Background: an optimization exercise with open tools, aiming at small area and a short achievable clock period. Do not read the settings as production practice. Some runs may be left out. An edit can pass the tests and still lose a function that they never use. No functional check of the RTL was part of any run shown here. The flow treats the clock pin as an ideal source, which a real chip does not have.

==> run_1/clk_routes.png <==
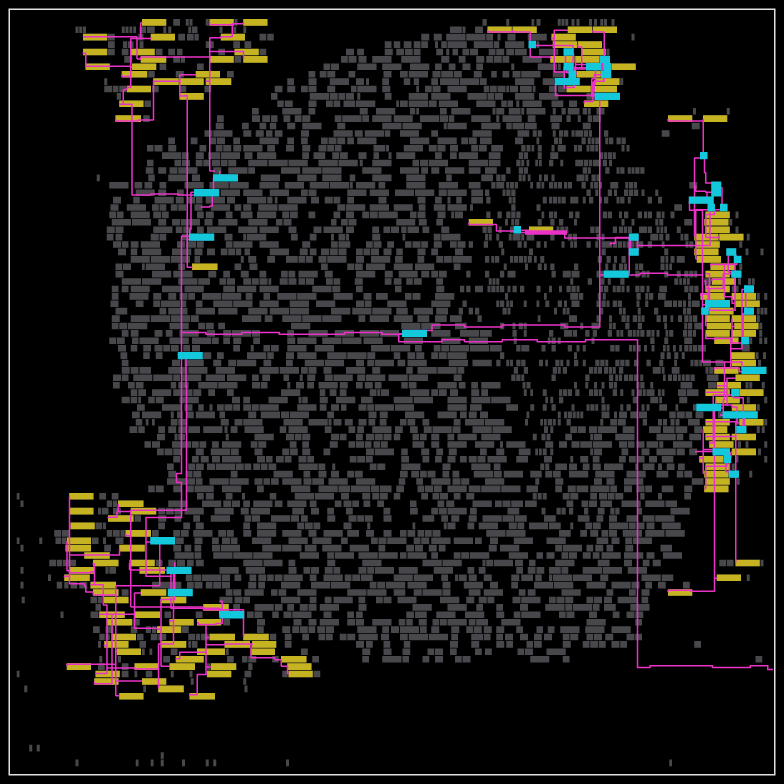
==> run_1/layout.png <==
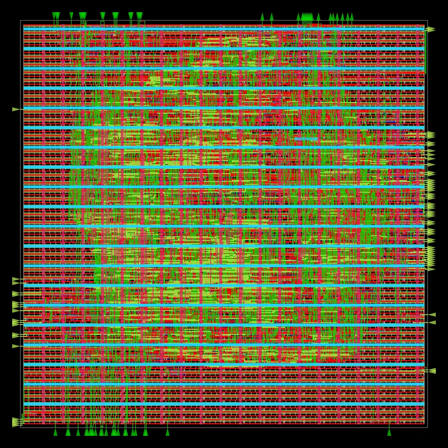
==> run_1/io_placement.png <==
Pins as bars across the die edge, other pins in grey.
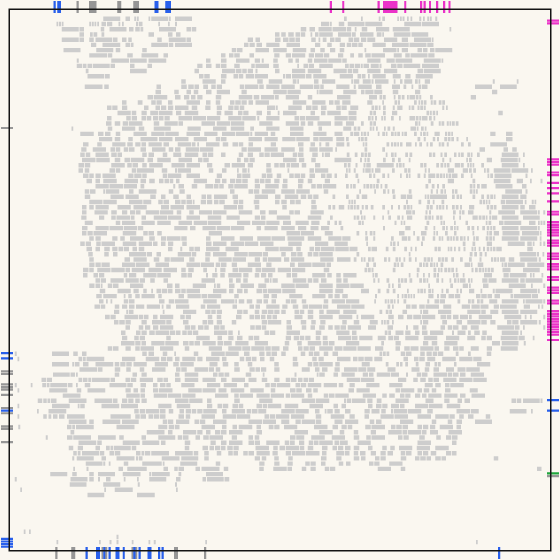
==> run_1/congestion.png <==
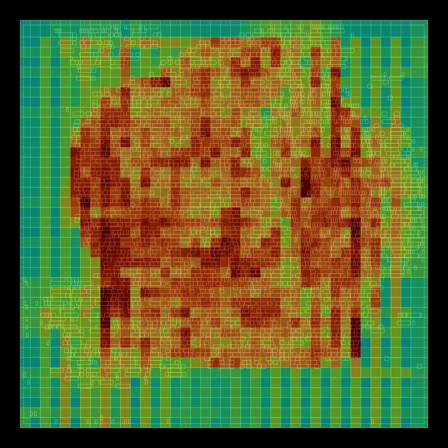
==> flow/design.v, too long to show whole: its modules and the start of the top module <==
// module Vedic: 80 lines
// module mul32: 4061 lines
// module fa1: 4 lines
// module ha1: 4 lines
// module pc_aoi21: 3 lines
// module pc_oai21: 3 lines
// module pc_nand2: 3 lines
// module pc_nor2: 3 lines
// module pc_inv: 3 lines
// module pc_xor2: 3 lines
// module pc_xnor2: 3 lines
// module bsel: 3 lines
// module hai1: 4 lines
module Vedic(
  input             clk,
  input             rst,
  input      [31:0] A_5,
  input      [31:0] B_5,
  output reg [63:0] Q_REG
);
  // ...
==> flow/flow/run.sh <==
#!/bin/bash
# The standard layout (standard.sh, unchanged synthesis) with these changes:
#  - the port buffers are buf_1 (ORFS picks a larger delay buffer by default);
#  - after floorplan, ABC's buffers are removed and every combinational cell
#    is set to its smallest size (flow/downsize.tcl);
#  - CTS's setup repair runs after that skew (in flow/skew.tcl), and it and
#    the later repairs aim at 8.75 ns of setup slack on the 14 ns clock,
#    working on the worst paths (TNS_END_PERCENT=0), so they size up only
#    the cells that the critical paths need; the hold repair fixes the short
#    paths into Q_REG that the skew leaves too fast, with 0.1 ns to spare.
# The make output goes to make_finish.log; each ORFS step keeps its own log
# under orfs/logs.
set -euo pipefail
HERE=$(pwd)
export SKEW_CELLS="dlygate4sd3_1 dlygate4sd3_1"
bash standard.sh \
  "BUFFER_PORTS_ARGS=-buffer_cell sky130_fd_sc_hd__buf_1" \
  REMOVE_ABC_BUFFERS=1 \
  POST_FLOORPLAN_TCL=$HERE/flow/downsize.tcl \
  POST_CTS_TCL=$HERE/flow/skew.tcl \
  SETUP_SLACK_MARGIN=8.75 TNS_END_PERCENT=0 HOLD_SLACK_MARGIN=0.1 SKIP_CTS_REPAIR_TIMING=1 \
  finish > make_finish.log 2>&1
==> flow/flow/downsize.tcl <==
# Set every combinational cell to the smallest-area cell of the same function
# (same footprint family, e.g. a22oi_2 -> a22oi_1); the timing repair that
# follows sizes up only what the clock period needs.  Registers, clock cells,
# tie cells, tap cells and port buffers are left alone.
set ds_count 0
set ds_saved 0.0
foreach inst [get_cells *] {
  set ref [get_full_name [get_lib_cells -of_objects $inst]]
  set cell [get_property [get_lib_cells -of_objects $inst] name]
  if { ![regexp {^(sky130_fd_sc_hd__)([a-z0-9]+)_([0-9]+)$} $cell -> pre base drive] } { continue }
  if { [regexp {^(df|dl|sdf|edf|clk|conb|tap|fill|decap|diode|buf$|probe|lpflow)} $base] } { continue }
  set name [get_full_name $inst]
  if { [regexp {^(input|output)[0-9]+$} $name] } { continue }
  set best $cell
  set best_area [get_property [get_lib_cells $cell] area]
  foreach d {0 1 2} {
    set cand "${pre}${base}_$d"
    if { $cand eq $cell } { continue }
    set lc [get_lib_cells -quiet $cand]
    if { $lc eq "" } { continue }
    if { [get_property $lc dont_use] } { continue }
    set a [get_property $lc area]
    if { $a < $best_area } { set best $cand; set best_area $a }
  }
  if { $best ne $cell } {
    set ds_saved [expr { $ds_saved + [get_property [get_lib_cells $cell] area] - $best_area }]
    replace_cell $name $best
    incr ds_count
  }
}
puts "downsize: $ds_count cells set to their smallest size, [format %.1f $ds_saved] um2 saved"
==> flow/flow/skew.tcl <==
set skew_cells [expr { [info exists ::env(SKEW_CELLS)] ? $::env(SKEW_CELLS) : "dlygate4sd3_1 dlygate4sd3_1" }]
set skew_n [llength $skew_cells]
set skew_buf sky130_fd_sc_hd__clkbuf_4
set block [ord::get_db_block]
set groups [dict create]
estimate_parasitics -placement
set skew_thr [expr { [info exists ::env(SETUP_SLACK_MARGIN)] ? $::env(SETUP_SLACK_MARGIN) : 1e9 }]
set skew_skipped 0
foreach inst [$block getInsts] {
  if { ![string match "Q_REG*" [$inst getName]] } { continue }
  if { [get_property [get_pins -of_objects [get_cells [$inst getName]] -filter "name == D"] slack_max] >= $skew_thr } {
    incr skew_skipped
    continue
  }
  set it [$inst findITerm CLK]
  set net [$it getNet]
  dict lappend groups [$net getName] $inst
}
set k 0
dict for {netname insts} $groups {
  # centroid of the group
  set sx 0; set sy 0
  set pins {}
  foreach inst $insts {
    set bb [$inst getBBox]
    set sx [expr { $sx + ([$bb xMin] + [$bb xMax]) / 2 }]
    set sy [expr { $sy + ([$bb yMin] + [$bb yMax]) / 2 }]
    lappend pins [get_pins -of_objects [get_cells [$inst getName]] -filter "name == CLK"]
  }
  set n [llength $insts]
  set dbu [$block getDbUnitsPerMicron]
  set cx [expr { double($sx) / $n / $dbu }]
  set cy [expr { double($sy) / $n / $dbu }]
  set order [lsort -real -index 0 [lmap inst $insts p $pins {
    set bb [$inst getBBox]
    list [expr { ([$bb xMin] + [$bb xMax]) / 2.0 }] $p [expr { ([$bb yMin] + [$bb yMax]) / 2.0 }]
  }]]
  set nchunk [expr { ($n + 3) / 4 }]
  set load {}
  for {set c 0} {$c < $nchunk} {incr c} {
    set lo [expr { $c * $n / $nchunk }]
    set hi [expr { ($c + 1) * $n / $nchunk - 1 }]
    set chunk [lrange $order $lo $hi]
    set cp [lmap e $chunk { lindex $e 1 }]
    set bx [expr { [tcl::mathop::+ {*}[lmap e $chunk { lindex $e 0 }]] / [llength $chunk] / $dbu }]
    set by [expr { [tcl::mathop::+ {*}[lmap e $chunk { lindex $e 2 }]] / [llength $chunk] / $dbu }]
    set b [insert_buffer -buffer_cell $skew_buf -net [get_nets $netname] -load_pins $cp \
             -location [list $bx $by] -buffer_name skewbuf_${k}_$c -net_name skewnet_${k}_0_$c]
    lappend load [get_pins [get_full_name $b]/A]
  }
  for {set i 1} {$i <= $skew_n} {incr i} {
    set d [insert_buffer -buffer_cell sky130_fd_sc_hd__[lindex $skew_cells [expr { $i - 1 }]] -net [get_nets $netname] -load_pins $load \
             -location [list $cx $cy] -buffer_name skewdly_${k}_$i -net_name skewnet_${k}_$i]
    set load [get_pins [get_full_name $d]/A]
  }
  incr k
}
puts "skew: delayed the clock of [dict size $groups] Q_REG groups by $skew_cells; $skew_skipped Q_REG flip-flops left as they were"
foreach net [$block getNets] {
  if { [string match "skewnet_*" [$net getName]] } { $net setSigType CLOCK }
}
detailed_placement
estimate_parasitics -placement

# With SKIP_CTS_REPAIR_TIMING set, the setup repair that CTS would have run
# before this hook runs here instead, after the skew, so that it sees the
# clock the layout will have.
if { [info exists ::env(SKIP_CTS_REPAIR_TIMING)] && $::env(SKIP_CTS_REPAIR_TIMING) } {
  repair_timing_helper -setup
  detailed_placement
  check_placement -verbose
  estimate_parasitics -placement
}
==> flow/standard.sh <==
#!/bin/bash
# synth_recipe.tcl (not shown) runs the flow's synth.tcl, then flattens the netlist and writes it again
# the make line also repeats each setting of config.mk as NAME=value (left out here)
make -C /OpenROAD-flow-scripts/flow DESIGN_CONFIG=/design/flow/config.mk WORK_HOME=/design/flow/orfs CLKGATE_MAP_FILE= SYNTH_SCRIPT=/design/flow/synth_recipe.tcl "${@:-finish}"
==> flow/config.mk <==
export PLATFORM = sky130hd
export DESIGN_NAME = Vedic
export DESIGN_NICKNAME = Vedic
export VERILOG_FILES = /design/flow/design.v
export SDC_FILE = /design/flow/constraint.sdc
export NUM_CORES = 4
export LEC_CHECK = 0
export CAP_MARGIN = 20
export CORE_MARGIN = 2
export CORE_UTILIZATION = 40
export SLEW_MARGIN = 20
export SYNTH_HIERARCHICAL = 1
export SYNTH_MINIMUM_KEEP_SIZE = 0
==> flow/constraint.sdc <==
create_clock -name core_clock -period 14.0 [get_ports {clk}]
set_input_delay 2.8000 -clock core_clock [delete_from_list [all_inputs] [get_ports {clk}]]
set_output_delay 2.8000 -clock core_clock [all_outputs]
set_load 0.01 [all_outputs]
==> run_results.csv, run 1 <==
group,metric,value,unit
grt,grt_antenna_before_repair,1,
setup_path,arrival_time_worst_endpoint,6880,ps
setup_path,critPathLaunchType,"flop",
clocking,number_of_clock_sinks_seen_by_cts,144,
synthesis,post_synth_main_area_contributors,"fa_1 31%, a22oi_2 20%, xnor2_1 15%",
sta,timing.final.crit_share,37.9,%
final_layout,number_of_flip_flops_under_the_largest_register_name,64,
final_layout,instances_no_fill,3790,
final_layout,seq_cell_count,144,
route,routed_wire_length_per_instance,28.0,um
final_layout,layout.area.seq,3660,sq um
synthesis,synth.mux.area_fraction,0,%
synthesis,simple_gate_share_of_the_synthesized_area,4.95,%
route,drt-total-wl,106000,um
final_layout,synthToLayoutAreaGrowth,-2.06,%
sta,worst_slew_margin_rel,30.4,%
final_layout,design_area,30000,sq um
synthesis,synth.yosys.seq_area_share,11.8,%
synthesis,dominant_register_cell_in_the_synthesized_netlist,"dfrtp_1",
route,dr_wl_met3,11700,um
grt,via_count_of_the_first_global_routing_pass,25200,
synthesis,post_synth.cell_area_avg,11.7,sq um
synthesis,yosys.area_share.adder,35.7,%
route,total_met2_wirelength_after_detailed_routing,47800,um
route,detailroute.via_count,23400,
run_status,outcome,"complete, no violations",
final_layout,fill_cells,7557,
synthesis,most_frequent_cell_after_synthesis,"xnor2_1",
sta,max_slew.worst_pin.slew,1040,ps
route,detail-route-antenna-nets,0,
sta,rsz0062_at_grt,"yes",
run,cap_violations,0,
grt,grt_util_met2,42.1,%
setup_path,critical_path.max_fanout,32,
sta,report.final.slew_viol_count,0,
final_layout,dominant-cell-class,"multi-input combinational cells",
route,wl_met1,42400,um
synthesis,synthDistinctLibCells,25,
synthesis,compound_cell_area_share_of_the_yosys_netlist,27.7,%
final_layout,final.signal_inverter_count,32,
setup_path,crit_top_cell,"fa_1",
placement,detailed_place_hpwl,69400,um
final_layout,multi_input_gate_share_of_total_cell_area,77.3,%
setup_path,rr_worst_depth,16,
Notes on clk_routes.png above:
[cyan] clock drivers | count: 48
[magenta] clock wires | length: 3250 um
[yellow] flip-flops | count: 144
routed clock nets: 49

Notes on layout.png above:
final core utilization: 39.5%
die width: 281 um
site row count: 101
Top Ports: 130

Notes on io_placement.png above:
[magenta] `Q_REG` | pins: 64 | direction: output | edge: 46 right, 18 top
[green] `rst` | pins: 1 | direction: input | edge: right
[blue] `A_5` | pins: 32 | direction: input | edge: 15 bottom, 8 top, 7 left, 2 right
all pins by edge: 50 right, 36 top, 25 bottom, 19 left

Notes on congestion.png above:
met3 demand-to-capacity share in global routing: 6.88%
busiest layer in global routing: met2
total routing resource utilization after global routing: 27.1%

==> run 2, diff against run 1 <==
--- a/flow/flow/run.sh
+++ b/flow/flow/run.sh
@@ -5,7 +5,7 @@
 #    is set to its smallest size (flow/downsize.tcl);
 #  - CTS's setup repair runs after that skew (in flow/skew.tcl), and it and
 #    the later repairs aim at 8.75 ns of setup slack on the 14 ns clock,
-#    working on the worst paths (TNS_END_PERCENT=0), so they size up only
+#    working on the worst paths (TNS_END_PERCENT=10), so they size up only
 #    the cells that the critical paths need; the hold repair fixes the short
 #    paths into Q_REG that the skew leaves too fast, with 0.1 ns to spare.
 # The make output goes to make_finish.log; each ORFS step keeps its own log
@@ -18,5 +18,5 @@
   REMOVE_ABC_BUFFERS=1 \
   POST_FLOORPLAN_TCL=$HERE/flow/downsize.tcl \
   POST_CTS_TCL=$HERE/flow/skew.tcl \
-  SETUP_SLACK_MARGIN=8.75 TNS_END_PERCENT=0 HOLD_SLACK_MARGIN=0.1 SKIP_CTS_REPAIR_TIMING=1 \
+  SETUP_SLACK_MARGIN=8.75 TNS_END_PERCENT=10 HOLD_SLACK_MARGIN=0.1 SKIP_CTS_REPAIR_TIMING=1 \
   finish > make_finish.log 2>&1
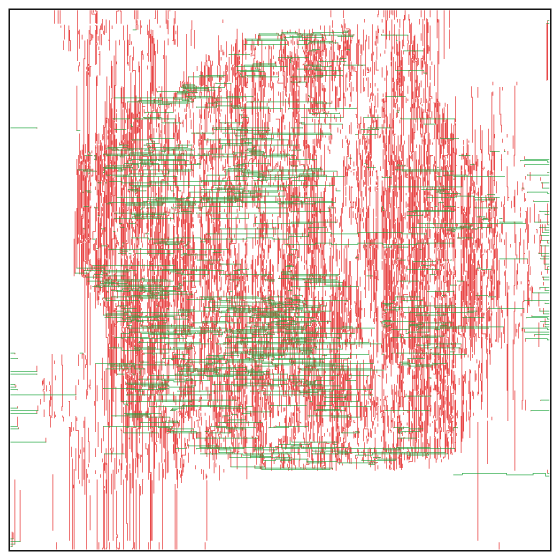
(run_2/wires.png)
Only two layers are drawn.
[red] metal 2 | wire length: 47.8 mm
[green] metal 3 | wire length: 11700 um
number of vias in the routed layout: 23400
total routed wirelength: 106000 um

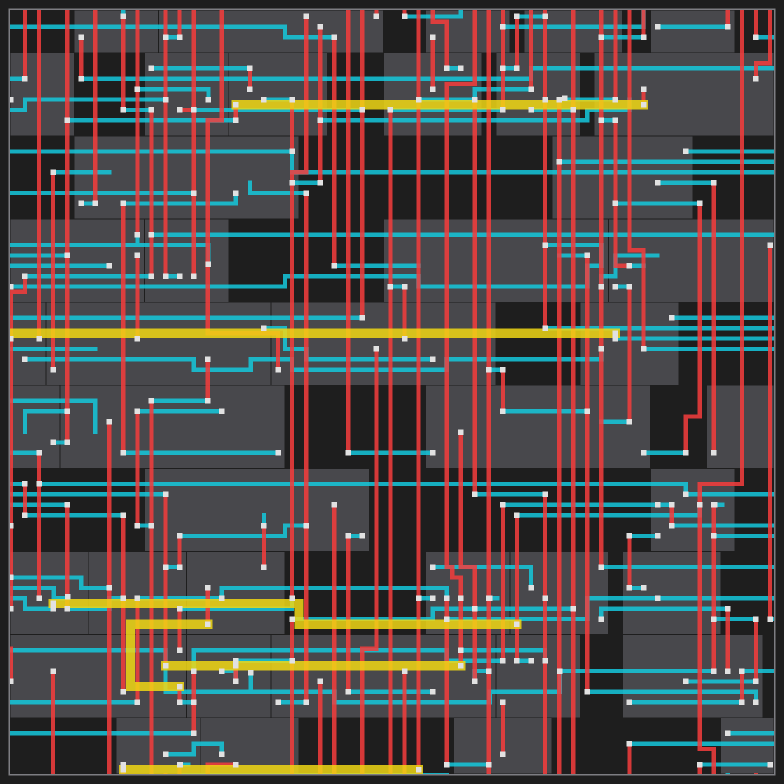
(run_2/detail.png)
Region (198, 58) to (223, 83) um. Cells in grey, sequential cells in the stronger grey; small squares are vias.
[yellow] metal 3
[red] metal 2
[cyan] metal 1
most frequent: a22oi_1 (13), fa_1 (12), xnor2_1 (11)
cells with their middle in the window: 40
sequential cells in the window: 0

==> run_results.csv, run 2 <==
group,metric,value,unit
grt,grt_antenna_before_repair,1,
grt,via_count_of_the_first_global_routing_pass,25200,
clocking,number_of_clock_sinks_seen_by_cts,144,
final_layout,multi_input_gate_share_of_total_cell_area,77.3,%
synthesis,fraction_of_synthesized_cell_area_taken_by_the_top_area_cell_type,31.4,%
setup_path,critical_path.max_fanout,32,
grt,grt_util_met2,42.1,%
synthesis,synthDistinctLibCells,25,
run_status,outcome,"complete, no violations",
final_layout,design_area,30000,sq um
grt,track_usage,27.1,%
sta,rsz0062_at_grt,"yes",
final_layout,final_core_util,39.5,%
final_layout,synthToLayoutAreaGrowth,-2.06,%
route,detail-route-antenna-nets,0,
sta,worst_slew_margin_rel,30.4,%
route,wl_met1,42400,um
final_layout,layout.area.seq,3660,sq um
grt,top_usage_layer,"met2",
sta,report.final.slew_viol_count,0,
grt,global_route.usage.met3,6.88,%
route,routed_wire_length_per_instance,28.0,um
synthesis,asyncSetResetFlopFracSynth,100,%
synthesis,post_synth_main_area_contributors,"fa_1 31%, a22oi_2 20%, xnor2_1 15%",
route,dr_wl_met3,11700,um
floorplan,io_pins,130,
setup_path,critPathLaunchType,"flop",
final_layout,instances_no_fill,3790,
setup_path,rr_worst_depth,16,
sta,timing.final.crit_share,37.9,%
route,total_met2_wirelength_after_detailed_routing,47800,um
synthesis,dominant_register_cell_in_the_synthesized_netlist,"dfrtp_1",
setup_path,critical_path_cell_count,16,
synthesis,simple_gate_share_of_the_synthesized_area,4.95,%
final_layout,fill_cells,7557,
final_layout,seq_cell_count,144,
synthesis,post_synth.cell_area_avg,11.7,sq um
run,cap_violations,0,
synthesis,most_frequent_cell_after_synthesis,"xnor2_1",
floorplan,die_width,281,um
final_layout,dominant-cell-class,"multi-input combinational cells",
synthesis,compound_cell_area_share_of_the_yosys_netlist,27.7,%
placement,placed_cells_incl_taps,3727,
synthesis,synth.mux.area_fraction,0,%
sta,max_slew.worst_pin.slew,1040,ps
synthesis,synth.yosys.seq_area_share,11.8,%
final_layout,number_of_flip_flops_under_the_largest_register_name,64,
setup_path,crit_top_cell,"fa_1",
sta,hold_vio_cnt_final,0,
floorplan,placementRows,101,
placement,detailed_place_hpwl,69400,um
sta,layout_min_cycle_time,5300,ps
--- run 3 (changed files replaced; the others as in run 2) ---
removed: flow/flow/run.sh
removed: flow/flow/downsize.tcl
removed: flow/flow/skew.tcl
removed: flow/standard.sh
==> flow/design.v <==
module HA(
input IN1,
input IN2,
output cout,
output sum    
               );
assign sum = IN1^IN2;
assign cout= IN1&IN2;
endmodule
module N_bit_adder_no_carry (IN1,IN2,S);
	parameter N = 4;
	input [N-1:0] IN1,IN2;
	output [N-1:0] S;
	assign S = IN1 + IN2;
endmodule
module Vedic_2bit_Mul(
input            [1:0]A,
input            [1:0]B,
output           [3:0]Res
                     );
wire [2:0] And_out;
wire        c_ha_1;
assign Res[0]        = A[0]&B[0];
assign And_out[0]    = A[0]&B[1];
assign And_out[1]    = A[1]&B[0];
HA ha_1(.sum(Res[1]),.cout(c_ha_1),.IN1(And_out[0]),.IN2(And_out[1]));
assign And_out[2]    = A[1]&B[1];
HA ha_2(.sum(Res[2]),.cout(Res[3]),.IN1(c_ha_1),.IN2(And_out[2]));
endmodule
module vedic_adder (q0,q1,q2,q3,Q);
	parameter MUL_Size 			=  4; 						 
	parameter Small_Adder_Size  =  MUL_Size;				 
	parameter Big_Adder_Size 	=  MUL_Size + MUL_Size/2;    
	parameter Added_Zeros 		=  MUL_Size/2;
	parameter Mul_Output_Size   =  2*MUL_Size;
	input  [MUL_Size-1:0] 		   q0,q1,q2,q3;
	output [Mul_Output_Size-1:0]   Q;
	wire [Small_Adder_Size-1:0]   Small_Adder_Sum;
	wire [Big_Adder_Size-1:0]     Big_Adder_Sum;
	N_bit_adder_no_carry #(.N(Small_Adder_Size)) FBA (.IN1({{Added_Zeros{1'b0}},q0[MUL_Size-1:Added_Zeros]}),.IN2(q1),.S(Small_Adder_Sum));
	N_bit_adder_no_carry #(.N(Big_Adder_Size))   SBA_0 (.IN1({{Added_Zeros{1'b0}},q2}),.IN2({q3,{Added_Zeros{1'b0}}}),.S(Big_Adder_Sum));
	N_bit_adder_no_carry #(.N(Big_Adder_Size))   SBA_1 (.IN1({{Added_Zeros{1'b0}},Small_Adder_Sum}),.IN2(Big_Adder_Sum),.S(Q[Mul_Output_Size-1:Added_Zeros]));
	assign Q[Added_Zeros-1:0] = q0[Added_Zeros-1:0];
endmodule
module Vedic4x4_Top(
input         [3:0] A_2,
input         [3:0] B_2,
output        [7:0] Q
);
wire  [3:0]      WM1;
wire  [3:0]      WM2;
wire  [3:0]      WM3;
wire  [3:0]      WM4;
Vedic_2bit_Mul M1                  (.A(A_2[1:0]),.B(B_2[1:0]),.Res(WM1));
Vedic_2bit_Mul M2                  (.A(A_2[3:2]),.B(B_2[1:0]),.Res(WM2));
Vedic_2bit_Mul M3                  (.A(A_2[1:0]),.B(B_2[3:2]),.Res(WM3));
Vedic_2bit_Mul M4                  (.A(A_2[3:2]),.B(B_2[3:2]),.Res(WM4));
vedic_adder #(.MUL_Size(4))  VA     (.q0(WM1),.q1(WM2),.q2(WM3),.q3(WM4),.Q(Q));
endmodule
module Vedic8x8_Top(
input         [7:0] A_3,
input         [7:0] B_3,
output        [15:0] Q
);
wire  [7:0]      WM1;
wire  [7:0]      WM2;
wire  [7:0]      WM3;
wire  [7:0]      WM4;
Vedic4x4_Top M1                  (.A_2(A_3[3:0]),.B_2(B_3[3:0]),.Q(WM1));
Vedic4x4_Top M2                  (.A_2(A_3[7:4]),.B_2(B_3[3:0]),.Q(WM2));
Vedic4x4_Top M3                  (.A_2(A_3[3:0]),.B_2(B_3[7:4]),.Q(WM3));
Vedic4x4_Top M4                  (.A_2(A_3[7:4]),.B_2(B_3[7:4]),.Q(WM4));
vedic_adder #(.MUL_Size(8))  VA     (.q0(WM1),.q1(WM2),.q2(WM3),.q3(WM4),.Q(Q));
endmodule
module Vedic16x16_Top(
input         [15:0] A_4,
input         [15:0] B_4,
output        [31:0] Q
);
wire  [15:0]      WM1;
wire  [15:0]      WM2;
wire  [15:0]      WM3;
wire  [15:0]      WM4;
Vedic8x8_Top M1                  (.A_3(A_4[7:0]),.B_3(B_4[7:0]),.Q(WM1));
Vedic8x8_Top M2                  (.A_3(A_4[15:8]),.B_3(B_4[7:0]),.Q(WM2));
Vedic8x8_Top M3                  (.A_3(A_4[7:0]),.B_3(B_4[15:8]),.Q(WM3));
Vedic8x8_Top M4                  (.A_3(A_4[15:8]),.B_3(B_4[15:8]),.Q(WM4));
vedic_adder #(.MUL_Size(16))  VA     (.q0(WM1),.q1(WM2),.q2(WM3),.q3(WM4),.Q(Q));
endmodule
module Vedic(
input                clk,
input                rst,
input         [31:0] A_5,
input         [31:0] B_5,
output  reg [63:0] Q_REG
);
wire [63:0]  Q;
reg  [31:0] A_5_reg;
reg  [31:0] B_5_reg;
always@(posedge clk or negedge rst)
begin
      if(~rst)
	  begin
        Q_REG   <=0;
		A_5_reg <=0;
		B_5_reg <=0;
  end
		else
begin
		  Q_REG <=Q;
		A_5_reg <=A_5;
		B_5_reg <=B_5;
		end
end
wire  [31:0]      WM1;
wire  [31:0]      WM2;
wire  [31:0]      WM3;
wire  [31:0]      WM4;
Vedic16x16_Top M1                  (.A_4(A_5_reg[15:0]),.B_4(B_5_reg[15:0]),.Q(WM1));
Vedic16x16_Top M2                  (.A_4(A_5_reg[31:16]),.B_4(B_5_reg[15:0]),.Q(WM2));
Vedic16x16_Top M3                  (.A_4(A_5_reg[15:0]),.B_4(B_5_reg[31:16]),.Q(WM3));
Vedic16x16_Top M4                  (.A_4(A_5_reg[31:16]),.B_4(B_5_reg[31:16]),.Q(WM4));
vedic_adder #(.MUL_Size(32))  VA     (.q0(WM1),.q1(WM2),.q2(WM3),.q3(WM4),.Q(Q));
endmodule
==> flow/run.sh <==
#!/bin/bash
# synth_recipe.tcl (not shown) runs the flow's synth.tcl, then flattens the netlist and writes it again
# the make line also repeats each setting of config.mk as NAME=value (left out here)
make -C /OpenROAD-flow-scripts/flow DESIGN_CONFIG=/design/flow/config.mk WORK_HOME=/design/flow/orfs CLKGATE_MAP_FILE= SYNTH_SCRIPT=/design/flow/synth_recipe.tcl finish
==> flow/config.mk <==
export PLATFORM = sky130hd
export DESIGN_NAME = Vedic
export DESIGN_NICKNAME = Vedic
export VERILOG_FILES = /design/flow/design.v
export SDC_FILE = /design/flow/constraint.sdc
export NUM_CORES = 4
export LEC_CHECK = 0
export CAP_MARGIN = 20
export CORE_MARGIN = 2
export CORE_UTILIZATION = 40
export SLEW_MARGIN = 20
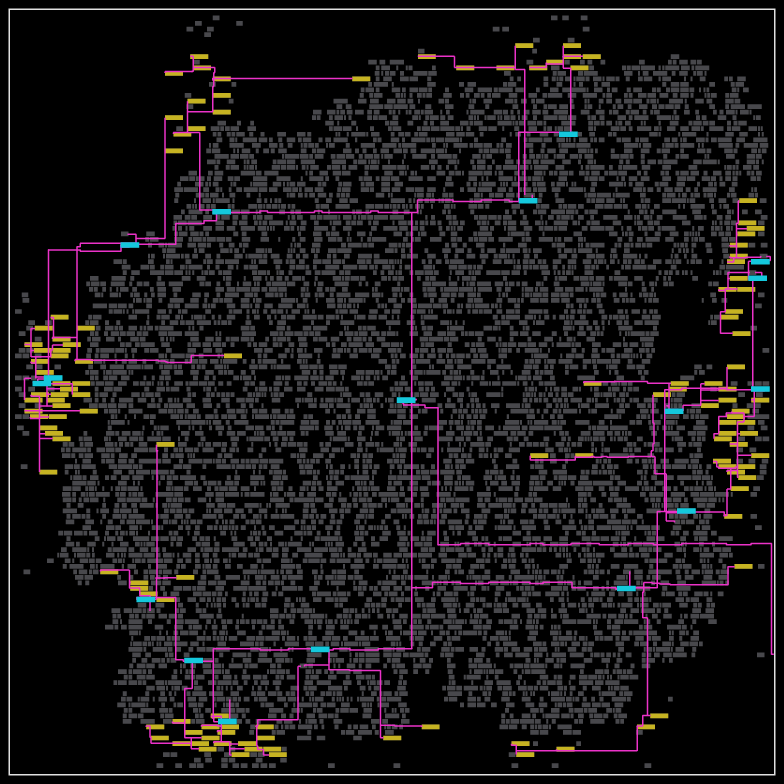
(run_3/clk_routes.png)
[yellow] flip-flops | count: 128
[magenta] clock wires | length: 3680 um
[cyan] clock drivers | count: 17
routed clock nets: 18
flops lie: widely spread
worst clock skew: 26.0 ps

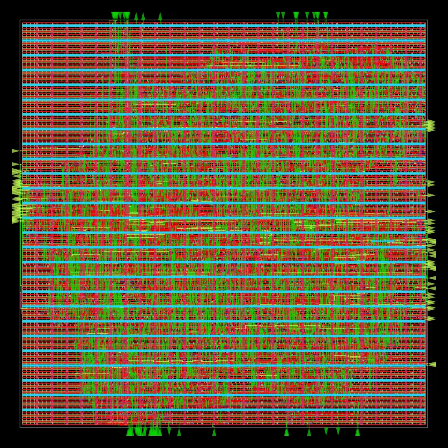
(run_3/layout.png)
die width: 375 um
Design Area, Final: 60700 sq um

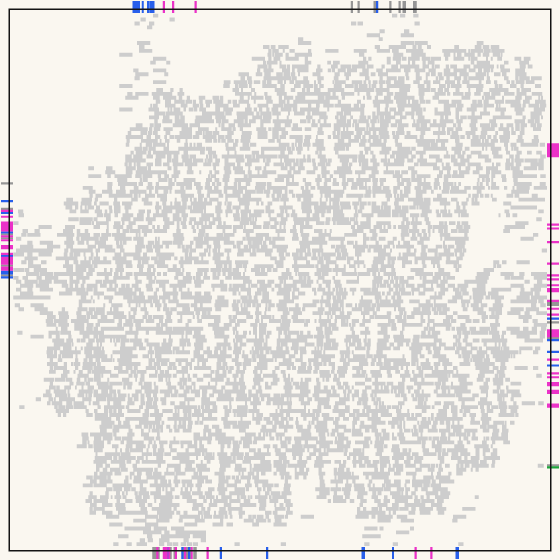
(run_3/io_placement.png)
Pins as bars across the die edge, other pins in grey.
die height: 375 um
input/output buffers: 129

==> run_results.csv, run 3 <==
group,metric,value,unit
placement,detailed_place_hpwl,119000,um
final_layout,fill_cells,13400,
floorplan,placementRows,136,
sta,worst_slew_margin_rel,31.6,%
synthesis,dominant_register_cell_in_the_synthesized_netlist,"dfrtp_1",
synthesis,compound_cell_area_share_of_the_yosys_netlist,11.4,%
synthesis,simple_gate_share_of_the_synthesized_area,16.3,%
sta,hold_vio_cnt_final,0,
floorplan,io_pins,130,
placement,placed_cells_incl_taps,8122,
sta,layout_min_cycle_time,13500,ps
route,total_met2_wirelength_after_detailed_routing,70400,um
route,detail-route-antenna-nets,0,
setup_path,critical_path_cell_count,62,
run_status,outcome,"complete, no violations",
route,detailroute.via_count,41800,
final_layout,layout.area.seq,3200,sq um
synthesis,post_synth.cell_area_avg,8.85,sq um
synthesis,yosys.area_share.adder,48.3,%
grt,grt_antenna_before_repair,10,
setup_path,critical_path.max_fanout,5,
synthesis,synthDistinctLibCells,74,
sta,max_slew.worst_pin.slew,1020,ps
synthesis,most_frequent_cell_after_synthesis,"ha_1",
final_layout,seq_cell_count,128,
grt,grt_util_met2,37.1,%
final_layout,instances_no_fill,8176,
sta,report.final.slew_viol_count,0,
synthesis,post_synth_main_area_contributors,"ha_1 33%, fa_1 15%, and2_1 11%",
final_layout,final.signal_inverter_count,723,
setup_path,crit_top_cell,"ha_1",
synthesis,fraction_of_synthesized_cell_area_taken_by_the_top_area_cell_type,33.4,%
setup_path,rr_worst_depth,62,
final_layout,final_core_util,44.2,%
run,cap_violations,0,
route,routed_wire_length_per_instance,17.6,um
final_layout,synthToLayoutAreaGrowth,10.1,%
grt,top_usage_layer,"met2",
synthesis,synth.mux.area_fraction,0.0363,%
grt,via_count_of_the_first_global_routing_pass,43300,
grt,track_usage,20.7,%
route,drt-total-wl,144000,um
clocking,number_of_clock_sinks_seen_by_cts,128,
## Run 4: large edit since run 3, in outline
flow/design.v: 124 -> 4045 lines; modules unchanged: 0
  Vedic: edited, 35 -> 80 lines
  mul32: new, 3929 lines
  fa1: new, 4 lines
  ha1: new, 4 lines
  pc_aoi21: new, 3 lines
  pc_oai21: new, 3 lines
  pc_nand2: new, 3 lines
  pc_nor2: new, 3 lines
  pc_inv: new, 3 lines
  pc_xor2: new, 3 lines
  pc_xnor2: new, 3 lines
  bsel: new, 3 lines
  hai1: new, 4 lines
  removed: HA, N_bit_adder_no_carry, Vedic_2bit_Mul, vedic_adder, Vedic4x4_Top, Vedic8x8_Top, Vedic16x16_Top
==> module pc_aoi21 as of run 4 <==
module pc_aoi21(input a1, input a2, input b1, output y);
assign y = ~((a1 & a2) | b1);
endmodule
==> module pc_inv as of run 4 <==
module pc_inv(input a, output y);
assign y = ~a;
endmodule
==> module pc_xnor2 as of run 4 <==
module pc_xnor2(input a, input b, output y);
assign y = ~(a ^ b);
endmodule
==> module ha1 as of run 4 <==
module ha1(input a, input b, output s, output co);
assign s = a ^ b;
assign co = a & b;
endmodule
==> module Vedic as of run 4 <==
module Vedic(
  input             clk,
  input             rst,
  input      [31:0] A_5,
  input      [31:0] B_5,
  output reg [63:0] Q_REG
);
reg  [31:0] A_5_reg;
reg  [15:0] one_reg, two_reg, neg_reg;
reg         b31_reg;
wire [15:0] one_d, two_d, neg_d;
wire [63:0] Q;
assign one_d[0] = B_5[0] ^ 1'b0;
assign two_d[0] = (B_5[1] & ~B_5[0] & ~1'b0) | (~B_5[1] & B_5[0] & 1'b0);
assign neg_d[0] = B_5[1];
assign one_d[1] = B_5[2] ^ B_5[1];
assign two_d[1] = (B_5[3] & ~B_5[2] & ~B_5[1]) | (~B_5[3] & B_5[2] & B_5[1]);
assign neg_d[1] = B_5[3];
assign one_d[2] = B_5[4] ^ B_5[3];
assign two_d[2] = (B_5[5] & ~B_5[4] & ~B_5[3]) | (~B_5[5] & B_5[4] & B_5[3]);
assign neg_d[2] = B_5[5];
assign one_d[3] = B_5[6] ^ B_5[5];
assign two_d[3] = (B_5[7] & ~B_5[6] & ~B_5[5]) | (~B_5[7] & B_5[6] & B_5[5]);
assign neg_d[3] = B_5[7];
assign one_d[4] = B_5[8] ^ B_5[7];
assign two_d[4] = (B_5[9] & ~B_5[8] & ~B_5[7]) | (~B_5[9] & B_5[8] & B_5[7]);
assign neg_d[4] = B_5[9];
assign one_d[5] = B_5[10] ^ B_5[9];
assign two_d[5] = (B_5[11] & ~B_5[10] & ~B_5[9]) | (~B_5[11] & B_5[10] & B_5[9]);
assign neg_d[5] = B_5[11];
assign one_d[6] = B_5[12] ^ B_5[11];
assign two_d[6] = (B_5[13] & ~B_5[12] & ~B_5[11]) | (~B_5[13] & B_5[12] & B_5[11]);
assign neg_d[6] = B_5[13];
assign one_d[7] = B_5[14] ^ B_5[13];
assign two_d[7] = (B_5[15] & ~B_5[14] & ~B_5[13]) | (~B_5[15] & B_5[14] & B_5[13]);
assign neg_d[7] = B_5[15];
assign one_d[8] = B_5[16] ^ B_5[15];
assign two_d[8] = (B_5[17] & ~B_5[16] & ~B_5[15]) | (~B_5[17] & B_5[16] & B_5[15]);
assign neg_d[8] = B_5[17];
assign one_d[9] = B_5[18] ^ B_5[17];
assign two_d[9] = (B_5[19] & ~B_5[18] & ~B_5[17]) | (~B_5[19] & B_5[18] & B_5[17]);
assign neg_d[9] = B_5[19];
assign one_d[10] = B_5[20] ^ B_5[19];
assign two_d[10] = (B_5[21] & ~B_5[20] & ~B_5[19]) | (~B_5[21] & B_5[20] & B_5[19]);
assign neg_d[10] = B_5[21];
assign one_d[11] = B_5[22] ^ B_5[21];
assign two_d[11] = (B_5[23] & ~B_5[22] & ~B_5[21]) | (~B_5[23] & B_5[22] & B_5[21]);
assign neg_d[11] = B_5[23];
assign one_d[12] = B_5[24] ^ B_5[23];
assign two_d[12] = (B_5[25] & ~B_5[24] & ~B_5[23]) | (~B_5[25] & B_5[24] & B_5[23]);
assign neg_d[12] = B_5[25];
assign one_d[13] = B_5[26] ^ B_5[25];
assign two_d[13] = (B_5[27] & ~B_5[26] & ~B_5[25]) | (~B_5[27] & B_5[26] & B_5[25]);
assign neg_d[13] = B_5[27];
assign one_d[14] = B_5[28] ^ B_5[27];
assign two_d[14] = (B_5[29] & ~B_5[28] & ~B_5[27]) | (~B_5[29] & B_5[28] & B_5[27]);
assign neg_d[14] = B_5[29];
assign one_d[15] = B_5[30] ^ B_5[29];
assign two_d[15] = (B_5[31] & ~B_5[30] & ~B_5[29]) | (~B_5[31] & B_5[30] & B_5[29]);
assign neg_d[15] = B_5[31];
always @(posedge clk or negedge rst)
begin
  if (~rst) begin
    Q_REG   <= 0;
    A_5_reg <= 0;
    one_reg <= 0;
    two_reg <= 0;
    neg_reg <= 0;
    b31_reg <= 0;
  end else begin
    Q_REG   <= Q;
    A_5_reg <= A_5;
    one_reg <= one_d;
    two_reg <= two_d;
    neg_reg <= neg_d;
    b31_reg <= B_5[31];
  end
end
mul32 u_mul (.a(A_5_reg), .one(one_reg), .two(two_reg), .neg(neg_reg), .b31(b31_reg), .Q(Q));
endmodule
==> module fa1 as of run 4 <==
module fa1(input a, input b, input ci, output s, output co);
assign s = a ^ b ^ ci;
assign co = (a & b) | (a & ci) | (b & ci);
endmodule
==> module pc_oai21 as of run 4 <==
module pc_oai21(input a1, input a2, input b1, output y);
assign y = ~((a1 | a2) & b1);
endmodule
==> module bsel as of run 4 <==
module bsel(input one, input two, input neg, input x1, input x0, output p);
assign p = ((one & x1) | (two & x0)) ^ neg;
endmodule
==> module pc_xor2 as of run 4 <==
module pc_xor2(input a, input b, output y);
assign y = a ^ b;
endmodule
==> module pc_nor2 as of run 4 <==
module pc_nor2(input a, input b, output y);
assign y = ~(a | b);
endmodule
==> module pc_nand2 as of run 4 <==
module pc_nand2(input a, input b, output y);
assign y = ~(a & b);
endmodule
==> module hai1 as of run 4 <==
module hai1(input a, input b, output s, output co);
assign s = ~(a ^ b);
assign co = a | b;
endmodule
==> flow/flow/run.sh (new file) <==
#!/bin/bash
# The standard layout (standard.sh, unchanged synthesis) with these changes:
#  - the port buffers are buf_1 (ORFS picks a larger delay buffer by default);
#  - after floorplan, ABC's buffers are removed and every combinational cell
#    is set to its smallest size (flow/downsize.tcl);
#  - CTS's setup repair runs after that skew (in flow/skew.tcl), and it and
#    the later repairs aim at 8.75 ns of setup slack on the 14 ns clock,
#    working on the worst paths (TNS_END_PERCENT=10), so they size up only
#    the cells that the critical paths need; the hold repair fixes the short
#    paths into Q_REG that the skew leaves too fast, with 0.1 ns to spare.
# The make output goes to make_finish.log; each ORFS step keeps its own log
# under orfs/logs.
set -euo pipefail
HERE=$(pwd)
export SKEW_CELLS="dlygate4sd3_1 dlygate4sd3_1"
bash standard.sh \
  "BUFFER_PORTS_ARGS=-buffer_cell sky130_fd_sc_hd__buf_1" \
  REMOVE_ABC_BUFFERS=1 \
  POST_FLOORPLAN_TCL=$HERE/flow/downsize.tcl \
  POST_CTS_TCL=$HERE/flow/skew.tcl \
  SETUP_SLACK_MARGIN=8.75 TNS_END_PERCENT=10 HOLD_SLACK_MARGIN=0.1 SKIP_CTS_REPAIR_TIMING=1 \
  finish > make_finish.log 2>&1
==> flow/flow/downsize.tcl (new file) <==
# Set every combinational cell to the smallest-area cell of the same function
# (same footprint family, e.g. a22oi_2 -> a22oi_1); the timing repair that
# follows sizes up only what the clock period needs.  Registers, clock cells,
# tie cells, tap cells and port buffers are left alone.
set ds_count 0
set ds_saved 0.0
foreach inst [get_cells *] {
  set ref [get_full_name [get_lib_cells -of_objects $inst]]
  set cell [get_property [get_lib_cells -of_objects $inst] name]
  if { ![regexp {^(sky130_fd_sc_hd__)([a-z0-9]+)_([0-9]+)$} $cell -> pre base drive] } { continue }
  if { [regexp {^(df|dl|sdf|edf|clk|conb|tap|fill|decap|diode|buf$|probe|lpflow)} $base] } { continue }
  set name [get_full_name $inst]
  if { [regexp {^(input|output)[0-9]+$} $name] } { continue }
  set best $cell
  set best_area [get_property [get_lib_cells $cell] area]
  foreach d {0 1 2} {
    set cand "${pre}${base}_$d"
    if { $cand eq $cell } { continue }
    set lc [get_lib_cells -quiet $cand]
    if { $lc eq "" } { continue }
    if { [get_property $lc dont_use] } { continue }
    set a [get_property $lc area]
    if { $a < $best_area } { set best $cand; set best_area $a }
  }
  if { $best ne $cell } {
    set ds_saved [expr { $ds_saved + [get_property [get_lib_cells $cell] area] - $best_area }]
    replace_cell $name $best
    incr ds_count
  }
}
puts "downsize: $ds_count cells set to their smallest size, [format %.1f $ds_saved] um2 saved"
==> flow/flow/skew.tcl (new file) <==
set skew_cells [expr { [info exists ::env(SKEW_CELLS)] ? $::env(SKEW_CELLS) : "dlygate4sd3_1 dlygate4sd3_1" }]
set skew_n [llength $skew_cells]
set skew_buf sky130_fd_sc_hd__clkbuf_4
set block [ord::get_db_block]
set groups [dict create]
estimate_parasitics -placement
set skew_thr [expr { [info exists ::env(SETUP_SLACK_MARGIN)] ? $::env(SETUP_SLACK_MARGIN) : 1e9 }]
set skew_skipped 0
foreach inst [$block getInsts] {
  if { ![string match "Q_REG*" [$inst getName]] } { continue }
  if { [get_property [get_pins -of_objects [get_cells [$inst getName]] -filter "name == D"] slack_max] >= $skew_thr } {
    incr skew_skipped
    continue
  }
  set it [$inst findITerm CLK]
  set net [$it getNet]
  dict lappend groups [$net getName] $inst
}
set k 0
dict for {netname insts} $groups {
  # centroid of the group
  set sx 0; set sy 0
  set pins {}
  foreach inst $insts {
    set bb [$inst getBBox]
    set sx [expr { $sx + ([$bb xMin] + [$bb xMax]) / 2 }]
    set sy [expr { $sy + ([$bb yMin] + [$bb yMax]) / 2 }]
    lappend pins [get_pins -of_objects [get_cells [$inst getName]] -filter "name == CLK"]
  }
  set n [llength $insts]
  set dbu [$block getDbUnitsPerMicron]
  set cx [expr { double($sx) / $n / $dbu }]
  set cy [expr { double($sy) / $n / $dbu }]
  set order [lsort -real -index 0 [lmap inst $insts p $pins {
    set bb [$inst getBBox]
    list [expr { ([$bb xMin] + [$bb xMax]) / 2.0 }] $p [expr { ([$bb yMin] + [$bb yMax]) / 2.0 }]
  }]]
  set nchunk [expr { ($n + 3) / 4 }]
  set load {}
  for {set c 0} {$c < $nchunk} {incr c} {
    set lo [expr { $c * $n / $nchunk }]
    set hi [expr { ($c + 1) * $n / $nchunk - 1 }]
    set chunk [lrange $order $lo $hi]
    set cp [lmap e $chunk { lindex $e 1 }]
    set bx [expr { [tcl::mathop::+ {*}[lmap e $chunk { lindex $e 0 }]] / [llength $chunk] / $dbu }]
    set by [expr { [tcl::mathop::+ {*}[lmap e $chunk { lindex $e 2 }]] / [llength $chunk] / $dbu }]
    set b [insert_buffer -buffer_cell $skew_buf -net [get_nets $netname] -load_pins $cp \
             -location [list $bx $by] -buffer_name skewbuf_${k}_$c -net_name skewnet_${k}_0_$c]
    lappend load [get_pins [get_full_name $b]/A]
  }
  for {set i 1} {$i <= $skew_n} {incr i} {
    set d [insert_buffer -buffer_cell sky130_fd_sc_hd__[lindex $skew_cells [expr { $i - 1 }]] -net [get_nets $netname] -load_pins $load \
             -location [list $cx $cy] -buffer_name skewdly_${k}_$i -net_name skewnet_${k}_$i]
    set load [get_pins [get_full_name $d]/A]
  }
  incr k
}
puts "skew: delayed the clock of [dict size $groups] Q_REG groups by $skew_cells; $skew_skipped Q_REG flip-flops left as they were"
foreach net [$block getNets] {
  if { [string match "skewnet_*" [$net getName]] } { $net setSigType CLOCK }
}
detailed_placement
estimate_parasitics -placement

# With SKIP_CTS_REPAIR_TIMING set, the setup repair that CTS would have run
# before this hook runs here instead, after the skew, so that it sees the
# clock the layout will have.
if { [info exists ::env(SKIP_CTS_REPAIR_TIMING)] && $::env(SKIP_CTS_REPAIR_TIMING) } {
  repair_timing_helper -setup
  detailed_placement
  check_placement -verbose
  estimate_parasitics -placement
}
==> flow/standard.sh (new file) <==
#!/bin/bash
# synth_recipe.tcl (not shown) runs the flow's synth.tcl, then flattens the netlist and writes it again
# the make line also repeats each setting of config.mk as NAME=value (left out here)
make -C /OpenROAD-flow-scripts/flow DESIGN_CONFIG=/design/flow/config.mk WORK_HOME=/design/flow/orfs CLKGATE_MAP_FILE= SYNTH_SCRIPT=/design/flow/synth_recipe.tcl "${@:-finish}"
--- a/flow/config.mk
+++ b/flow/config.mk
@@ -10,2 +10,4 @@
 export CORE_UTILIZATION = 40
 export SLEW_MARGIN = 20
+export SYNTH_HIERARCHICAL = 1
+export SYNTH_MINIMUM_KEEP_SIZE = 0
removed: flow/run.sh
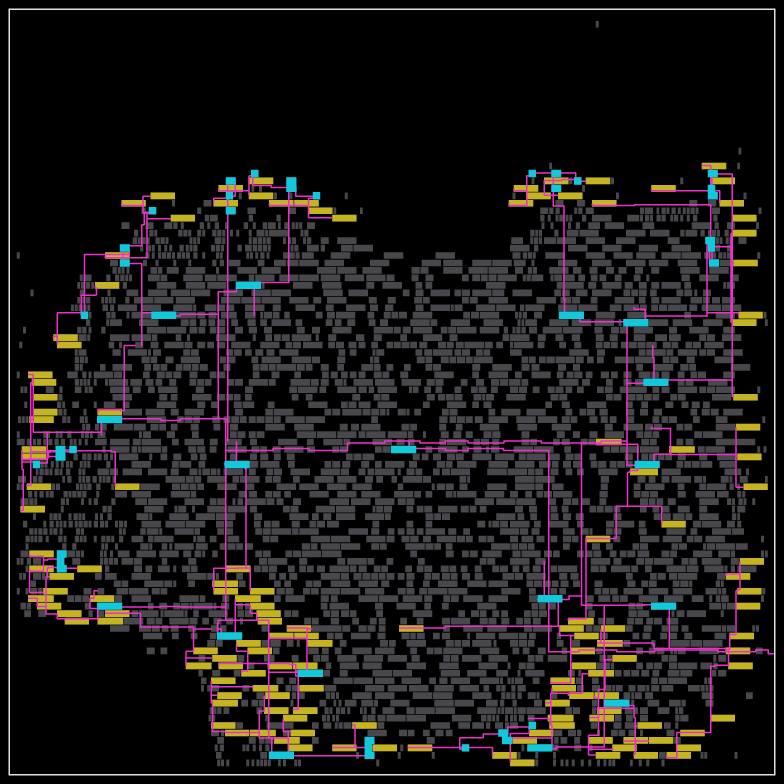
(run_4/clk_routes.png)
[cyan] clock drivers | count: 52
[yellow] flip-flops | count: 144
[magenta] clock wires | length: 3610 um
routed clock nets: 53

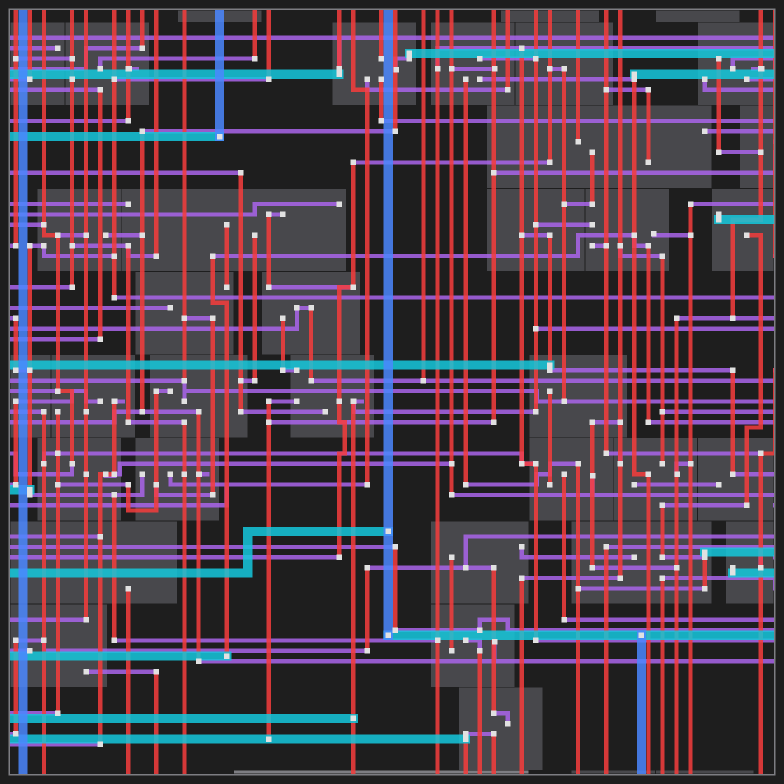
(run_4/detail.png)
Region (196, 57) to (221, 82) um. Cells in grey, sequential cells in the stronger grey; small squares are vias.
[blue] metal 4
[purple] metal 1
[red] metal 2
[cyan] metal 3
sequential cells in the window: 0
most frequent: a22oi_1 (14), xnor2_1 (10), fa_1 (2)
cells with their middle in the window: 29

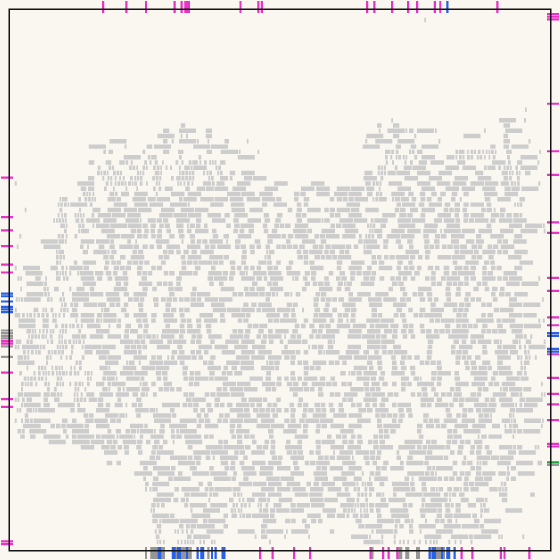
(run_4/io_placement.png)
Pins as bars across the die edge, other pins in grey.
die width: 279 um
die height: 279 um

==> run_results.csv, run 4 <==
group,metric,value,unit
run_status,outcome,"complete, no violations",
sta,max_slew.worst_pin.slew,902,ps
synthesis,compound_cell_area_share_of_the_yosys_netlist,26.7,%
setup_path,critical_path_cell_count,1,
synthesis,most_frequent_cell_after_synthesis,"xnor2_1",
sta,clock_skew,1350,ps
route,wl_met1,35900,um
synthesis,synthDistinctLibCells,25,
sta,timing.final.crit_share,36.8,%
route,drc,0,
clocking,number_of_clock_sinks_seen_by_cts,144,
placement,port-buffer-count,129,
final_layout,dominant-cell-class,"multi-input combinational cells",
synthesis,ys_warn_count,7,
final_layout,fill_cells,7371,
placement,detailed_place_hpwl,59700,um
synthesis,post_synth_main_area_contributors,"fa_1 32%, a22oi_2 21%, xnor2_1 16%",
final_layout,number_of_flip_flops_under_the_largest_register_name,64,
grt,global_route.usage.met3,5.33,%
grt,via_count_of_the_first_global_routing_pass,23500,
setup_path,arrival_time_worst_endpoint,2350,ps
grt,track_usage,24.5,%
synthesis,synth.yosys.seq_area_share,12.0,%
route,drt-initial-drc-count,2383,
synthesis,asyncSetResetFlopFracSynth,100,%
route,drt-total-wl,93800,um
final_layout,most-common-layout-cells,"562 x xnor2_1, 496 x a22oi_1, 480 x fa_1, 150 x a21oi_1, 149 x nand2_1",
final_layout,seq_cell_count,144,
sta,hold_vio_cnt_final,0,
grt,grt_util_met2,40.4,%
setup_path,worstPathCellList,"buf_1",
setup_path,rr_worst_depth,16,
sta,report.final.slew_viol_count,0,
final_layout,final.signal_inverter_count,107,
final_layout,multi_input_area,22500,sq um
route,dr_wl_met3,8940,um
setup_path,critical_path.max_fanout,1,
grt,grt_antenna_before_repair,3,
floorplan,placementRows,100,
setup_path,cp.required,11200,ps
sta,worst_slew_margin_rel,39.4,%
grt,grt.met1_usage,30.9,%
final_layout,multi_input_gate_share_of_total_cell_area,75.3,%
synthesis,dominant_register_cell_in_the_synthesized_netlist,"dfrtp_1",
final_layout,final_core_util,40.1,%
route,detail-route-antenna-nets,0,
synthesis,post_synth.cell_area_avg,11.9,sq um
final_layout,seq_area_share,12.1,%
final_layout,synthToLayoutAreaGrowth,-0.892,%
final_layout,drive_above_1_share,5.93,%
placement,placed_cells_incl_taps,3663,
synthesis,yosys.area_share.adder,36.3,%
setup_path,critPathLaunchType,"flop",
synthesis,synth.mux.area_fraction,0,%
route,routed_wire_length_per_instance,25.1,um
run,cap_violations,0,
synthesis,simple_gate_share_of_the_synthesized_area,4.07,%
route,total_met2_wirelength_after_detailed_routing,45300,um
synthesis,fraction_of_synthesized_cell_area_taken_by_the_top_area_cell_type,31.9,%
sta,rsz0062_at_grt,"yes",
final_layout,layout.area.seq,3630,sq um
route,via_per_inst,5.90,
floorplan,io_pins,130,
sta,layout_min_cycle_time,5150,ps
final_layout,design_area,29900,sq um
final_layout,instances_no_fill,3735,
route,detailroute.via_count,22000,
grt,top_usage_layer,"met2",
==> run 5: too many edits to list; what changed since run 4 <==
flow/design.v: 4045 -> 3380 lines; modules unchanged: 11
  Vedic: edited, 80 -> 83 lines
  mul32: edited, 3929 -> 3258 lines
  bseln: new, 3 lines
==> module Vedic as of run 5 <==
module Vedic(
  input             clk,
  input             rst,
  input      [31:0] A_5,
  input      [31:0] B_5,
  output reg [63:0] Q_REG
);
reg  [31:0] A_5_reg;
reg  [15:0] one_reg, two_reg, neg_reg;
reg  [15:0] negn_reg;
reg         b31_reg;
wire [15:0] one_d, two_d, neg_d;
wire [63:0] Q;
assign one_d[0] = B_5[0] ^ 1'b0;
assign two_d[0] = (B_5[1] & ~B_5[0] & ~1'b0) | (~B_5[1] & B_5[0] & 1'b0);
assign neg_d[0] = B_5[1];
assign one_d[1] = B_5[2] ^ B_5[1];
assign two_d[1] = (B_5[3] & ~B_5[2] & ~B_5[1]) | (~B_5[3] & B_5[2] & B_5[1]);
assign neg_d[1] = B_5[3];
assign one_d[2] = B_5[4] ^ B_5[3];
assign two_d[2] = (B_5[5] & ~B_5[4] & ~B_5[3]) | (~B_5[5] & B_5[4] & B_5[3]);
assign neg_d[2] = B_5[5];
assign one_d[3] = B_5[6] ^ B_5[5];
assign two_d[3] = (B_5[7] & ~B_5[6] & ~B_5[5]) | (~B_5[7] & B_5[6] & B_5[5]);
assign neg_d[3] = B_5[7];
assign one_d[4] = B_5[8] ^ B_5[7];
assign two_d[4] = (B_5[9] & ~B_5[8] & ~B_5[7]) | (~B_5[9] & B_5[8] & B_5[7]);
assign neg_d[4] = B_5[9];
assign one_d[5] = B_5[10] ^ B_5[9];
assign two_d[5] = (B_5[11] & ~B_5[10] & ~B_5[9]) | (~B_5[11] & B_5[10] & B_5[9]);
assign neg_d[5] = B_5[11];
assign one_d[6] = B_5[12] ^ B_5[11];
assign two_d[6] = (B_5[13] & ~B_5[12] & ~B_5[11]) | (~B_5[13] & B_5[12] & B_5[11]);
assign neg_d[6] = B_5[13];
assign one_d[7] = B_5[14] ^ B_5[13];
assign two_d[7] = (B_5[15] & ~B_5[14] & ~B_5[13]) | (~B_5[15] & B_5[14] & B_5[13]);
assign neg_d[7] = B_5[15];
assign one_d[8] = B_5[16] ^ B_5[15];
assign two_d[8] = (B_5[17] & ~B_5[16] & ~B_5[15]) | (~B_5[17] & B_5[16] & B_5[15]);
assign neg_d[8] = B_5[17];
assign one_d[9] = B_5[18] ^ B_5[17];
assign two_d[9] = (B_5[19] & ~B_5[18] & ~B_5[17]) | (~B_5[19] & B_5[18] & B_5[17]);
assign neg_d[9] = B_5[19];
assign one_d[10] = B_5[20] ^ B_5[19];
assign two_d[10] = (B_5[21] & ~B_5[20] & ~B_5[19]) | (~B_5[21] & B_5[20] & B_5[19]);
assign neg_d[10] = B_5[21];
assign one_d[11] = B_5[22] ^ B_5[21];
assign two_d[11] = (B_5[23] & ~B_5[22] & ~B_5[21]) | (~B_5[23] & B_5[22] & B_5[21]);
assign neg_d[11] = B_5[23];
assign one_d[12] = B_5[24] ^ B_5[23];
assign two_d[12] = (B_5[25] & ~B_5[24] & ~B_5[23]) | (~B_5[25] & B_5[24] & B_5[23]);
assign neg_d[12] = B_5[25];
assign one_d[13] = B_5[26] ^ B_5[25];
assign two_d[13] = (B_5[27] & ~B_5[26] & ~B_5[25]) | (~B_5[27] & B_5[26] & B_5[25]);
assign neg_d[13] = B_5[27];
assign one_d[14] = B_5[28] ^ B_5[27];
assign two_d[14] = (B_5[29] & ~B_5[28] & ~B_5[27]) | (~B_5[29] & B_5[28] & B_5[27]);
assign neg_d[14] = B_5[29];
assign one_d[15] = B_5[30] ^ B_5[29];
assign two_d[15] = (B_5[31] & ~B_5[30] & ~B_5[29]) | (~B_5[31] & B_5[30] & B_5[29]);
assign neg_d[15] = B_5[31];
always @(posedge clk or negedge rst)
begin
  if (~rst) begin
    Q_REG   <= 0;
    A_5_reg <= 0;
    one_reg <= 0;
    two_reg <= 0;
    neg_reg <= 0;
    negn_reg <= 16'hffff;
    b31_reg <= 0;
  end else begin
    Q_REG   <= Q;
    A_5_reg <= A_5;
    one_reg <= one_d;
    two_reg <= two_d;
    neg_reg <= neg_d;
    negn_reg <= ~neg_d;
    b31_reg <= B_5[31];
  end
end
mul32 u_mul (.a(A_5_reg), .one(one_reg), .two(two_reg), .neg(neg_reg), .negn(negn_reg), .b31(b31_reg), .Q(Q));
endmodule
==> module bseln as of run 5 <==
module bseln(input one, input two, input negn, input x1, input x0, output p);
assign p = ~(((one & x1) | (two & x0)) ^ negn);
endmodule
--- a/flow/flow/run.sh
+++ b/flow/flow/run.sh
@@ -6,5 +6,5 @@
 #  - CTS's setup repair runs after that skew (in flow/skew.tcl), and it and
 #    the later repairs aim at 8.75 ns of setup slack on the 14 ns clock,
-#    working on the worst paths (TNS_END_PERCENT=10), so they size up only
+#    working on the worst paths (TNS_END_PERCENT=0), so they size up only
 #    the cells that the critical paths need; the hold repair fixes the short
 #    paths into Q_REG that the skew leaves too fast, with 0.1 ns to spare.
@@ -19,4 +19,4 @@
   POST_FLOORPLAN_TCL=$HERE/flow/downsize.tcl \
   POST_CTS_TCL=$HERE/flow/skew.tcl \
-  SETUP_SLACK_MARGIN=8.75 TNS_END_PERCENT=10 HOLD_SLACK_MARGIN=0.1 SKIP_CTS_REPAIR_TIMING=1 \
+  SETUP_SLACK_MARGIN=8.75 TNS_END_PERCENT=0 HOLD_SLACK_MARGIN=0.1 SKIP_CTS_REPAIR_TIMING=1 \
   finish > make_finish.log 2>&1
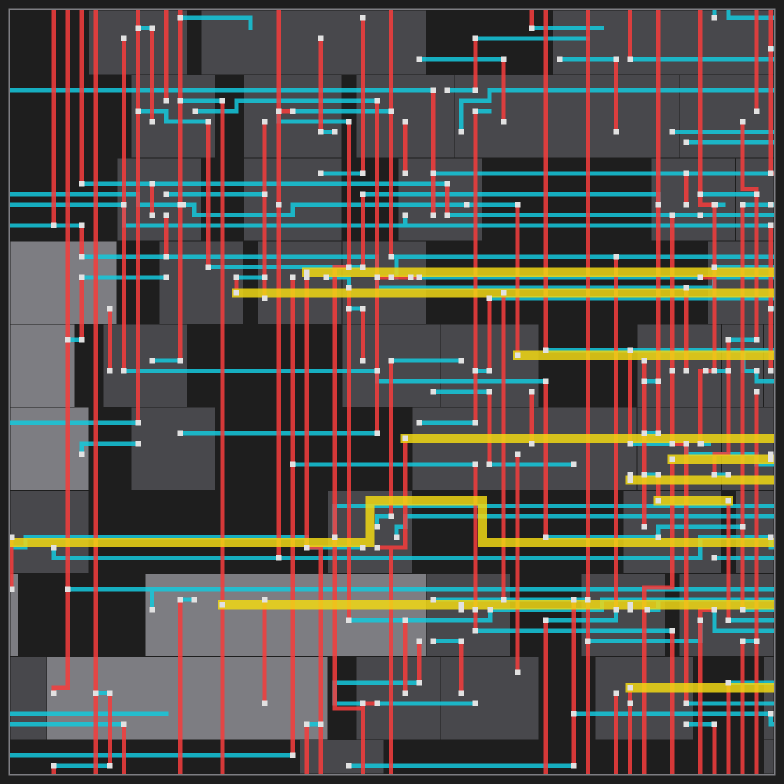
(run_5/detail.png)
Region (192, 56) to (217, 81) um. Cells in grey, sequential cells in the stronger grey; small squares are vias.
[yellow] metal 3
[cyan] metal 1
[red] metal 2
sequential cells in the window: 2
most frequent: a22oi_1 (11), xnor2_1 (10), buf_4 (5)
cells with their middle in the window: 33

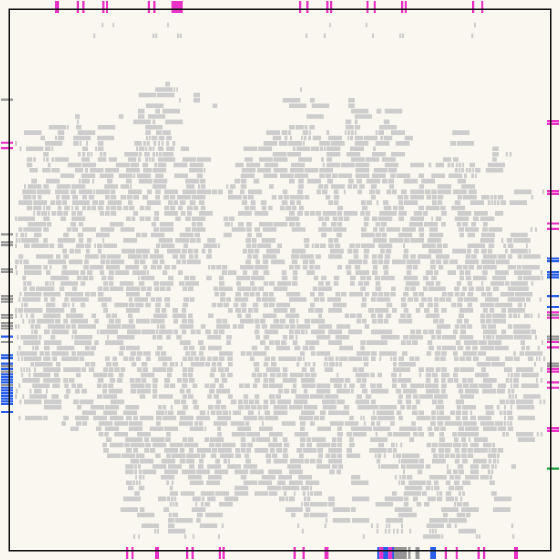
(run_5/io_placement.png)
Pins as bars across the die edge, other pins in grey.
[blue] `A_5` | pins: 32 | direction: input | edge: 17 left, 8 bottom, 7 right
[magenta] `Q_REG` | pins: 64 | direction: output | edge: 24 top, 22 bottom, 16 right, 2 left
[green] `rst` | pins: 1 | direction: input | edge: right

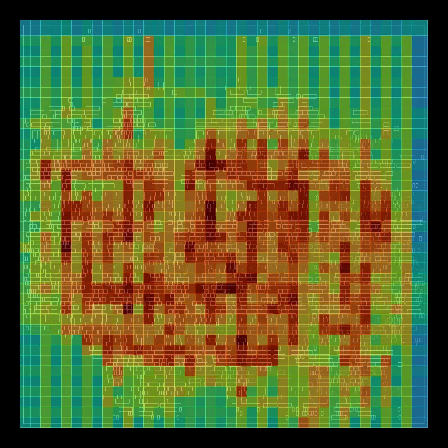
(run_5/congestion.png)
final core utilization: 40.2%
final routed wire length divided by cell count: 26.1 um
GR met2 Demand/Resource: 39.2%
total routing resource utilization after global routing: 24.2%

==> run_results.csv, run 5 <==
group,metric,value,unit
sta,worst_slew_margin_rel,30.6,%
final_layout,antenna_cells,0,
final_layout,design_area,28800,sq um
sta,layout_setup_ws,8680,ps
run_status,outcome,"complete, no violations",
final_layout,synthToLayoutAreaGrowth,-0.472,%
sta,timing.final.crit_share,38.0,%
setup_path,critical_path.max_fanout,33,
route,dr_wl_met3,9230,um
synthesis,post_synth_main_area_contributors,"fa_1 33%, a22oi_2 21%, dfrtp_1 12%",
floorplan,placeableCoreArea,71500,sq um
setup_path,rr_worst_depth,22,
setup_path,critPathLaunchType,"flop",
floorplan,floorplan.initialDensity,40.4,%
route,drt-initial-drc-count,2372,
sta,layout_min_cycle_time,5320,ps
sta,rsz0062_at_grt,"yes",
setup_path,worst-path-buf-inv,3,
sta,hold_vio_cnt_final,0,
setup_path,critical_path_cell_count,22,
floorplan,io_pins,130,
setup_path,arrival_time_worst_endpoint,6950,ps
route,drt-total-wl,88400,um
sta,max_slew.worst_pin.slew,1040,ps
synthesis,yosys.area_share.adder,37.9,%
synthesis,compound_cell_area_share_of_the_yosys_netlist,24.8,%
route,total_met2_wirelength_after_detailed_routing,42200,um
placement,detailed_place_hpwl,59200,um
run,cap_violations,0,
synthesis,synth.mux.area_fraction,0,%
final_layout,fill_cells,6913,
synthesis,dominant_register_cell_in_the_synthesized_netlist,"dfrtp_1",
synthesis,fraction_of_synthesized_cell_area_taken_by_the_top_area_cell_type,33.3,%
setup_path,cp.required,15620,ps
route,wl_met1,32800,um
floorplan,placementRows,98,
synthesis,asyncSetResetFlopFracSynth,100,%
grt,grt_antenna_before_repair,0,
route,via_per_inst,5.99,
synthesis,post_synth.cell_area_avg,12.9,sq um
synthesis,synth.yosys.seq_area_share,13.9,%
final_layout,multi_input_area,21400,sq um
final_layout,seq_area_share,14.1,%
placement,port-buffer-count,129,
min_path,hold_path_depth,4,
final_layout,drive_above_1_share,6.39,%
synthesis,synthDistinctLibCells,27,
min_path,hold_path.class,"flop to flop",
floorplan,fp.dieH,273,um
grt,via_count_of_the_first_global_routing_pass,22400,
synthesis,ys_warn_count,7,
final_layout,instances_no_fill,3392,
grt,grt.met1_usage,30.2,%
synthesis,simple_gate_share_of_the_synthesized_area,2.46,%
route,detailroute.via_count,20300,
route,drc,0,
sta,clock_skew,1290,ps
synthesis,most_frequent_cell_after_synthesis,"a22oi_2",
floorplan,die_width,273,um
grt,top_usage_layer,"met2",
clocking,number_of_clock_sinks_seen_by_cts,160,
final_layout,most-common-layout-cells,"496 x a22oi_1, 480 x fa_1, 315 x xnor2_1, 292 x xor2_1, 135 x dfrtp_1",
final_layout,dominant-cell-class,"multi-input combinational cells",
final_layout,multi_input_gate_share_of_total_cell_area,74.4,%
setup_path,crit_top_cell,"fa_1",
setup_path,slowest_delay,570,ps
final_layout,number_of_flip_flops_under_the_largest_register_name,64,
final_layout,seq_cell_count,160,
final_layout,layout.area.seq,4050,sq um
setup_path,worstPathCellList,"buf_4 -> a22oi_1 -> xor2_1 -> fa_1 -> fa_1 -> fa_1 -> fa_1 -> fa_1 -> fa_1 -> ha_1 -> a21oi_1 -> o21ai_1 -> a21oi_1 -> o21ai_1 -> a21oi_4 -> inv_1 -> a21oi_4 -> inv_1 -> a21oi_1 -> o21ai_1 -> a21oi_1 -> xnor2_1",
final_layout,final.signal_inverter_count,33,
grt,global_route.usage.met3,6.70,%
placement,placed_cells_incl_taps,3332,
route,detail-route-antenna-nets,0,
sta,report.final.slew_viol_count,0,
==> run 6: too many edits to list; what changed since run 5 <==
flow/design.v: 3380 -> 5530 lines; modules unchanged: 3
  Vedic: edited, 83 -> 24 lines
  mul32: edited, 3258 -> 5494 lines
  removed: bseln, pc_aoi21, pc_oai21, pc_nand2, pc_nor2, pc_inv, pc_xor2, pc_xnor2, bsel
==> module Vedic as of run 6 <==
module Vedic(
  input             clk,
  input             rst,
  input      [31:0] A_5,
  input      [31:0] B_5,
  output reg [63:0] Q_REG
);
reg  [31:0] A_5_reg;
reg  [31:0] B_5_reg;
wire [63:0] Q;
always @(posedge clk or negedge rst)
begin
  if (~rst) begin
    Q_REG   <= 0;
    A_5_reg <= 0;
    B_5_reg <= 0;
  end else begin
    Q_REG   <= Q;
    A_5_reg <= A_5;
    B_5_reg <= B_5;
  end
end
mul32 u_mul (.a(A_5_reg), .b(B_5_reg), .Q(Q));
endmodule
==> flow/run.sh (new file) <==
#!/bin/bash
# synth_recipe.tcl (not shown) runs the flow's synth.tcl, then flattens the netlist and writes it again
# the make line also repeats each setting of config.mk as NAME=value (left out here)
make -C /OpenROAD-flow-scripts/flow DESIGN_CONFIG=/design/flow/config.mk WORK_HOME=/design/flow/orfs CLKGATE_MAP_FILE= SYNTH_SCRIPT=/design/flow/synth_recipe.tcl finish
removed: flow/flow/run.sh
removed: flow/flow/downsize.tcl
removed: flow/flow/skew.tcl
removed: flow/standard.sh
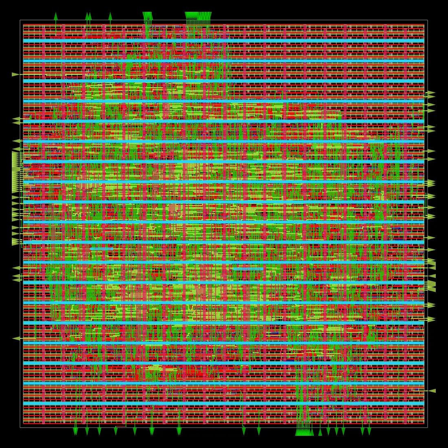
(run_6/layout.png)
count of non-filler cells in the finished layout: 3737
site row count: 99
total routed wirelength: 98700 um
die height: 275 um

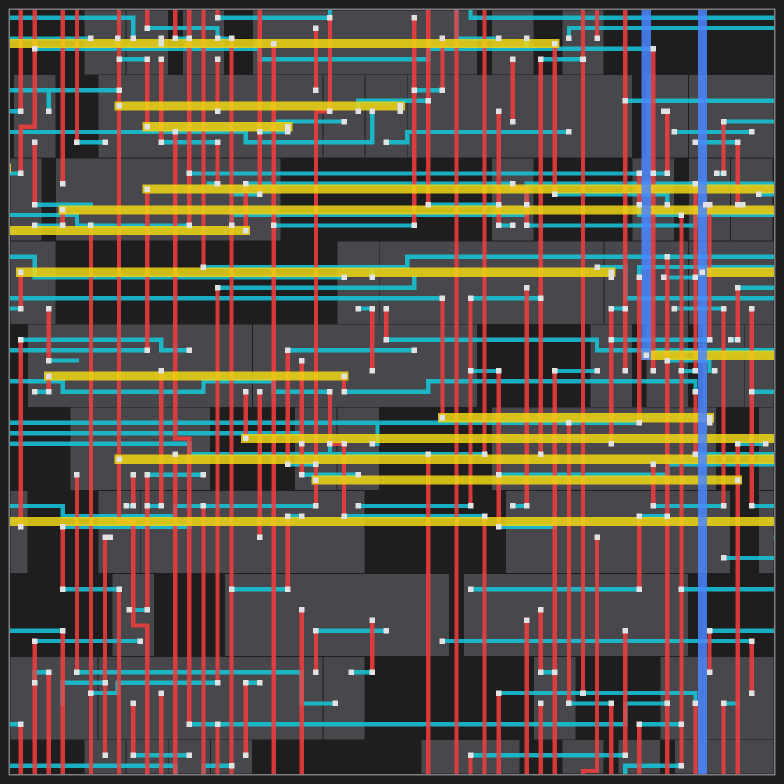
(run_6/detail.png)
Region (194, 56) to (219, 81) um. Cells in grey, sequential cells in the stronger grey; small squares are vias.
[red] metal 2
[yellow] metal 3
[blue] metal 4
[cyan] metal 1
cells with their middle in the window: 42
most frequent: nand2_1 (18), fa_1 (13), inv_1 (8)
sequential cells in the window: 0

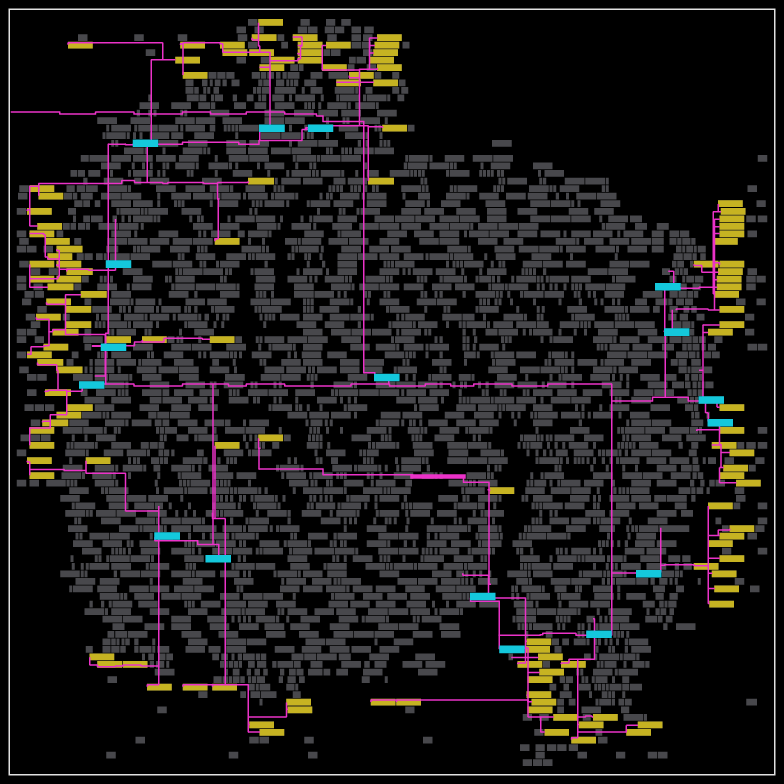
(run_6/clk_routes.png)
[cyan] clock drivers | count: 17
[magenta] clock wires | length: 2800 um
[yellow] flip-flops | count: 128
flops lie: widely spread

==> run_results.csv, run 6 <==
group,metric,value,unit
route,drt-initial-drc-count,2249,
route,wl_met1,36300,um
final_layout,multi_input_gate_share_of_total_cell_area,77.6,%
sta,rsz0062_at_grt,"no",
synthesis,synth.yosys.seq_area_share,10.9,%
run,cap_violations,0,
final_layout,design_area,32100,sq um
sta,layout_min_cycle_time,8100,ps
route,detailroute.via_count,21800,
synthesis,synthDistinctLibCells,59,
final_layout,drive_above_1_share,4.50,%
synthesis,most_frequent_cell_after_synthesis,"nand2_1",
sta,worst_slew_margin_rel,25.2,%
floorplan,placeableCoreArea,72800,sq um
min_path,hold_path_depth,2,
sta,timing.final.crit_share,57.9,%
final_layout,seq_cell_count,128,
placement,detailed_place_hpwl,66200,um
grt,via_count_of_the_first_global_routing_pass,25100,
final_layout,dominant-cell-class,"multi-input combinational cells",
final_layout,synthToLayoutAreaGrowth,9.32,%
sta,report.final.slew_viol_count,0,
sta,max_slew.worst_pin.slew,1120,ps
setup_path,rr_worst_depth,17,
synthesis,post_synth.cell_area_avg,10.7,sq um
sta,fin_tns_setup,0,ps
run_status,outcome,"complete, no violations",
route,dr_wl_met3,11600,um
setup_path,critPathLaunchType,"flop",
synthesis,post_synth_most_frequent_cells,"1053 x nand2_1, 904 x fa_1, 192 x clkbuf_1",
setup_path,worst-path-buf-inv,0,
grt,grt_antenna_before_repair,2,
setup_path,crit_top_cell,"fa_1",
final_layout,final_core_util,44.1,%
setup_path,cp.required,14340,ps
route,drc,0,
synthesis,synth.mux.area_fraction,0,%
synthesis,yosys.area_share.adder,65.5,%
route,routed_wire_length_per_instance,26.4,um
min_path,hold_path.class,"flop to flop",
setup_path,critical_path.max_fanout,32,
placement,placed_cells_incl_taps,3705,
clocking,postCtsSetupRepairBufs,0,
synthesis,simple_gate_share_of_the_synthesized_area,15.1,%
final_layout,final.signal_inverter_count,141,
synthesis,compound_cell_area_share_of_the_yosys_netlist,2.77,%
floorplan,io_pins,130,
final_layout,number_of_flip_flops_under_the_largest_register_name,64,
sta,hold_vio_cnt_final,0,
synthesis,post_synth_main_area_contributors,"fa_1 62%, nand2_1 13%, dfrtp_1 11%",
route,total_met2_wirelength_after_detailed_routing,46000,um
grt,top_usage_layer,"met2",
floorplan,die_width,275,um
final_layout,layout.area.seq,3220,sq um
synthesis,asyncSetResetFlopFracSynth,100,%
sta,clock_skew,25.4,ps
sta,layout_setup_ws,5900,ps
final_layout,fill_cells,6737,
grt,global_route.usage.met3,7.58,%
final_layout,most-common-layout-cells,"1053 x nand2_1, 904 x fa_1, 141 x inv_1, 128 x clkdlybuf4s50_1, 113 x dfrtp_1",
route,detail-route-antenna-nets,0,
floorplan,floorplan.initialDensity,40.4,%
final_layout,seq_area_share,10.0,%
setup_path,arrival_time_worst_endpoint,8440,ps
synthesis,dominant_register_cell_in_the_synthesized_netlist,"dfrtp_1",
synthesis,fraction_of_synthesized_cell_area_taken_by_the_top_area_cell_type,61.6,%
synthesis,ys_warn_count,7,
grt,grt_util_met2,43.1,%
final_layout,multi_input_area,24900,sq um
setup_path,critical_path_cell_count,17,
final_layout,antenna_cells,0,
==> run 7, diff against run 6 <==
==> flow/flow/run.sh (new file) <==
#!/bin/bash
# Standard ORFS layout (standard.sh), with the resizer's setup
# repair aiming at a slack margin of 7 ns below the 14 ns clock.
set -euo pipefail
bash standard.sh SETUP_SLACK_MARGIN=7 finish > make_finish.log 2>&1
==> flow/standard.sh (new file) <==
#!/bin/bash
# synth_recipe.tcl (not shown) runs the flow's synth.tcl, then flattens the netlist and writes it again
# the make line also repeats each setting of config.mk as NAME=value (left out here)
make -C /OpenROAD-flow-scripts/flow DESIGN_CONFIG=/design/flow/config.mk WORK_HOME=/design/flow/orfs CLKGATE_MAP_FILE= SYNTH_SCRIPT=/design/flow/synth_recipe.tcl "${@:-finish}"
removed: flow/run.sh
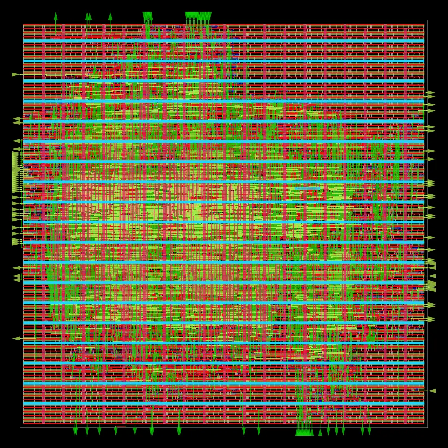
(run_7/layout.png)
final core utilization: 49.1%
die width: 275 um

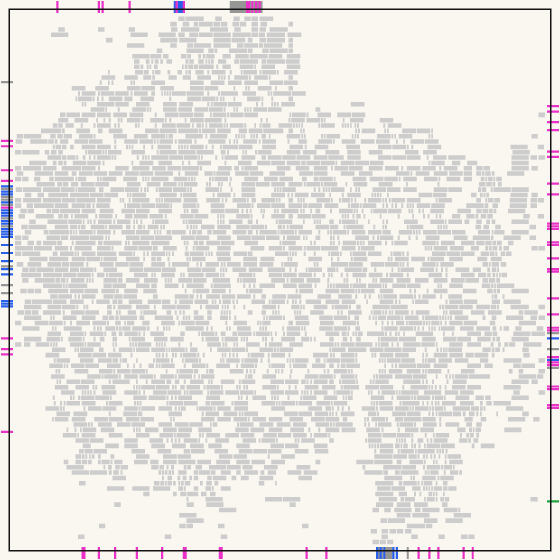
(run_7/io_placement.png)
Pins as bars across the die edge, other pins in grey.
[magenta] `Q_REG` | pins: 64 | direction: output | edge: 27 right, 17 bottom, 11 top, 9 left
[green] `rst` | pins: 1 | direction: input | edge: right
[blue] `A_5` | pins: 32 | direction: input | edge: 21 left, 5 bottom, 4 top, 2 right
all pins by edge: 40 left, 33 right, 29 bottom, 28 top

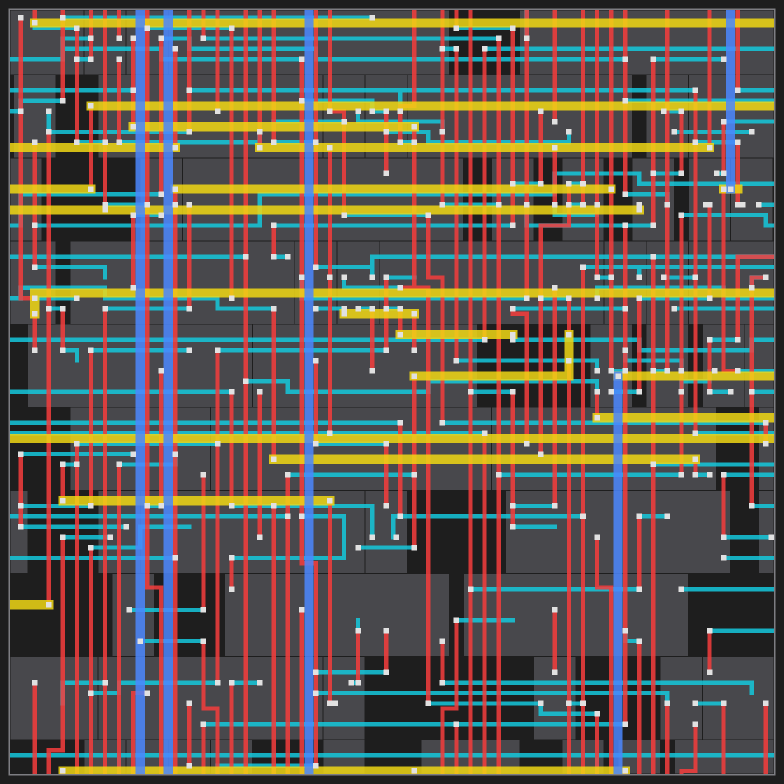
(run_7/detail.png)
Region (194, 56) to (219, 81) um. Cells in grey, sequential cells in the stronger grey; small squares are vias.
[cyan] metal 1
[red] metal 2
[yellow] metal 3
[blue] metal 4
cells with their middle in the window: 44
sequential cells in the window: 0
most frequent: nand2_1 (17), fa_1 (12), inv_1 (8)

==> run_results.csv, run 7 <==
group,metric,value,unit
grt,via_count_of_the_first_global_routing_pass,25500,
synthesis,post_synth.cell_area_avg,10.7,sq um
sta,rsz0062_at_grt,"no",
sta,worst_slew_margin_rel,49.7,%
final_layout,synthToLayoutAreaGrowth,21.7,%
sta,report.final.slew_viol_count,0,
final_layout,antenna_cells,1,
synthesis,fraction_of_synthesized_cell_area_taken_by_the_top_area_cell_type,61.6,%
sta,max_slew.worst_pin.slew,746,ps
setup_path,crit_top_cell,"fa_1",
final_layout,seq_area_share,9.25,%
setup_path,slowest_delay,630,ps
sta,timing.final.crit_share,50.0,%
final_layout,instances_no_fill,3941,
route,dr_wl_met3,18000,um
sta,fin_tns_setup,0,ps
grt,grt_antenna_before_repair,5,
synthesis,synth.mux.area_fraction,0,%
run_status,outcome,"complete, no violations",
route,drt-total-wl,117000,um
route,detailroute.via_count,23900,
final_layout,layout.area.seq,3310,sq um
grt,track_usage,28.1,%
final_layout,seq_cell_count,128,
route,drc,0,
setup_path,critical_path.max_fanout,16,
placement,port-buffer-count,129,
final_layout,fill_cells,6350,
setup_path,critical_path_cell_count,20,
route,total_met2_wirelength_after_detailed_routing,50800,um
final_layout,multi_input_gate_share_of_total_cell_area,70.3,%
final_layout,multi_input_area,25100,sq um
sta,layout_setup_ws,7010,ps
clocking,number_of_clock_sinks_seen_by_cts,128,
synthesis,post_synth_most_frequent_cells,"1053 x nand2_1, 904 x fa_1, 192 x clkbuf_1",
clocking,postCtsSetupRepairBufs,44,
synthesis,compound_cell_area_share_of_the_yosys_netlist,2.77,%
route,wl_met1,39600,um
synthesis,synth.yosys.seq_area_share,10.9,%
route,drt-initial-drc-count,3102,
final_layout,design_area,35800,sq um
synthesis,simple_gate_share_of_the_synthesized_area,15.1,%
final_layout,dominant-cell-class,"multi-input combinational cells",
synthesis,yosys.area_share.adder,65.5,%
floorplan,floorplan.initialDensity,40.4,%
placement,detailed_place_hpwl,66200,um
synthesis,asyncSetResetFlopFracSynth,100,%
setup_path,cp.required,14440,ps
synthesis,most_frequent_cell_after_synthesis,"nand2_1",
floorplan,io_pins,130,
run,cap_violations,0,
grt,top_usage_layer,"met2",
setup_path,arrival_time_worst_endpoint,7430,ps
grt,global_route.usage.met3,9.32,%
synthesis,synthDistinctLibCells,59,
synthesis,ys_warn_count,7,
min_path,hold_path_depth,2,
min_path,hold_path.class,"flop to flop",
setup_path,worstPathCellList,"buf_12 -> nand2_1 -> fa_1 -> fa_1 -> fa_1 -> fa_1 -> fa_1 -> fa_1 -> fa_1 -> ha_4 -> a21o_1 -> a211o_1 -> o221ai_2 -> nand3_4 -> buf_4 -> o21ai_2 -> a21boi_2 -> a31o_2 -> a21oi_1 -> xor2_1",
==> run 8, diff against run 7 <==
==> flow/flow/run.sh (replaced) <==
#!/bin/bash
# Standard ORFS layout (standard.sh), with the resizer's setup
# repair aiming at a slack margin of 8 ns below the 14 ns clock.
set -euo pipefail
bash standard.sh SETUP_SLACK_MARGIN=8 finish > make_finish.log 2>&1
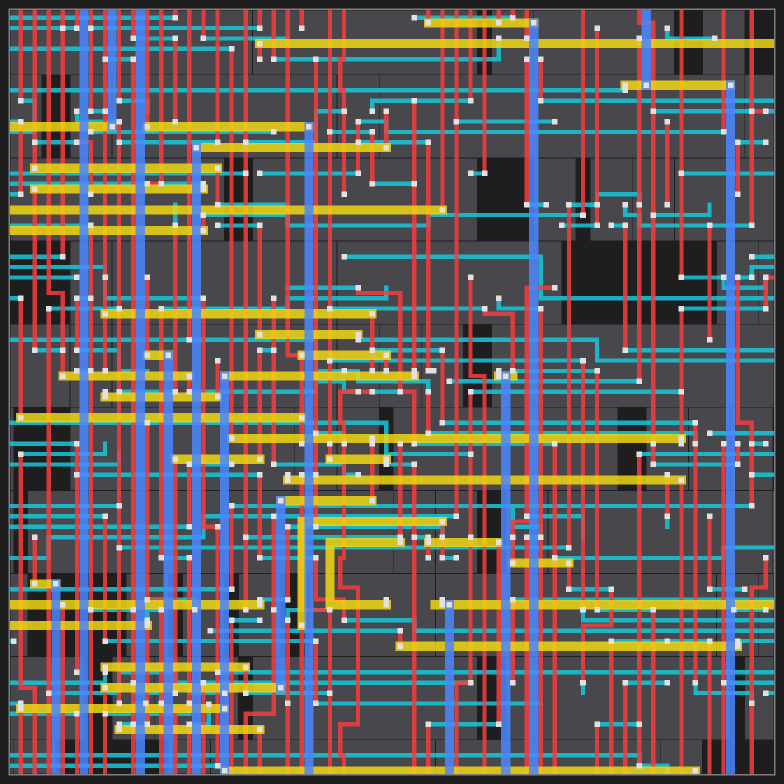
(run_8/detail.png)
Region (194, 56) to (219, 81) um. Cells in grey, sequential cells in the stronger grey; small squares are vias.
[blue] metal 4
[cyan] metal 1
[yellow] metal 3
[red] metal 2
most frequent: nand2_1 (24), fa_1 (10), inv_1 (6)
sequential cells in the window: 0
cells with their middle in the window: 50

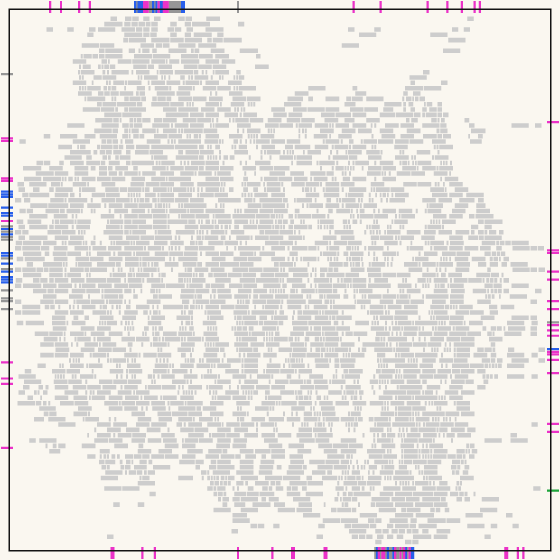
(run_8/io_placement.png)
Pins as bars across the die edge, other pins in grey.
[blue] `A_5` | pins: 32 | direction: input | edge: 15 left, 10 top, 6 bottom, 1 right
[magenta] `Q_REG` | pins: 64 | direction: output | edge: 21 bottom, 18 top, 16 right, 9 left
[green] `rst` | pins: 1 | direction: input | edge: right
all pins by edge: 40 top, 36 bottom, 35 left, 19 right

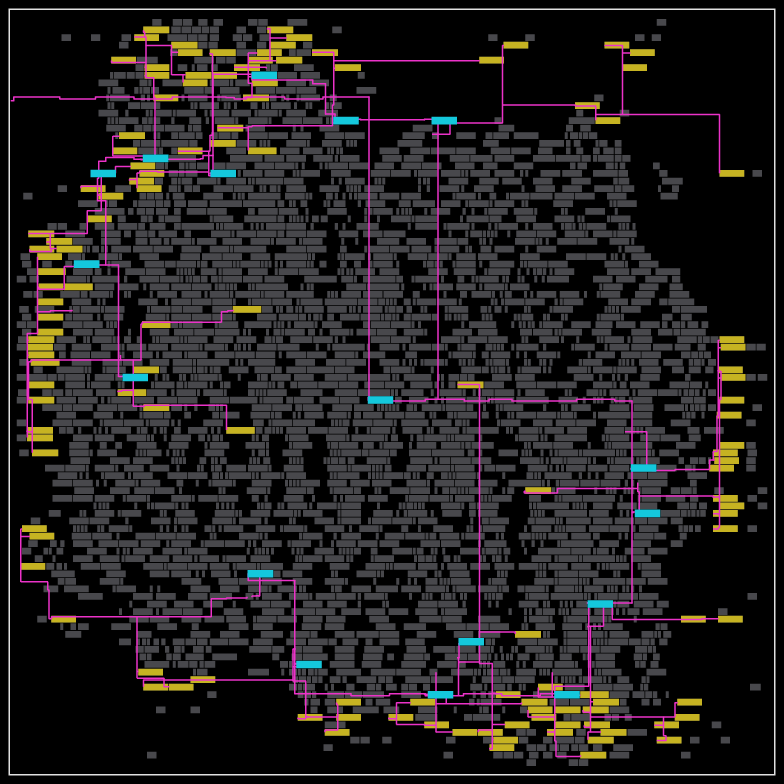
(run_8/clk_routes.png)
worst clock skew: 26.7 ps
source-to-sink clock delay at the later pin of the worst-skew pair: 520 ps

==> run_results.csv, run 8 <==
group,metric,value,unit
grt,grt_antenna_before_repair,9,
sta,hold_vio_cnt_final,0,
final_layout,design_area,37800,sq um
synthesis,dominant_register_cell_in_the_synthesized_netlist,"dfrtp_1",
placement,detailed_place_hpwl,66500,um
final_layout,seq_area_share,8.70,%
sta,timing.final.crit_share,48.8,%
floorplan,placementRows,99,
route,drt-initial-drc-count,3242,
floorplan,fp.dieH,275,um
synthesis,most_frequent_cell_after_synthesis,"nand2_1",
final_layout,multi_input_gate_share_of_total_cell_area,68.6,%
grt,via_count_of_the_first_global_routing_pass,27000,
final_layout,synthToLayoutAreaGrowth,28.7,%
route,total_met2_wirelength_after_detailed_routing,51500,um
final_layout,drive_above_1_share,20.4,%
run,cap_violations,0,
run_status,outcome,"complete, no violations",
final_layout,layout.area.seq,3290,sq um
setup_path,arrival_time_worst_endpoint,7220,ps
route,wl_met1,39200,um
setup_path,crit_top_cell,"fa_1",
final_layout,number_of_flip_flops_under_the_largest_register_name,64,
final_layout,final_core_util,52.0,%
synthesis,ys_warn_count,7,
setup_path,rr_worst_depth,20,
sta,worst_slew_margin_rel,45.8,%
grt,top_usage_layer,"met2",
setup_path,worstPathCellList,"buf_12 -> nand2_1 -> fa_1 -> fa_1 -> fa_2 -> fa_1 -> fa_2 -> fa_1 -> fa_2 -> ha_4 -> a21o_4 -> a211o_1 -> o221ai_4 -> nand3_4 -> buf_12 -> o21a_1 -> o21a_4 -> o21ba_4 -> or3_4 -> xnor2_2",
sta,fin_tns_setup,0,ps
synthesis,synth.yosys.seq_area_share,10.9,%
synthesis,compound_cell_area_share_of_the_yosys_netlist,2.77,%
min_path,hold_path.class,"flop to flop",
sta,rsz0062_at_grt,"yes",
final_layout,antenna_cells,3,
final_layout,seq_cell_count,128,
grt,track_usage,32.0,%
synthesis,simple_gate_share_of_the_synthesized_area,15.1,%
setup_path,worst-path-buf-inv,2,
sta,layout_min_cycle_time,6830,ps
min_path,hold_path_depth,2,
route,dr_wl_met3,17100,um
synthesis,synth.mux.area_fraction,0,%
final_layout,final.signal_inverter_count,141,
floorplan,io_pins,130,
final_layout,fill_cells,6129,
setup_path,slowest_delay,660,ps
floorplan,floorplan.initialDensity,40.4,%
sta,report.final.slew_viol_count,0,
synthesis,yosys.area_share.adder,65.5,%
final_layout,most-common-layout-cells,"1042 x nand2_1, 839 x fa_1, 201 x buf_4, 138 x inv_1, 128 x clkdlybuf4s50_1",
clocking,postCtsSetupRepairBufs,197,
setup_path,critical_path.max_fanout,14,
setup_path,cp.required,14390,ps
synthesis,post_synth_main_area_contributors,"fa_1 62%, nand2_1 13%, dfrtp_1 11%",
==> run 9: too many edits to list; what changed since run 8 <==
flow/design.v: 5530 -> 5245 lines; modules unchanged: 4
  mul32: edited, 5494 -> 5206 lines
  bsel: new, 3 lines
==> module bsel as of run 9 <==
module bsel(input one, input two, input neg, input x1, input x0, output p);
assign p = ((one & x1) | (two & x0)) ^ neg;
endmodule
==> flow/run.sh (new file) <==
#!/bin/bash
# synth_recipe.tcl (not shown) runs the flow's synth.tcl, then flattens the netlist and writes it again
# the make line also repeats each setting of config.mk as NAME=value (left out here)
make -C /OpenROAD-flow-scripts/flow DESIGN_CONFIG=/design/flow/config.mk WORK_HOME=/design/flow/orfs CLKGATE_MAP_FILE= SYNTH_SCRIPT=/design/flow/synth_recipe.tcl finish
removed: flow/flow/run.sh
removed: flow/standard.sh
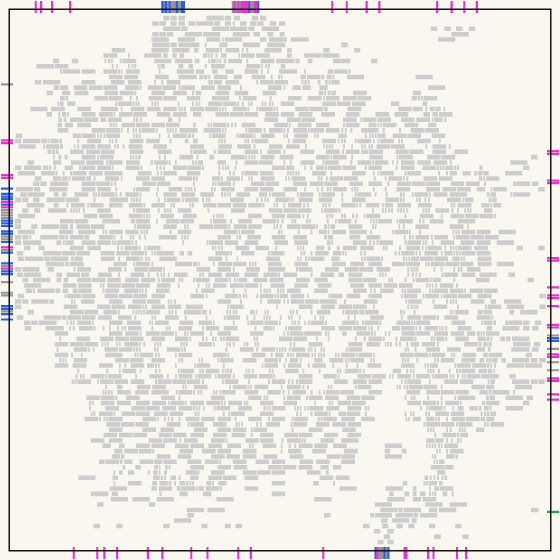
(run_9/io_placement.png)
Pins as bars across the die edge, other pins in grey.
[blue] `A_5` | pins: 32 | direction: input | edge: 19 left, 8 top, 3 bottom, 2 right
[green] `rst` | pins: 1 | direction: input | edge: right
[magenta] `Q_REG` | pins: 64 | direction: output | edge: 20 top, 18 bottom, 18 right, 8 left
all pins by edge: 40 left, 40 top, 25 bottom, 25 right

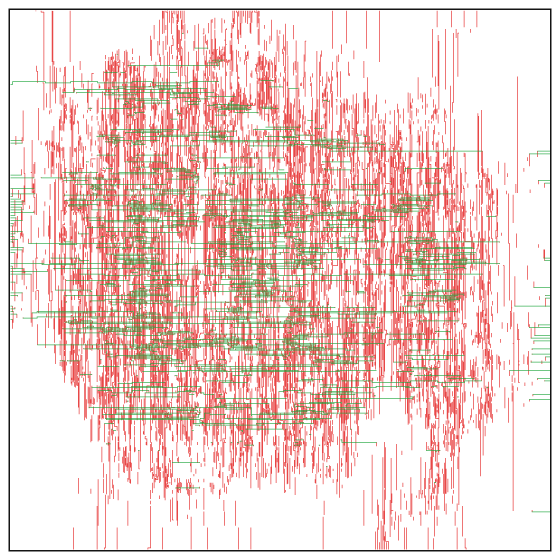
(run_9/wires.png)
Only two layers are drawn.
total routing resource utilization after global routing: 26.8%
final routed wire length divided by cell count: 26.1 um
total routed wirelength: 96400 um
number of vias in the routed layout: 21100

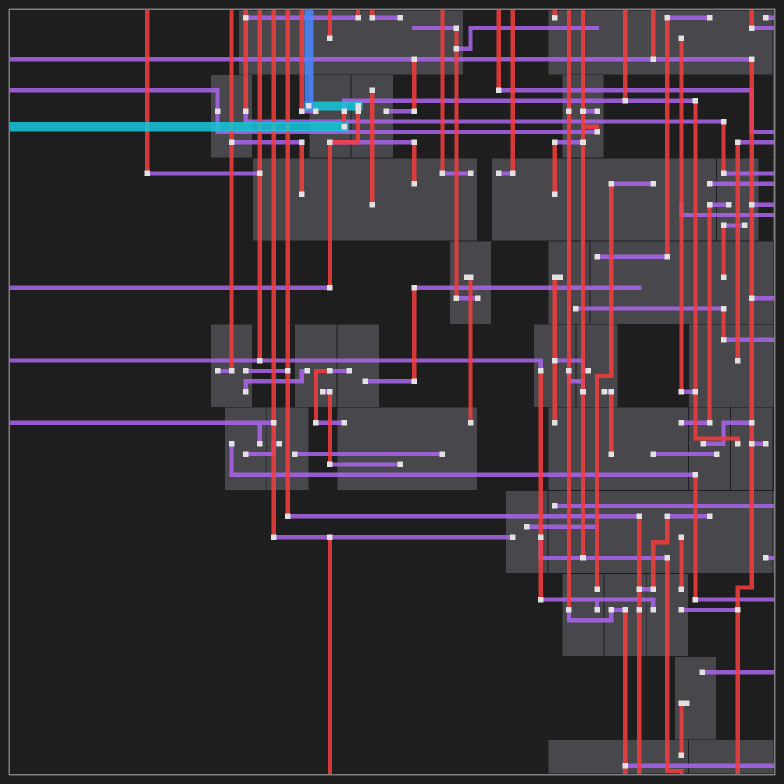
(run_9/detail.png)
Region (194, 56) to (219, 81) um. Cells in grey, sequential cells in the stronger grey; small squares are vias.

==> run_results.csv, run 9 <==
group,metric,value,unit
run_status,outcome,"complete, no violations",
floorplan,die_width,275,um
sta,max_slew.worst_pin.slew,1150,ps
final_layout,synthToLayoutAreaGrowth,9.39,%
grt,grt.met1_usage,33.7,%
run,cap_violations,0,
synthesis,compound_cell_area_share_of_the_yosys_netlist,1.87,%
setup_path,cp.required,14450,ps
setup_path,critPathLaunchType,"flop",
setup_path,arrival_time_worst_endpoint,8540,ps
final_layout,layout.area.seq,3230,sq um
final_layout,most-common-layout-cells,"1044 x nand2_1, 930 x fa_1, 181 x inv_1, 128 x clkdlybuf4s50_1, 105 x dfrtp_1",
synthesis,most_frequent_cell_after_synthesis,"nand2_1",
setup_path,critical_path_cell_count,21,
setup_path,slowest_delay,880,ps
setup_path,worstPathCellList,"buf_4 -> nand2_1 -> fa_1 -> fa_1 -> fa_1 -> fa_1 -> fa_1 -> fa_1 -> fa_1 -> fa_1 -> ha_1 -> nand2_1 -> nor3_1 -> nand3_1 -> inv_1 -> o211ai_1 -> a31oi_1 -> nor4_1 -> o31ai_1 -> fa_1 -> inv_1",
setup_path,crit_top_cell,"fa_1",
floorplan,fp.dieH,275,um
sta,worst_slew_margin_rel,22.8,%
route,dr_wl_met3,11400,um
floorplan,io_pins,130,
synthesis,fraction_of_synthesized_cell_area_taken_by_the_top_area_cell_type,63.5,%
sta,layout_min_cycle_time,8080,ps
setup_path,critical_path.max_fanout,17,
route,detail-route-antenna-nets,0,
route,drt-initial-drc-count,2073,
synthesis,post_synth_main_area_contributors,"fa_1 63%, nand2_1 13%, dfrtp_1 11%",
synthesis,post_synth.cell_area_avg,10.8,sq um
synthesis,yosys.area_share.adder,67.4,%
sta,hold_vio_cnt_final,0,
grt,grt_antenna_before_repair,0,
grt,top_usage_layer,"met2",
final_layout,final_core_util,44.0,%
sta,fin_tns_setup,0,ps
setup_path,rr_worst_depth,21,
floorplan,placementRows,99,
synthesis,simple_gate_share_of_the_synthesized_area,14.1,%
route,drc,0,
sta,rsz0062_at_grt,"no",
placement,port-buffer-count,129,
final_layout,fill_cells,6744,
setup_path,criticalPathCategory,"flop to flop",
synthesis,synth.yosys.seq_area_share,10.9,%
final_layout,comb.multi_input.count,2218,
floorplan,placeableCoreArea,72800,sq um
route,total_met2_wirelength_after_detailed_routing,45800,um
synthesis,synth.mux.area_fraction,0,%
final_layout,number_of_flip_flops_under_the_largest_register_name,64,
grt,global_route.usage.met3,7.79,%
synthesis,dominant_register_cell_in_the_synthesized_netlist,"dfrtp_1",
sta,report.final.slew_viol_count,0,
final_layout,antenna_cells,0,
clocking,number_of_clock_sinks_seen_by_cts,128,
final_layout,dominant-cell-class,"multi-input combinational cells",
sta,clock_skew,26.7,ps
final_layout,seq_area_share,10.1,%
final_layout,multi_input_gate_share_of_total_cell_area,77.1,%
sta,timing.final.crit_share,57.7,%
final_layout,design_area,32100,sq um
synthesis,ys_warn_count,7,
synthesis,asyncSetResetFlopFracSynth,100,%
route,via_per_inst,5.71,
min_path,hold_path_depth,2,
sta,layout_setup_ws,5920,ps
grt,via_count_of_the_first_global_routing_pass,24900,
placement,detailed_place_hpwl,65600,um
clocking,postCtsSetupRepairBufs,0,
grt,grt_util_met2,43.1,%
floorplan,floorplan.initialDensity,40.3,%
synthesis,post_synth_most_frequent_cells,"1044 x nand2_1, 930 x fa_1, 192 x clkbuf_1",
route,wl_met1,34600,um
final_layout,instances_no_fill,3694,
min_path,hold_path.class,"flop to flop",
final_layout,multi_input_area,24700,sq um
clocking,clkLatencyLatePin,520,ps
final_layout,seq_cell_count,128,
final_layout,drive_above_1_share,4.24,%
synthesis,synthDistinctLibCells,42,
final_layout,final.signal_inverter_count,181,
setup_path,worst-path-buf-inv,3,
==> run 10, diff against run 9 <==
==> flow/flow/run.sh (new file) <==
#!/bin/bash
# Standard ORFS layout (standard.sh); the port buffers are buf_1.
set -euo pipefail
bash standard.sh "BUFFER_PORTS_ARGS=-buffer_cell sky130_fd_sc_hd__buf_1" finish > make_finish.log 2>&1
==> flow/standard.sh (new file) <==
#!/bin/bash
# synth_recipe.tcl (not shown) runs the flow's synth.tcl, then flattens the netlist and writes it again
# the make line also repeats each setting of config.mk as NAME=value (left out here)
make -C /OpenROAD-flow-scripts/flow DESIGN_CONFIG=/design/flow/config.mk WORK_HOME=/design/flow/orfs CLKGATE_MAP_FILE= SYNTH_SCRIPT=/design/flow/synth_recipe.tcl "${@:-finish}"
removed: flow/run.sh
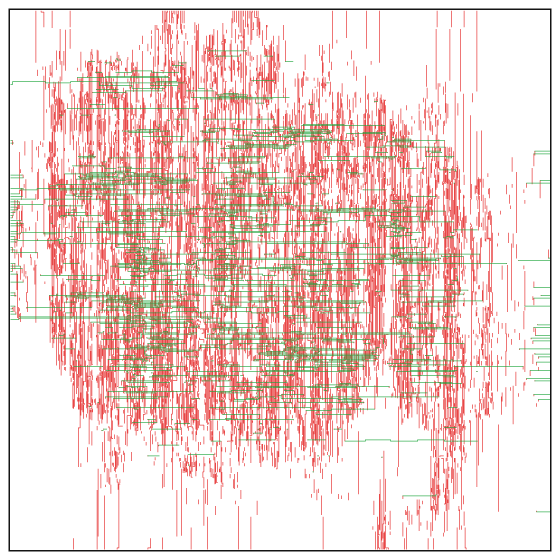
(run_10/wires.png)
Only two layers are drawn.
[green] metal 3 | wire length: 11000 um
[red] metal 2 | wire length: 44.3 mm

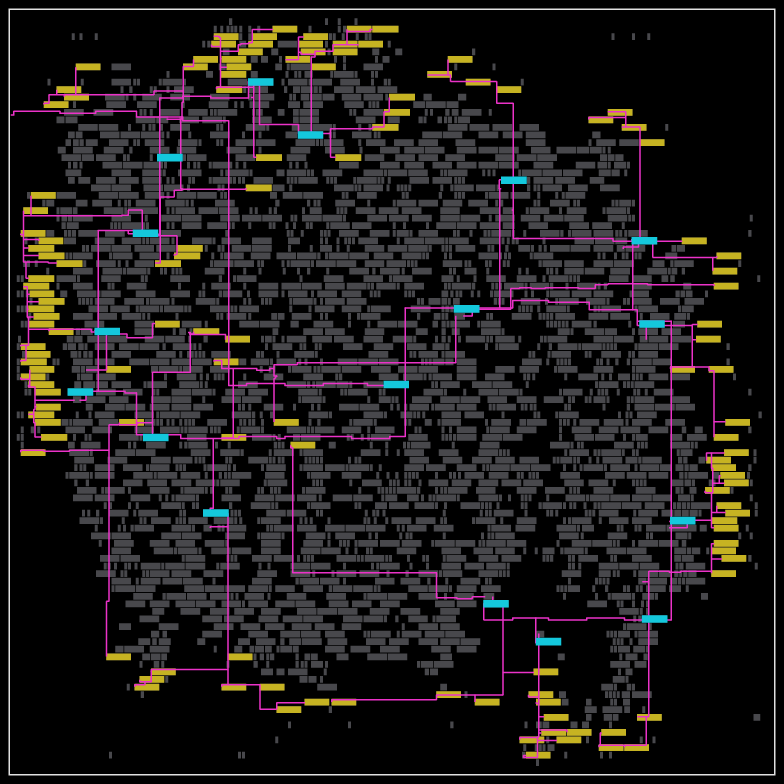
(run_10/clk_routes.png)
[yellow] flip-flops | count: 128
[magenta] clock wires | length: 3290 um
[cyan] clock drivers | count: 17
routed clock nets: 18

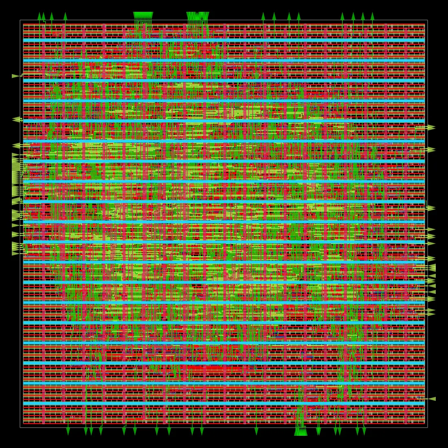
(run_10/layout.png)
total routed wirelength: 94700 um
die outline area: 75500 sq um

==> run_results.csv, run 10 <==
group,metric,value,unit
synthesis,fraction_of_synthesized_cell_area_taken_by_the_top_area_cell_type,63.5,%
run_status,outcome,"complete, no violations",
final_layout,final_core_util,42.9,%
final_layout,seq_area_share,10.4,%
setup_path,criticalPathCategory,"flop to flop",
grt,track_usage,26.4,%
floorplan,fp.dieH,275,um
sta,hold_vio_cnt_final,0,
placement,placed_cells_incl_taps,3655,
floorplan,io_pins,130,
setup_path,critical_path_cell_count,23,
setup_path,rr_worst_depth,23,
synthesis,post_synth_main_area_contributors,"fa_1 63%, nand2_1 13%, dfrtp_1 11%",
final_layout,dominant-cell-class,"multi-input combinational cells",
route,drt-initial-drc-count,1949,
synthesis,dominant_register_cell_in_the_synthesized_netlist,"dfrtp_1",
synthesis,yosys.area_share.adder,67.4,%
grt,grt_antenna_before_repair,0,
setup_path,crit_top_cell,"fa_1",
route,dr_wl_met3,11000,um
grt,top_usage_layer,"met2",
synthesis,synth.yosys.seq_area_share,10.9,%
synthesis,synth.mux.area_fraction,0,%
setup_path,cp.required,14390,ps
sta,layout_min_cycle_time,8050,ps
setup_path,worstPathCellList,"buf_4 -> nand2_1 -> inv_1 -> ha_1 -> inv_1 -> fa_1 -> fa_1 -> fa_1 -> fa_1 -> fa_1 -> fa_1 -> fa_1 -> ha_1 -> a21oi_1 -> nor2_1 -> o211ai_1 -> nand4b_1 -> a21oi_1 -> a31oi_1 -> nor4_1 -> nor2_1 -> fa_1 -> xnor2_1",
setup_path,slowest_delay,820,ps
clocking,postCtsSetupRepairBufs,0,
clocking,number_of_clock_sinks_seen_by_cts,128,
grt,global_route.usage.met3,7.22,%
floorplan,floorplan.initialDensity,40.3,%
sta,clock_skew,30.5,ps
synthesis,asyncSetResetFlopFracSynth,100,%
sta,max_slew.worst_pin.slew,1070,ps
sta,worst_slew_margin_rel,28.6,%
final_layout,most-common-layout-cells,"1044 x nand2_1, 930 x fa_1, 181 x inv_1, 128 x buf_1, 99 x dfrtp_1",
clocking,clkLatencyLatePin,520,ps
route,via_per_inst,5.72,
final_layout,comb.multi_input.count,2218,
synthesis,most_frequent_cell_after_synthesis,"nand2_1",
final_layout,multi_input_area,24700,sq um
sta,timing.final.crit_share,57.5,%
final_layout,antenna_cells,0,
setup_path,worst-path-buf-inv,3,
placement,detailed_place_hpwl,64300,um
final_layout,multi_input_gate_share_of_total_cell_area,79.1,%
final_layout,layout.area.seq,3240,sq um
final_layout,drive_above_1_share,4.18,%
synthesis,synthDistinctLibCells,42,
sta,rsz0062_at_grt,"no",
floorplan,placeableCoreArea,72800,sq um
final_layout,instances_no_fill,3687,
sta,fin_tns_setup,0,ps
setup_path,critical_path.max_fanout,18,
synthesis,post_synth.cell_area_avg,10.8,sq um
==> run 11, diff against run 10 <==
==> flow/flow/run.sh (replaced) <==
#!/bin/bash
# Standard ORFS layout (standard.sh); the port buffers are buf_1, and
# the resizer's setup repair aims at 7.5 ns of slack on the 14 ns clock,
# working on the worst paths only (TNS_END_PERCENT=0).
set -euo pipefail
bash standard.sh "BUFFER_PORTS_ARGS=-buffer_cell sky130_fd_sc_hd__buf_1" SETUP_SLACK_MARGIN=7.5 TNS_END_PERCENT=0 finish > make_finish.log 2>&1
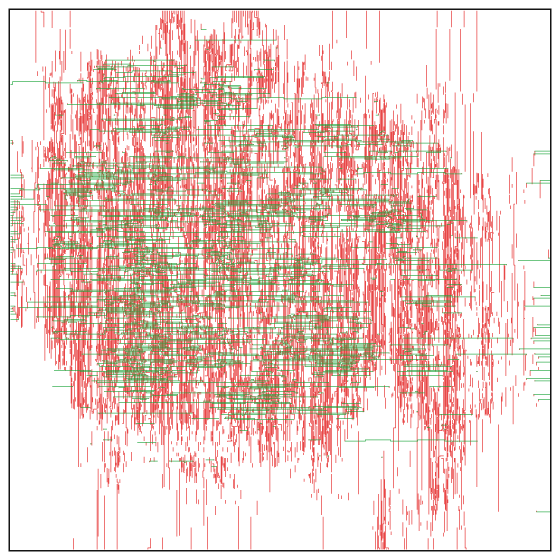
(run_11/wires.png)
Only two layers are drawn.
total routing resource utilization after global routing: 29.8%
final routed wire length divided by cell count: 27.9 um
number of vias in the routed layout: 22600
total routed wirelength: 108000 um

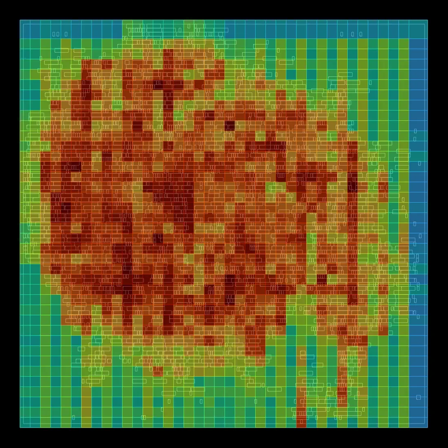
(run_11/congestion.png)
routing usage on met1: 35.8%
final core utilization: 47.6%

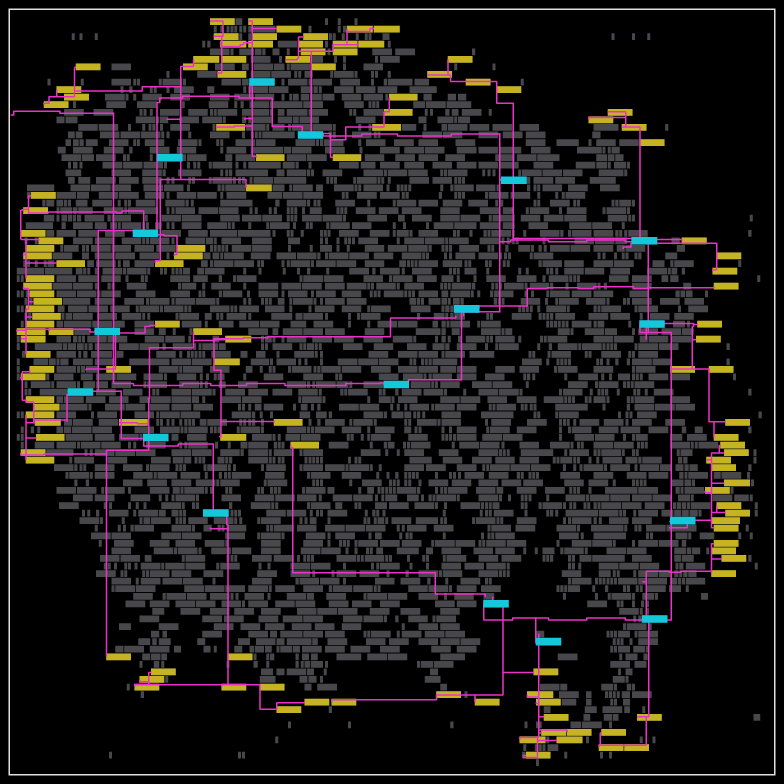
(run_11/clk_routes.png)
[magenta] clock wires | length: 3310 um
[yellow] flip-flops | count: 128
[cyan] clock drivers | count: 17
routed clock nets: 18
worst clock skew: 30.9 ps

==> run_results.csv, run 11 <==
group,metric,value,unit
run_status,outcome,"complete, no violations",
grt,via_count_of_the_first_global_routing_pass,26100,
route,drt-initial-drc-count,2553,
min_path,hold_path.class,"flop to flop",
final_layout,seq_area_share,9.60,%
route,drc,0,
sta,max_slew.worst_pin.slew,845,ps
setup_path,slowest_delay,570,ps
setup_path,critPathLaunchType,"flop",
setup_path,critical_path.max_fanout,15,
setup_path,cp.required,14400,ps
grt,grt_util_met2,46.0,%
sta,worst_slew_margin_rel,43.6,%
synthesis,post_synth_most_frequent_cells,"1044 x nand2_1, 930 x fa_1, 192 x clkbuf_1",
route,wl_met1,36600,um
final_layout,drive_above_1_share,11.8,%
setup_path,rr_worst_depth,21,
floorplan,placeableCoreArea,72800,sq um
synthesis,synthDistinctLibCells,42,
setup_path,critical_path_cell_count,21,
floorplan,fp.dieH,275,um
route,dr_wl_met3,15100,um
placement,port-buffer-count,129,
floorplan,floorplan.initialDensity,40.3,%
sta,timing.final.crit_share,48.5,%
min_path,hold_path_depth,2,
grt,global_route.usage.met3,11.1,%
clocking,postCtsSetupRepairBufs,140,
floorplan,io_pins,130,
final_layout,multi_input_gate_share_of_total_cell_area,72.2,%
final_layout,instances_no_fill,3858,
final_layout,seq_cell_count,128,
synthesis,synth.mux.area_fraction,0,%
clocking,clkLatencyLatePin,520,ps
final_layout,number_of_flip_flops_under_the_largest_register_name,64,
setup_path,crit_top_cell,"fa_1",
setup_path,worst-path-buf-inv,3,
final_layout,design_area,34700,sq um
sta,report.final.slew_viol_count,0,
sta,fin_tns_setup,0,ps
final_layout,multi_input_area,25100,sq um
placement,detailed_place_hpwl,64300,um
synthesis,simple_gate_share_of_the_synthesized_area,14.1,%
route,detail-route-antenna-nets,0,
placement,placed_cells_incl_taps,3655,
final_layout,most-common-layout-cells,"1043 x nand2_1, 919 x fa_1, 181 x inv_1, 128 x buf_1",
final_layout,comb.multi_input.count,2218,
synthesis,compound_cell_area_share_of_the_yosys_netlist,1.87,%
route,via_per_inst,5.86,
route,total_met2_wirelength_after_detailed_routing,48800,um
sta,layout_setup_ws,7210,ps
clocking,number_of_clock_sinks_seen_by_cts,128,
floorplan,die_width,275,um
final_layout,dominant-cell-class,"multi-input combinational cells",
synthesis,asyncSetResetFlopFracSynth,100,%
final_layout,layout.area.seq,3330,sq um
synthesis,ys_warn_count,7,
setup_path,criticalPathCategory,"flop to flop",
final_layout,final.signal_inverter_count,181,
sta,hold_vio_cnt_final,0,
final_layout,antenna_cells,1,
grt,top_usage_layer,"met2",
synthesis,dominant_register_cell_in_the_synthesized_netlist,"dfrtp_1",
synthesis,yosys.area_share.adder,67.4,%
grt,grt_antenna_before_repair,6,
==> run 12, diff against run 11 <==
==> flow/flow/run.sh (replaced) <==
#!/bin/bash
# Standard ORFS layout (standard.sh); the port buffers are buf_1, and
# the resizer's setup repair aims at 8.5 ns of slack on the 14 ns clock,
# working on the worst paths only (TNS_END_PERCENT=0).
set -euo pipefail
bash standard.sh "BUFFER_PORTS_ARGS=-buffer_cell sky130_fd_sc_hd__buf_1" SETUP_SLACK_MARGIN=8.5 TNS_END_PERCENT=0 finish > make_finish.log 2>&1
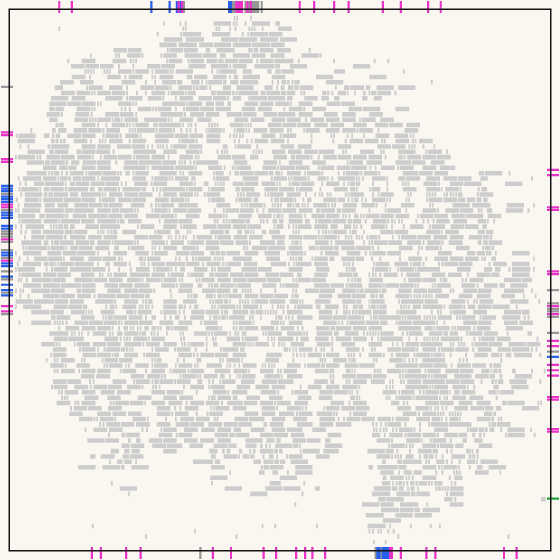
(run_12/io_placement.png)
Pins as bars across the die edge, other pins in grey.
[green] `rst` | pins: 1 | direction: input | edge: right
[blue] `A_5` | pins: 32 | direction: input | edge: 19 left, 6 bottom, 6 top, 1 right
[magenta] `Q_REG` | pins: 64 | direction: output | edge: 19 bottom, 18 top, 17 right, 10 left

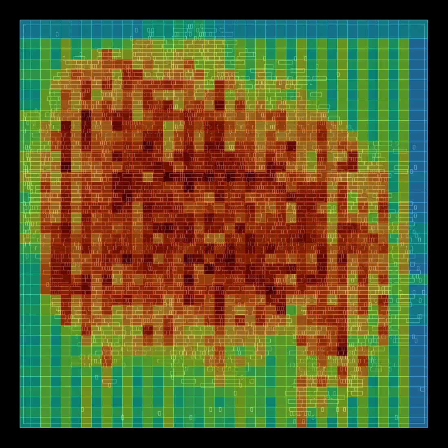
(run_12/congestion.png)
total routing resource utilization after global routing: 30.8%
routing usage on met1: 36.5%
final routed wire length divided by cell count: 28.6 um
GR met2 Demand/Resource: 46.3%

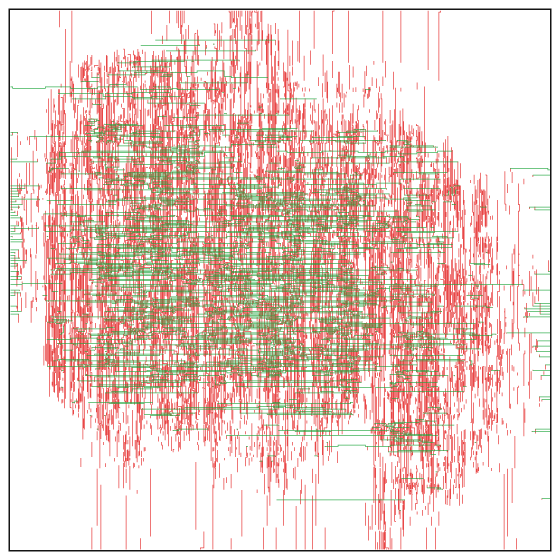
(run_12/wires.png)
Only two layers are drawn.
[red] metal 2 | wire length: 49.8 mm
[green] metal 3 | wire length: 17100 um

==> run_results.csv, run 12 <==
group,metric,value,unit
route,drt-total-wl,113000,um
floorplan,die_area,75500,sq um
sta,clock_skew,25.7,ps
synthesis,synth.yosys.seq_area_share,10.9,%
grt,via_count_of_the_first_global_routing_pass,26900,
final_layout,final.signal_inverter_count,181,
setup_path,worstPathCellList,"buf_12 -> buf_12 -> nand2_1 -> fa_1 -> fa_1 -> fa_1 -> fa_1 -> fa_2 -> fa_1 -> fa_2 -> ha_4 -> a21oi_2 -> o21ai_2 -> nor2_4 -> nand2_4 -> o211ai_1 -> a31oi_2 -> nor4_4 -> o31ai_2 -> fa_1 -> inv_1",
final_layout,seq_area_share,9.24,%
final_layout,comb.multi_input.count,2218,
synthesis,post_synth_most_frequent_cells,"1044 x nand2_1, 930 x fa_1, 192 x clkbuf_1",
grt,global_route.usage.met3,13.0,%
floorplan,floorplan.initialDensity,40.3,%
synthesis,fraction_of_synthesized_cell_area_taken_by_the_top_area_cell_type,63.5,%
setup_path,slowest_delay,660,ps
setup_path,arrival_time_worst_endpoint,7160,ps
route,wl_met1,37500,um
setup_path,criticalPathCategory,"flop to flop",
final_layout,antenna_cells,4,
final_layout,multi_input_gate_share_of_total_cell_area,70.2,%
synthesis,synth.mux.area_fraction,0,%
sta,timing.final.crit_share,48.4,%
clocking,number_of_clock_sinks_seen_by_cts,128,
setup_path,crit_top_cell,"fa_1",
route,detail-route-antenna-nets,0,
floorplan,fp.dieH,275,um
sta,report.final.slew_viol_count,0,
final_layout,design_area,36000,sq um
route,total_met2_wirelength_after_detailed_routing,49800,um
sta,rsz0062_at_grt,"yes",
min_path,hold_path_depth,2,
final_layout,number_of_flip_flops_under_the_largest_register_name,64,
grt,grt_antenna_before_repair,3,
final_layout,fill_cells,6336,
setup_path,critical_path_cell_count,21,
sta,hold_vio_cnt_final,0,
floorplan,placementRows,99,
floorplan,placeableCoreArea,72800,sq um
synthesis,post_synth.cell_area_avg,10.8,sq um
final_layout,final_core_util,49.4,%
route,detailroute.via_count,23500,
synthesis,ys_warn_count,7,
run_status,outcome,"complete, no violations",
clocking,clkLatencyLatePin,510,ps
run,cap_violations,0,
min_path,hold_path.class,"flop to flop",
setup_path,critical_path.max_fanout,11,
final_layout,dominant-cell-class,"multi-input combinational cells",
setup_path,worst-path-buf-inv,3,
sta,worst_slew_margin_rel,46.1,%
sta,fin_tns_setup,0,ps
final_layout,seq_cell_count,128,
final_layout,most-common-layout-cells,"1035 x nand2_1, 867 x fa_1, 180 x inv_1, 147 x buf_4, 128 x buf_1",
sta,layout_min_cycle_time,6770,ps
route,via_per_inst,5.96,
clocking,postCtsSetupRepairBufs,202,
final_layout,synthToLayoutAreaGrowth,22.8,%
grt,top_usage_layer,"met2",
setup_path,cp.required,14390,ps
sta,layout_setup_ws,7230,ps
synthesis,post_synth_main_area_contributors,"fa_1 63%, nand2_1 13%, dfrtp_1 11%",
synthesis,asyncSetResetFlopFracSynth,100,%
route,dr_wl_met3,17100,um
floorplan,io_pins,130,
sta,max_slew.worst_pin.slew,808,ps
final_layout,drive_above_1_share,17.0,%
placement,placed_cells_incl_taps,3660,
synthesis,compound_cell_area_share_of_the_yosys_netlist,1.87,%

-- static timing again, ports no longer ideal --
No port has a modelled driver above. Below, the same layouts with a new extraction and two added sets of constraints. Step 1 assumes that a clkbuf_16 drives the clock port and a buf_2 every other input. Step 2, shift: input delay + t, output delay - t, t = (earliest + latest rising clock arrival at the registers) / 2. This alone moves slack from input paths to output paths. a / b / c = ideal / step 1 / step 2; a / b = the first two.
run | t, ns | setup WS [ns] | hold WS [ns] | worst setup path after step 2 | latest minus earliest clock arrival (ns)
run 1 | 1.228 | 8.699 / 8.699 / 8.699 | 0.160 / 0.160 / 0.160 | register to register | 1.413 / 1.414
run 2 | 1.228 | 8.699 / 8.699 / 8.699 | 0.160 / 0.160 / 0.160 | register to register | 1.413 / 1.414
run 3 | 0.630 | 0.504 / 0.504 / 0.504 | 0.721 / 0.721 / 0.721 | register to register | 0.027 / 0.028
run 4 | 1.227 | 8.850 / 8.785 / 8.842 | 0.176 / 0.176 / 0.176 | input, reset recovery | 1.350 / 1.350
run 5 | 1.190 | 8.676 / 8.676 / 8.676 | 0.063 / 0.063 / 0.063 | register to register | 1.285 / 1.285
run 6 | 0.555 | 5.895 / 5.895 / 5.895 | 0.874 / 0.874 / 0.874 | register to register | 0.027 / 0.026
run 7 | 0.561 | 7.007 / 7.007 / 7.007 | 0.850 / 0.850 / 0.850 | register to register | 0.028 / 0.028
run 8 | 0.570 | 7.174 / 7.174 / 7.174 | 0.830 / 0.830 / 0.830 | register to register | 0.027 / 0.027
run 9 | 0.572 | 5.915 / 5.915 / 5.915 | 0.876 / 0.876 / 0.876 | register to register | 0.027 / 0.027
run 10 | 0.574 | 5.945 / 5.945 / 5.945 | 0.873 / 0.873 / 0.873 | register to register | 0.030 / 0.031
run 11 | 0.577 | 7.208 / 7.208 / 7.208 | 0.810 / 0.810 / 0.810 | register to register | 0.031 / 0.031
run 12 | 0.562 | 7.228 / 7.228 / 7.228 | 0.854 / 0.854 / 0.854 | register to register | 0.026 / 0.026
In run 1, run 2, run 4 and run 5 the clock reaches the registers at very different times; t lies between them, and the last value is a rough guide only. For run 4, which loses most, drivers alone change the setup slack by -0.065 ns; drivers and shift together by -0.008 ns. Setup slack includes reset recovery checks.
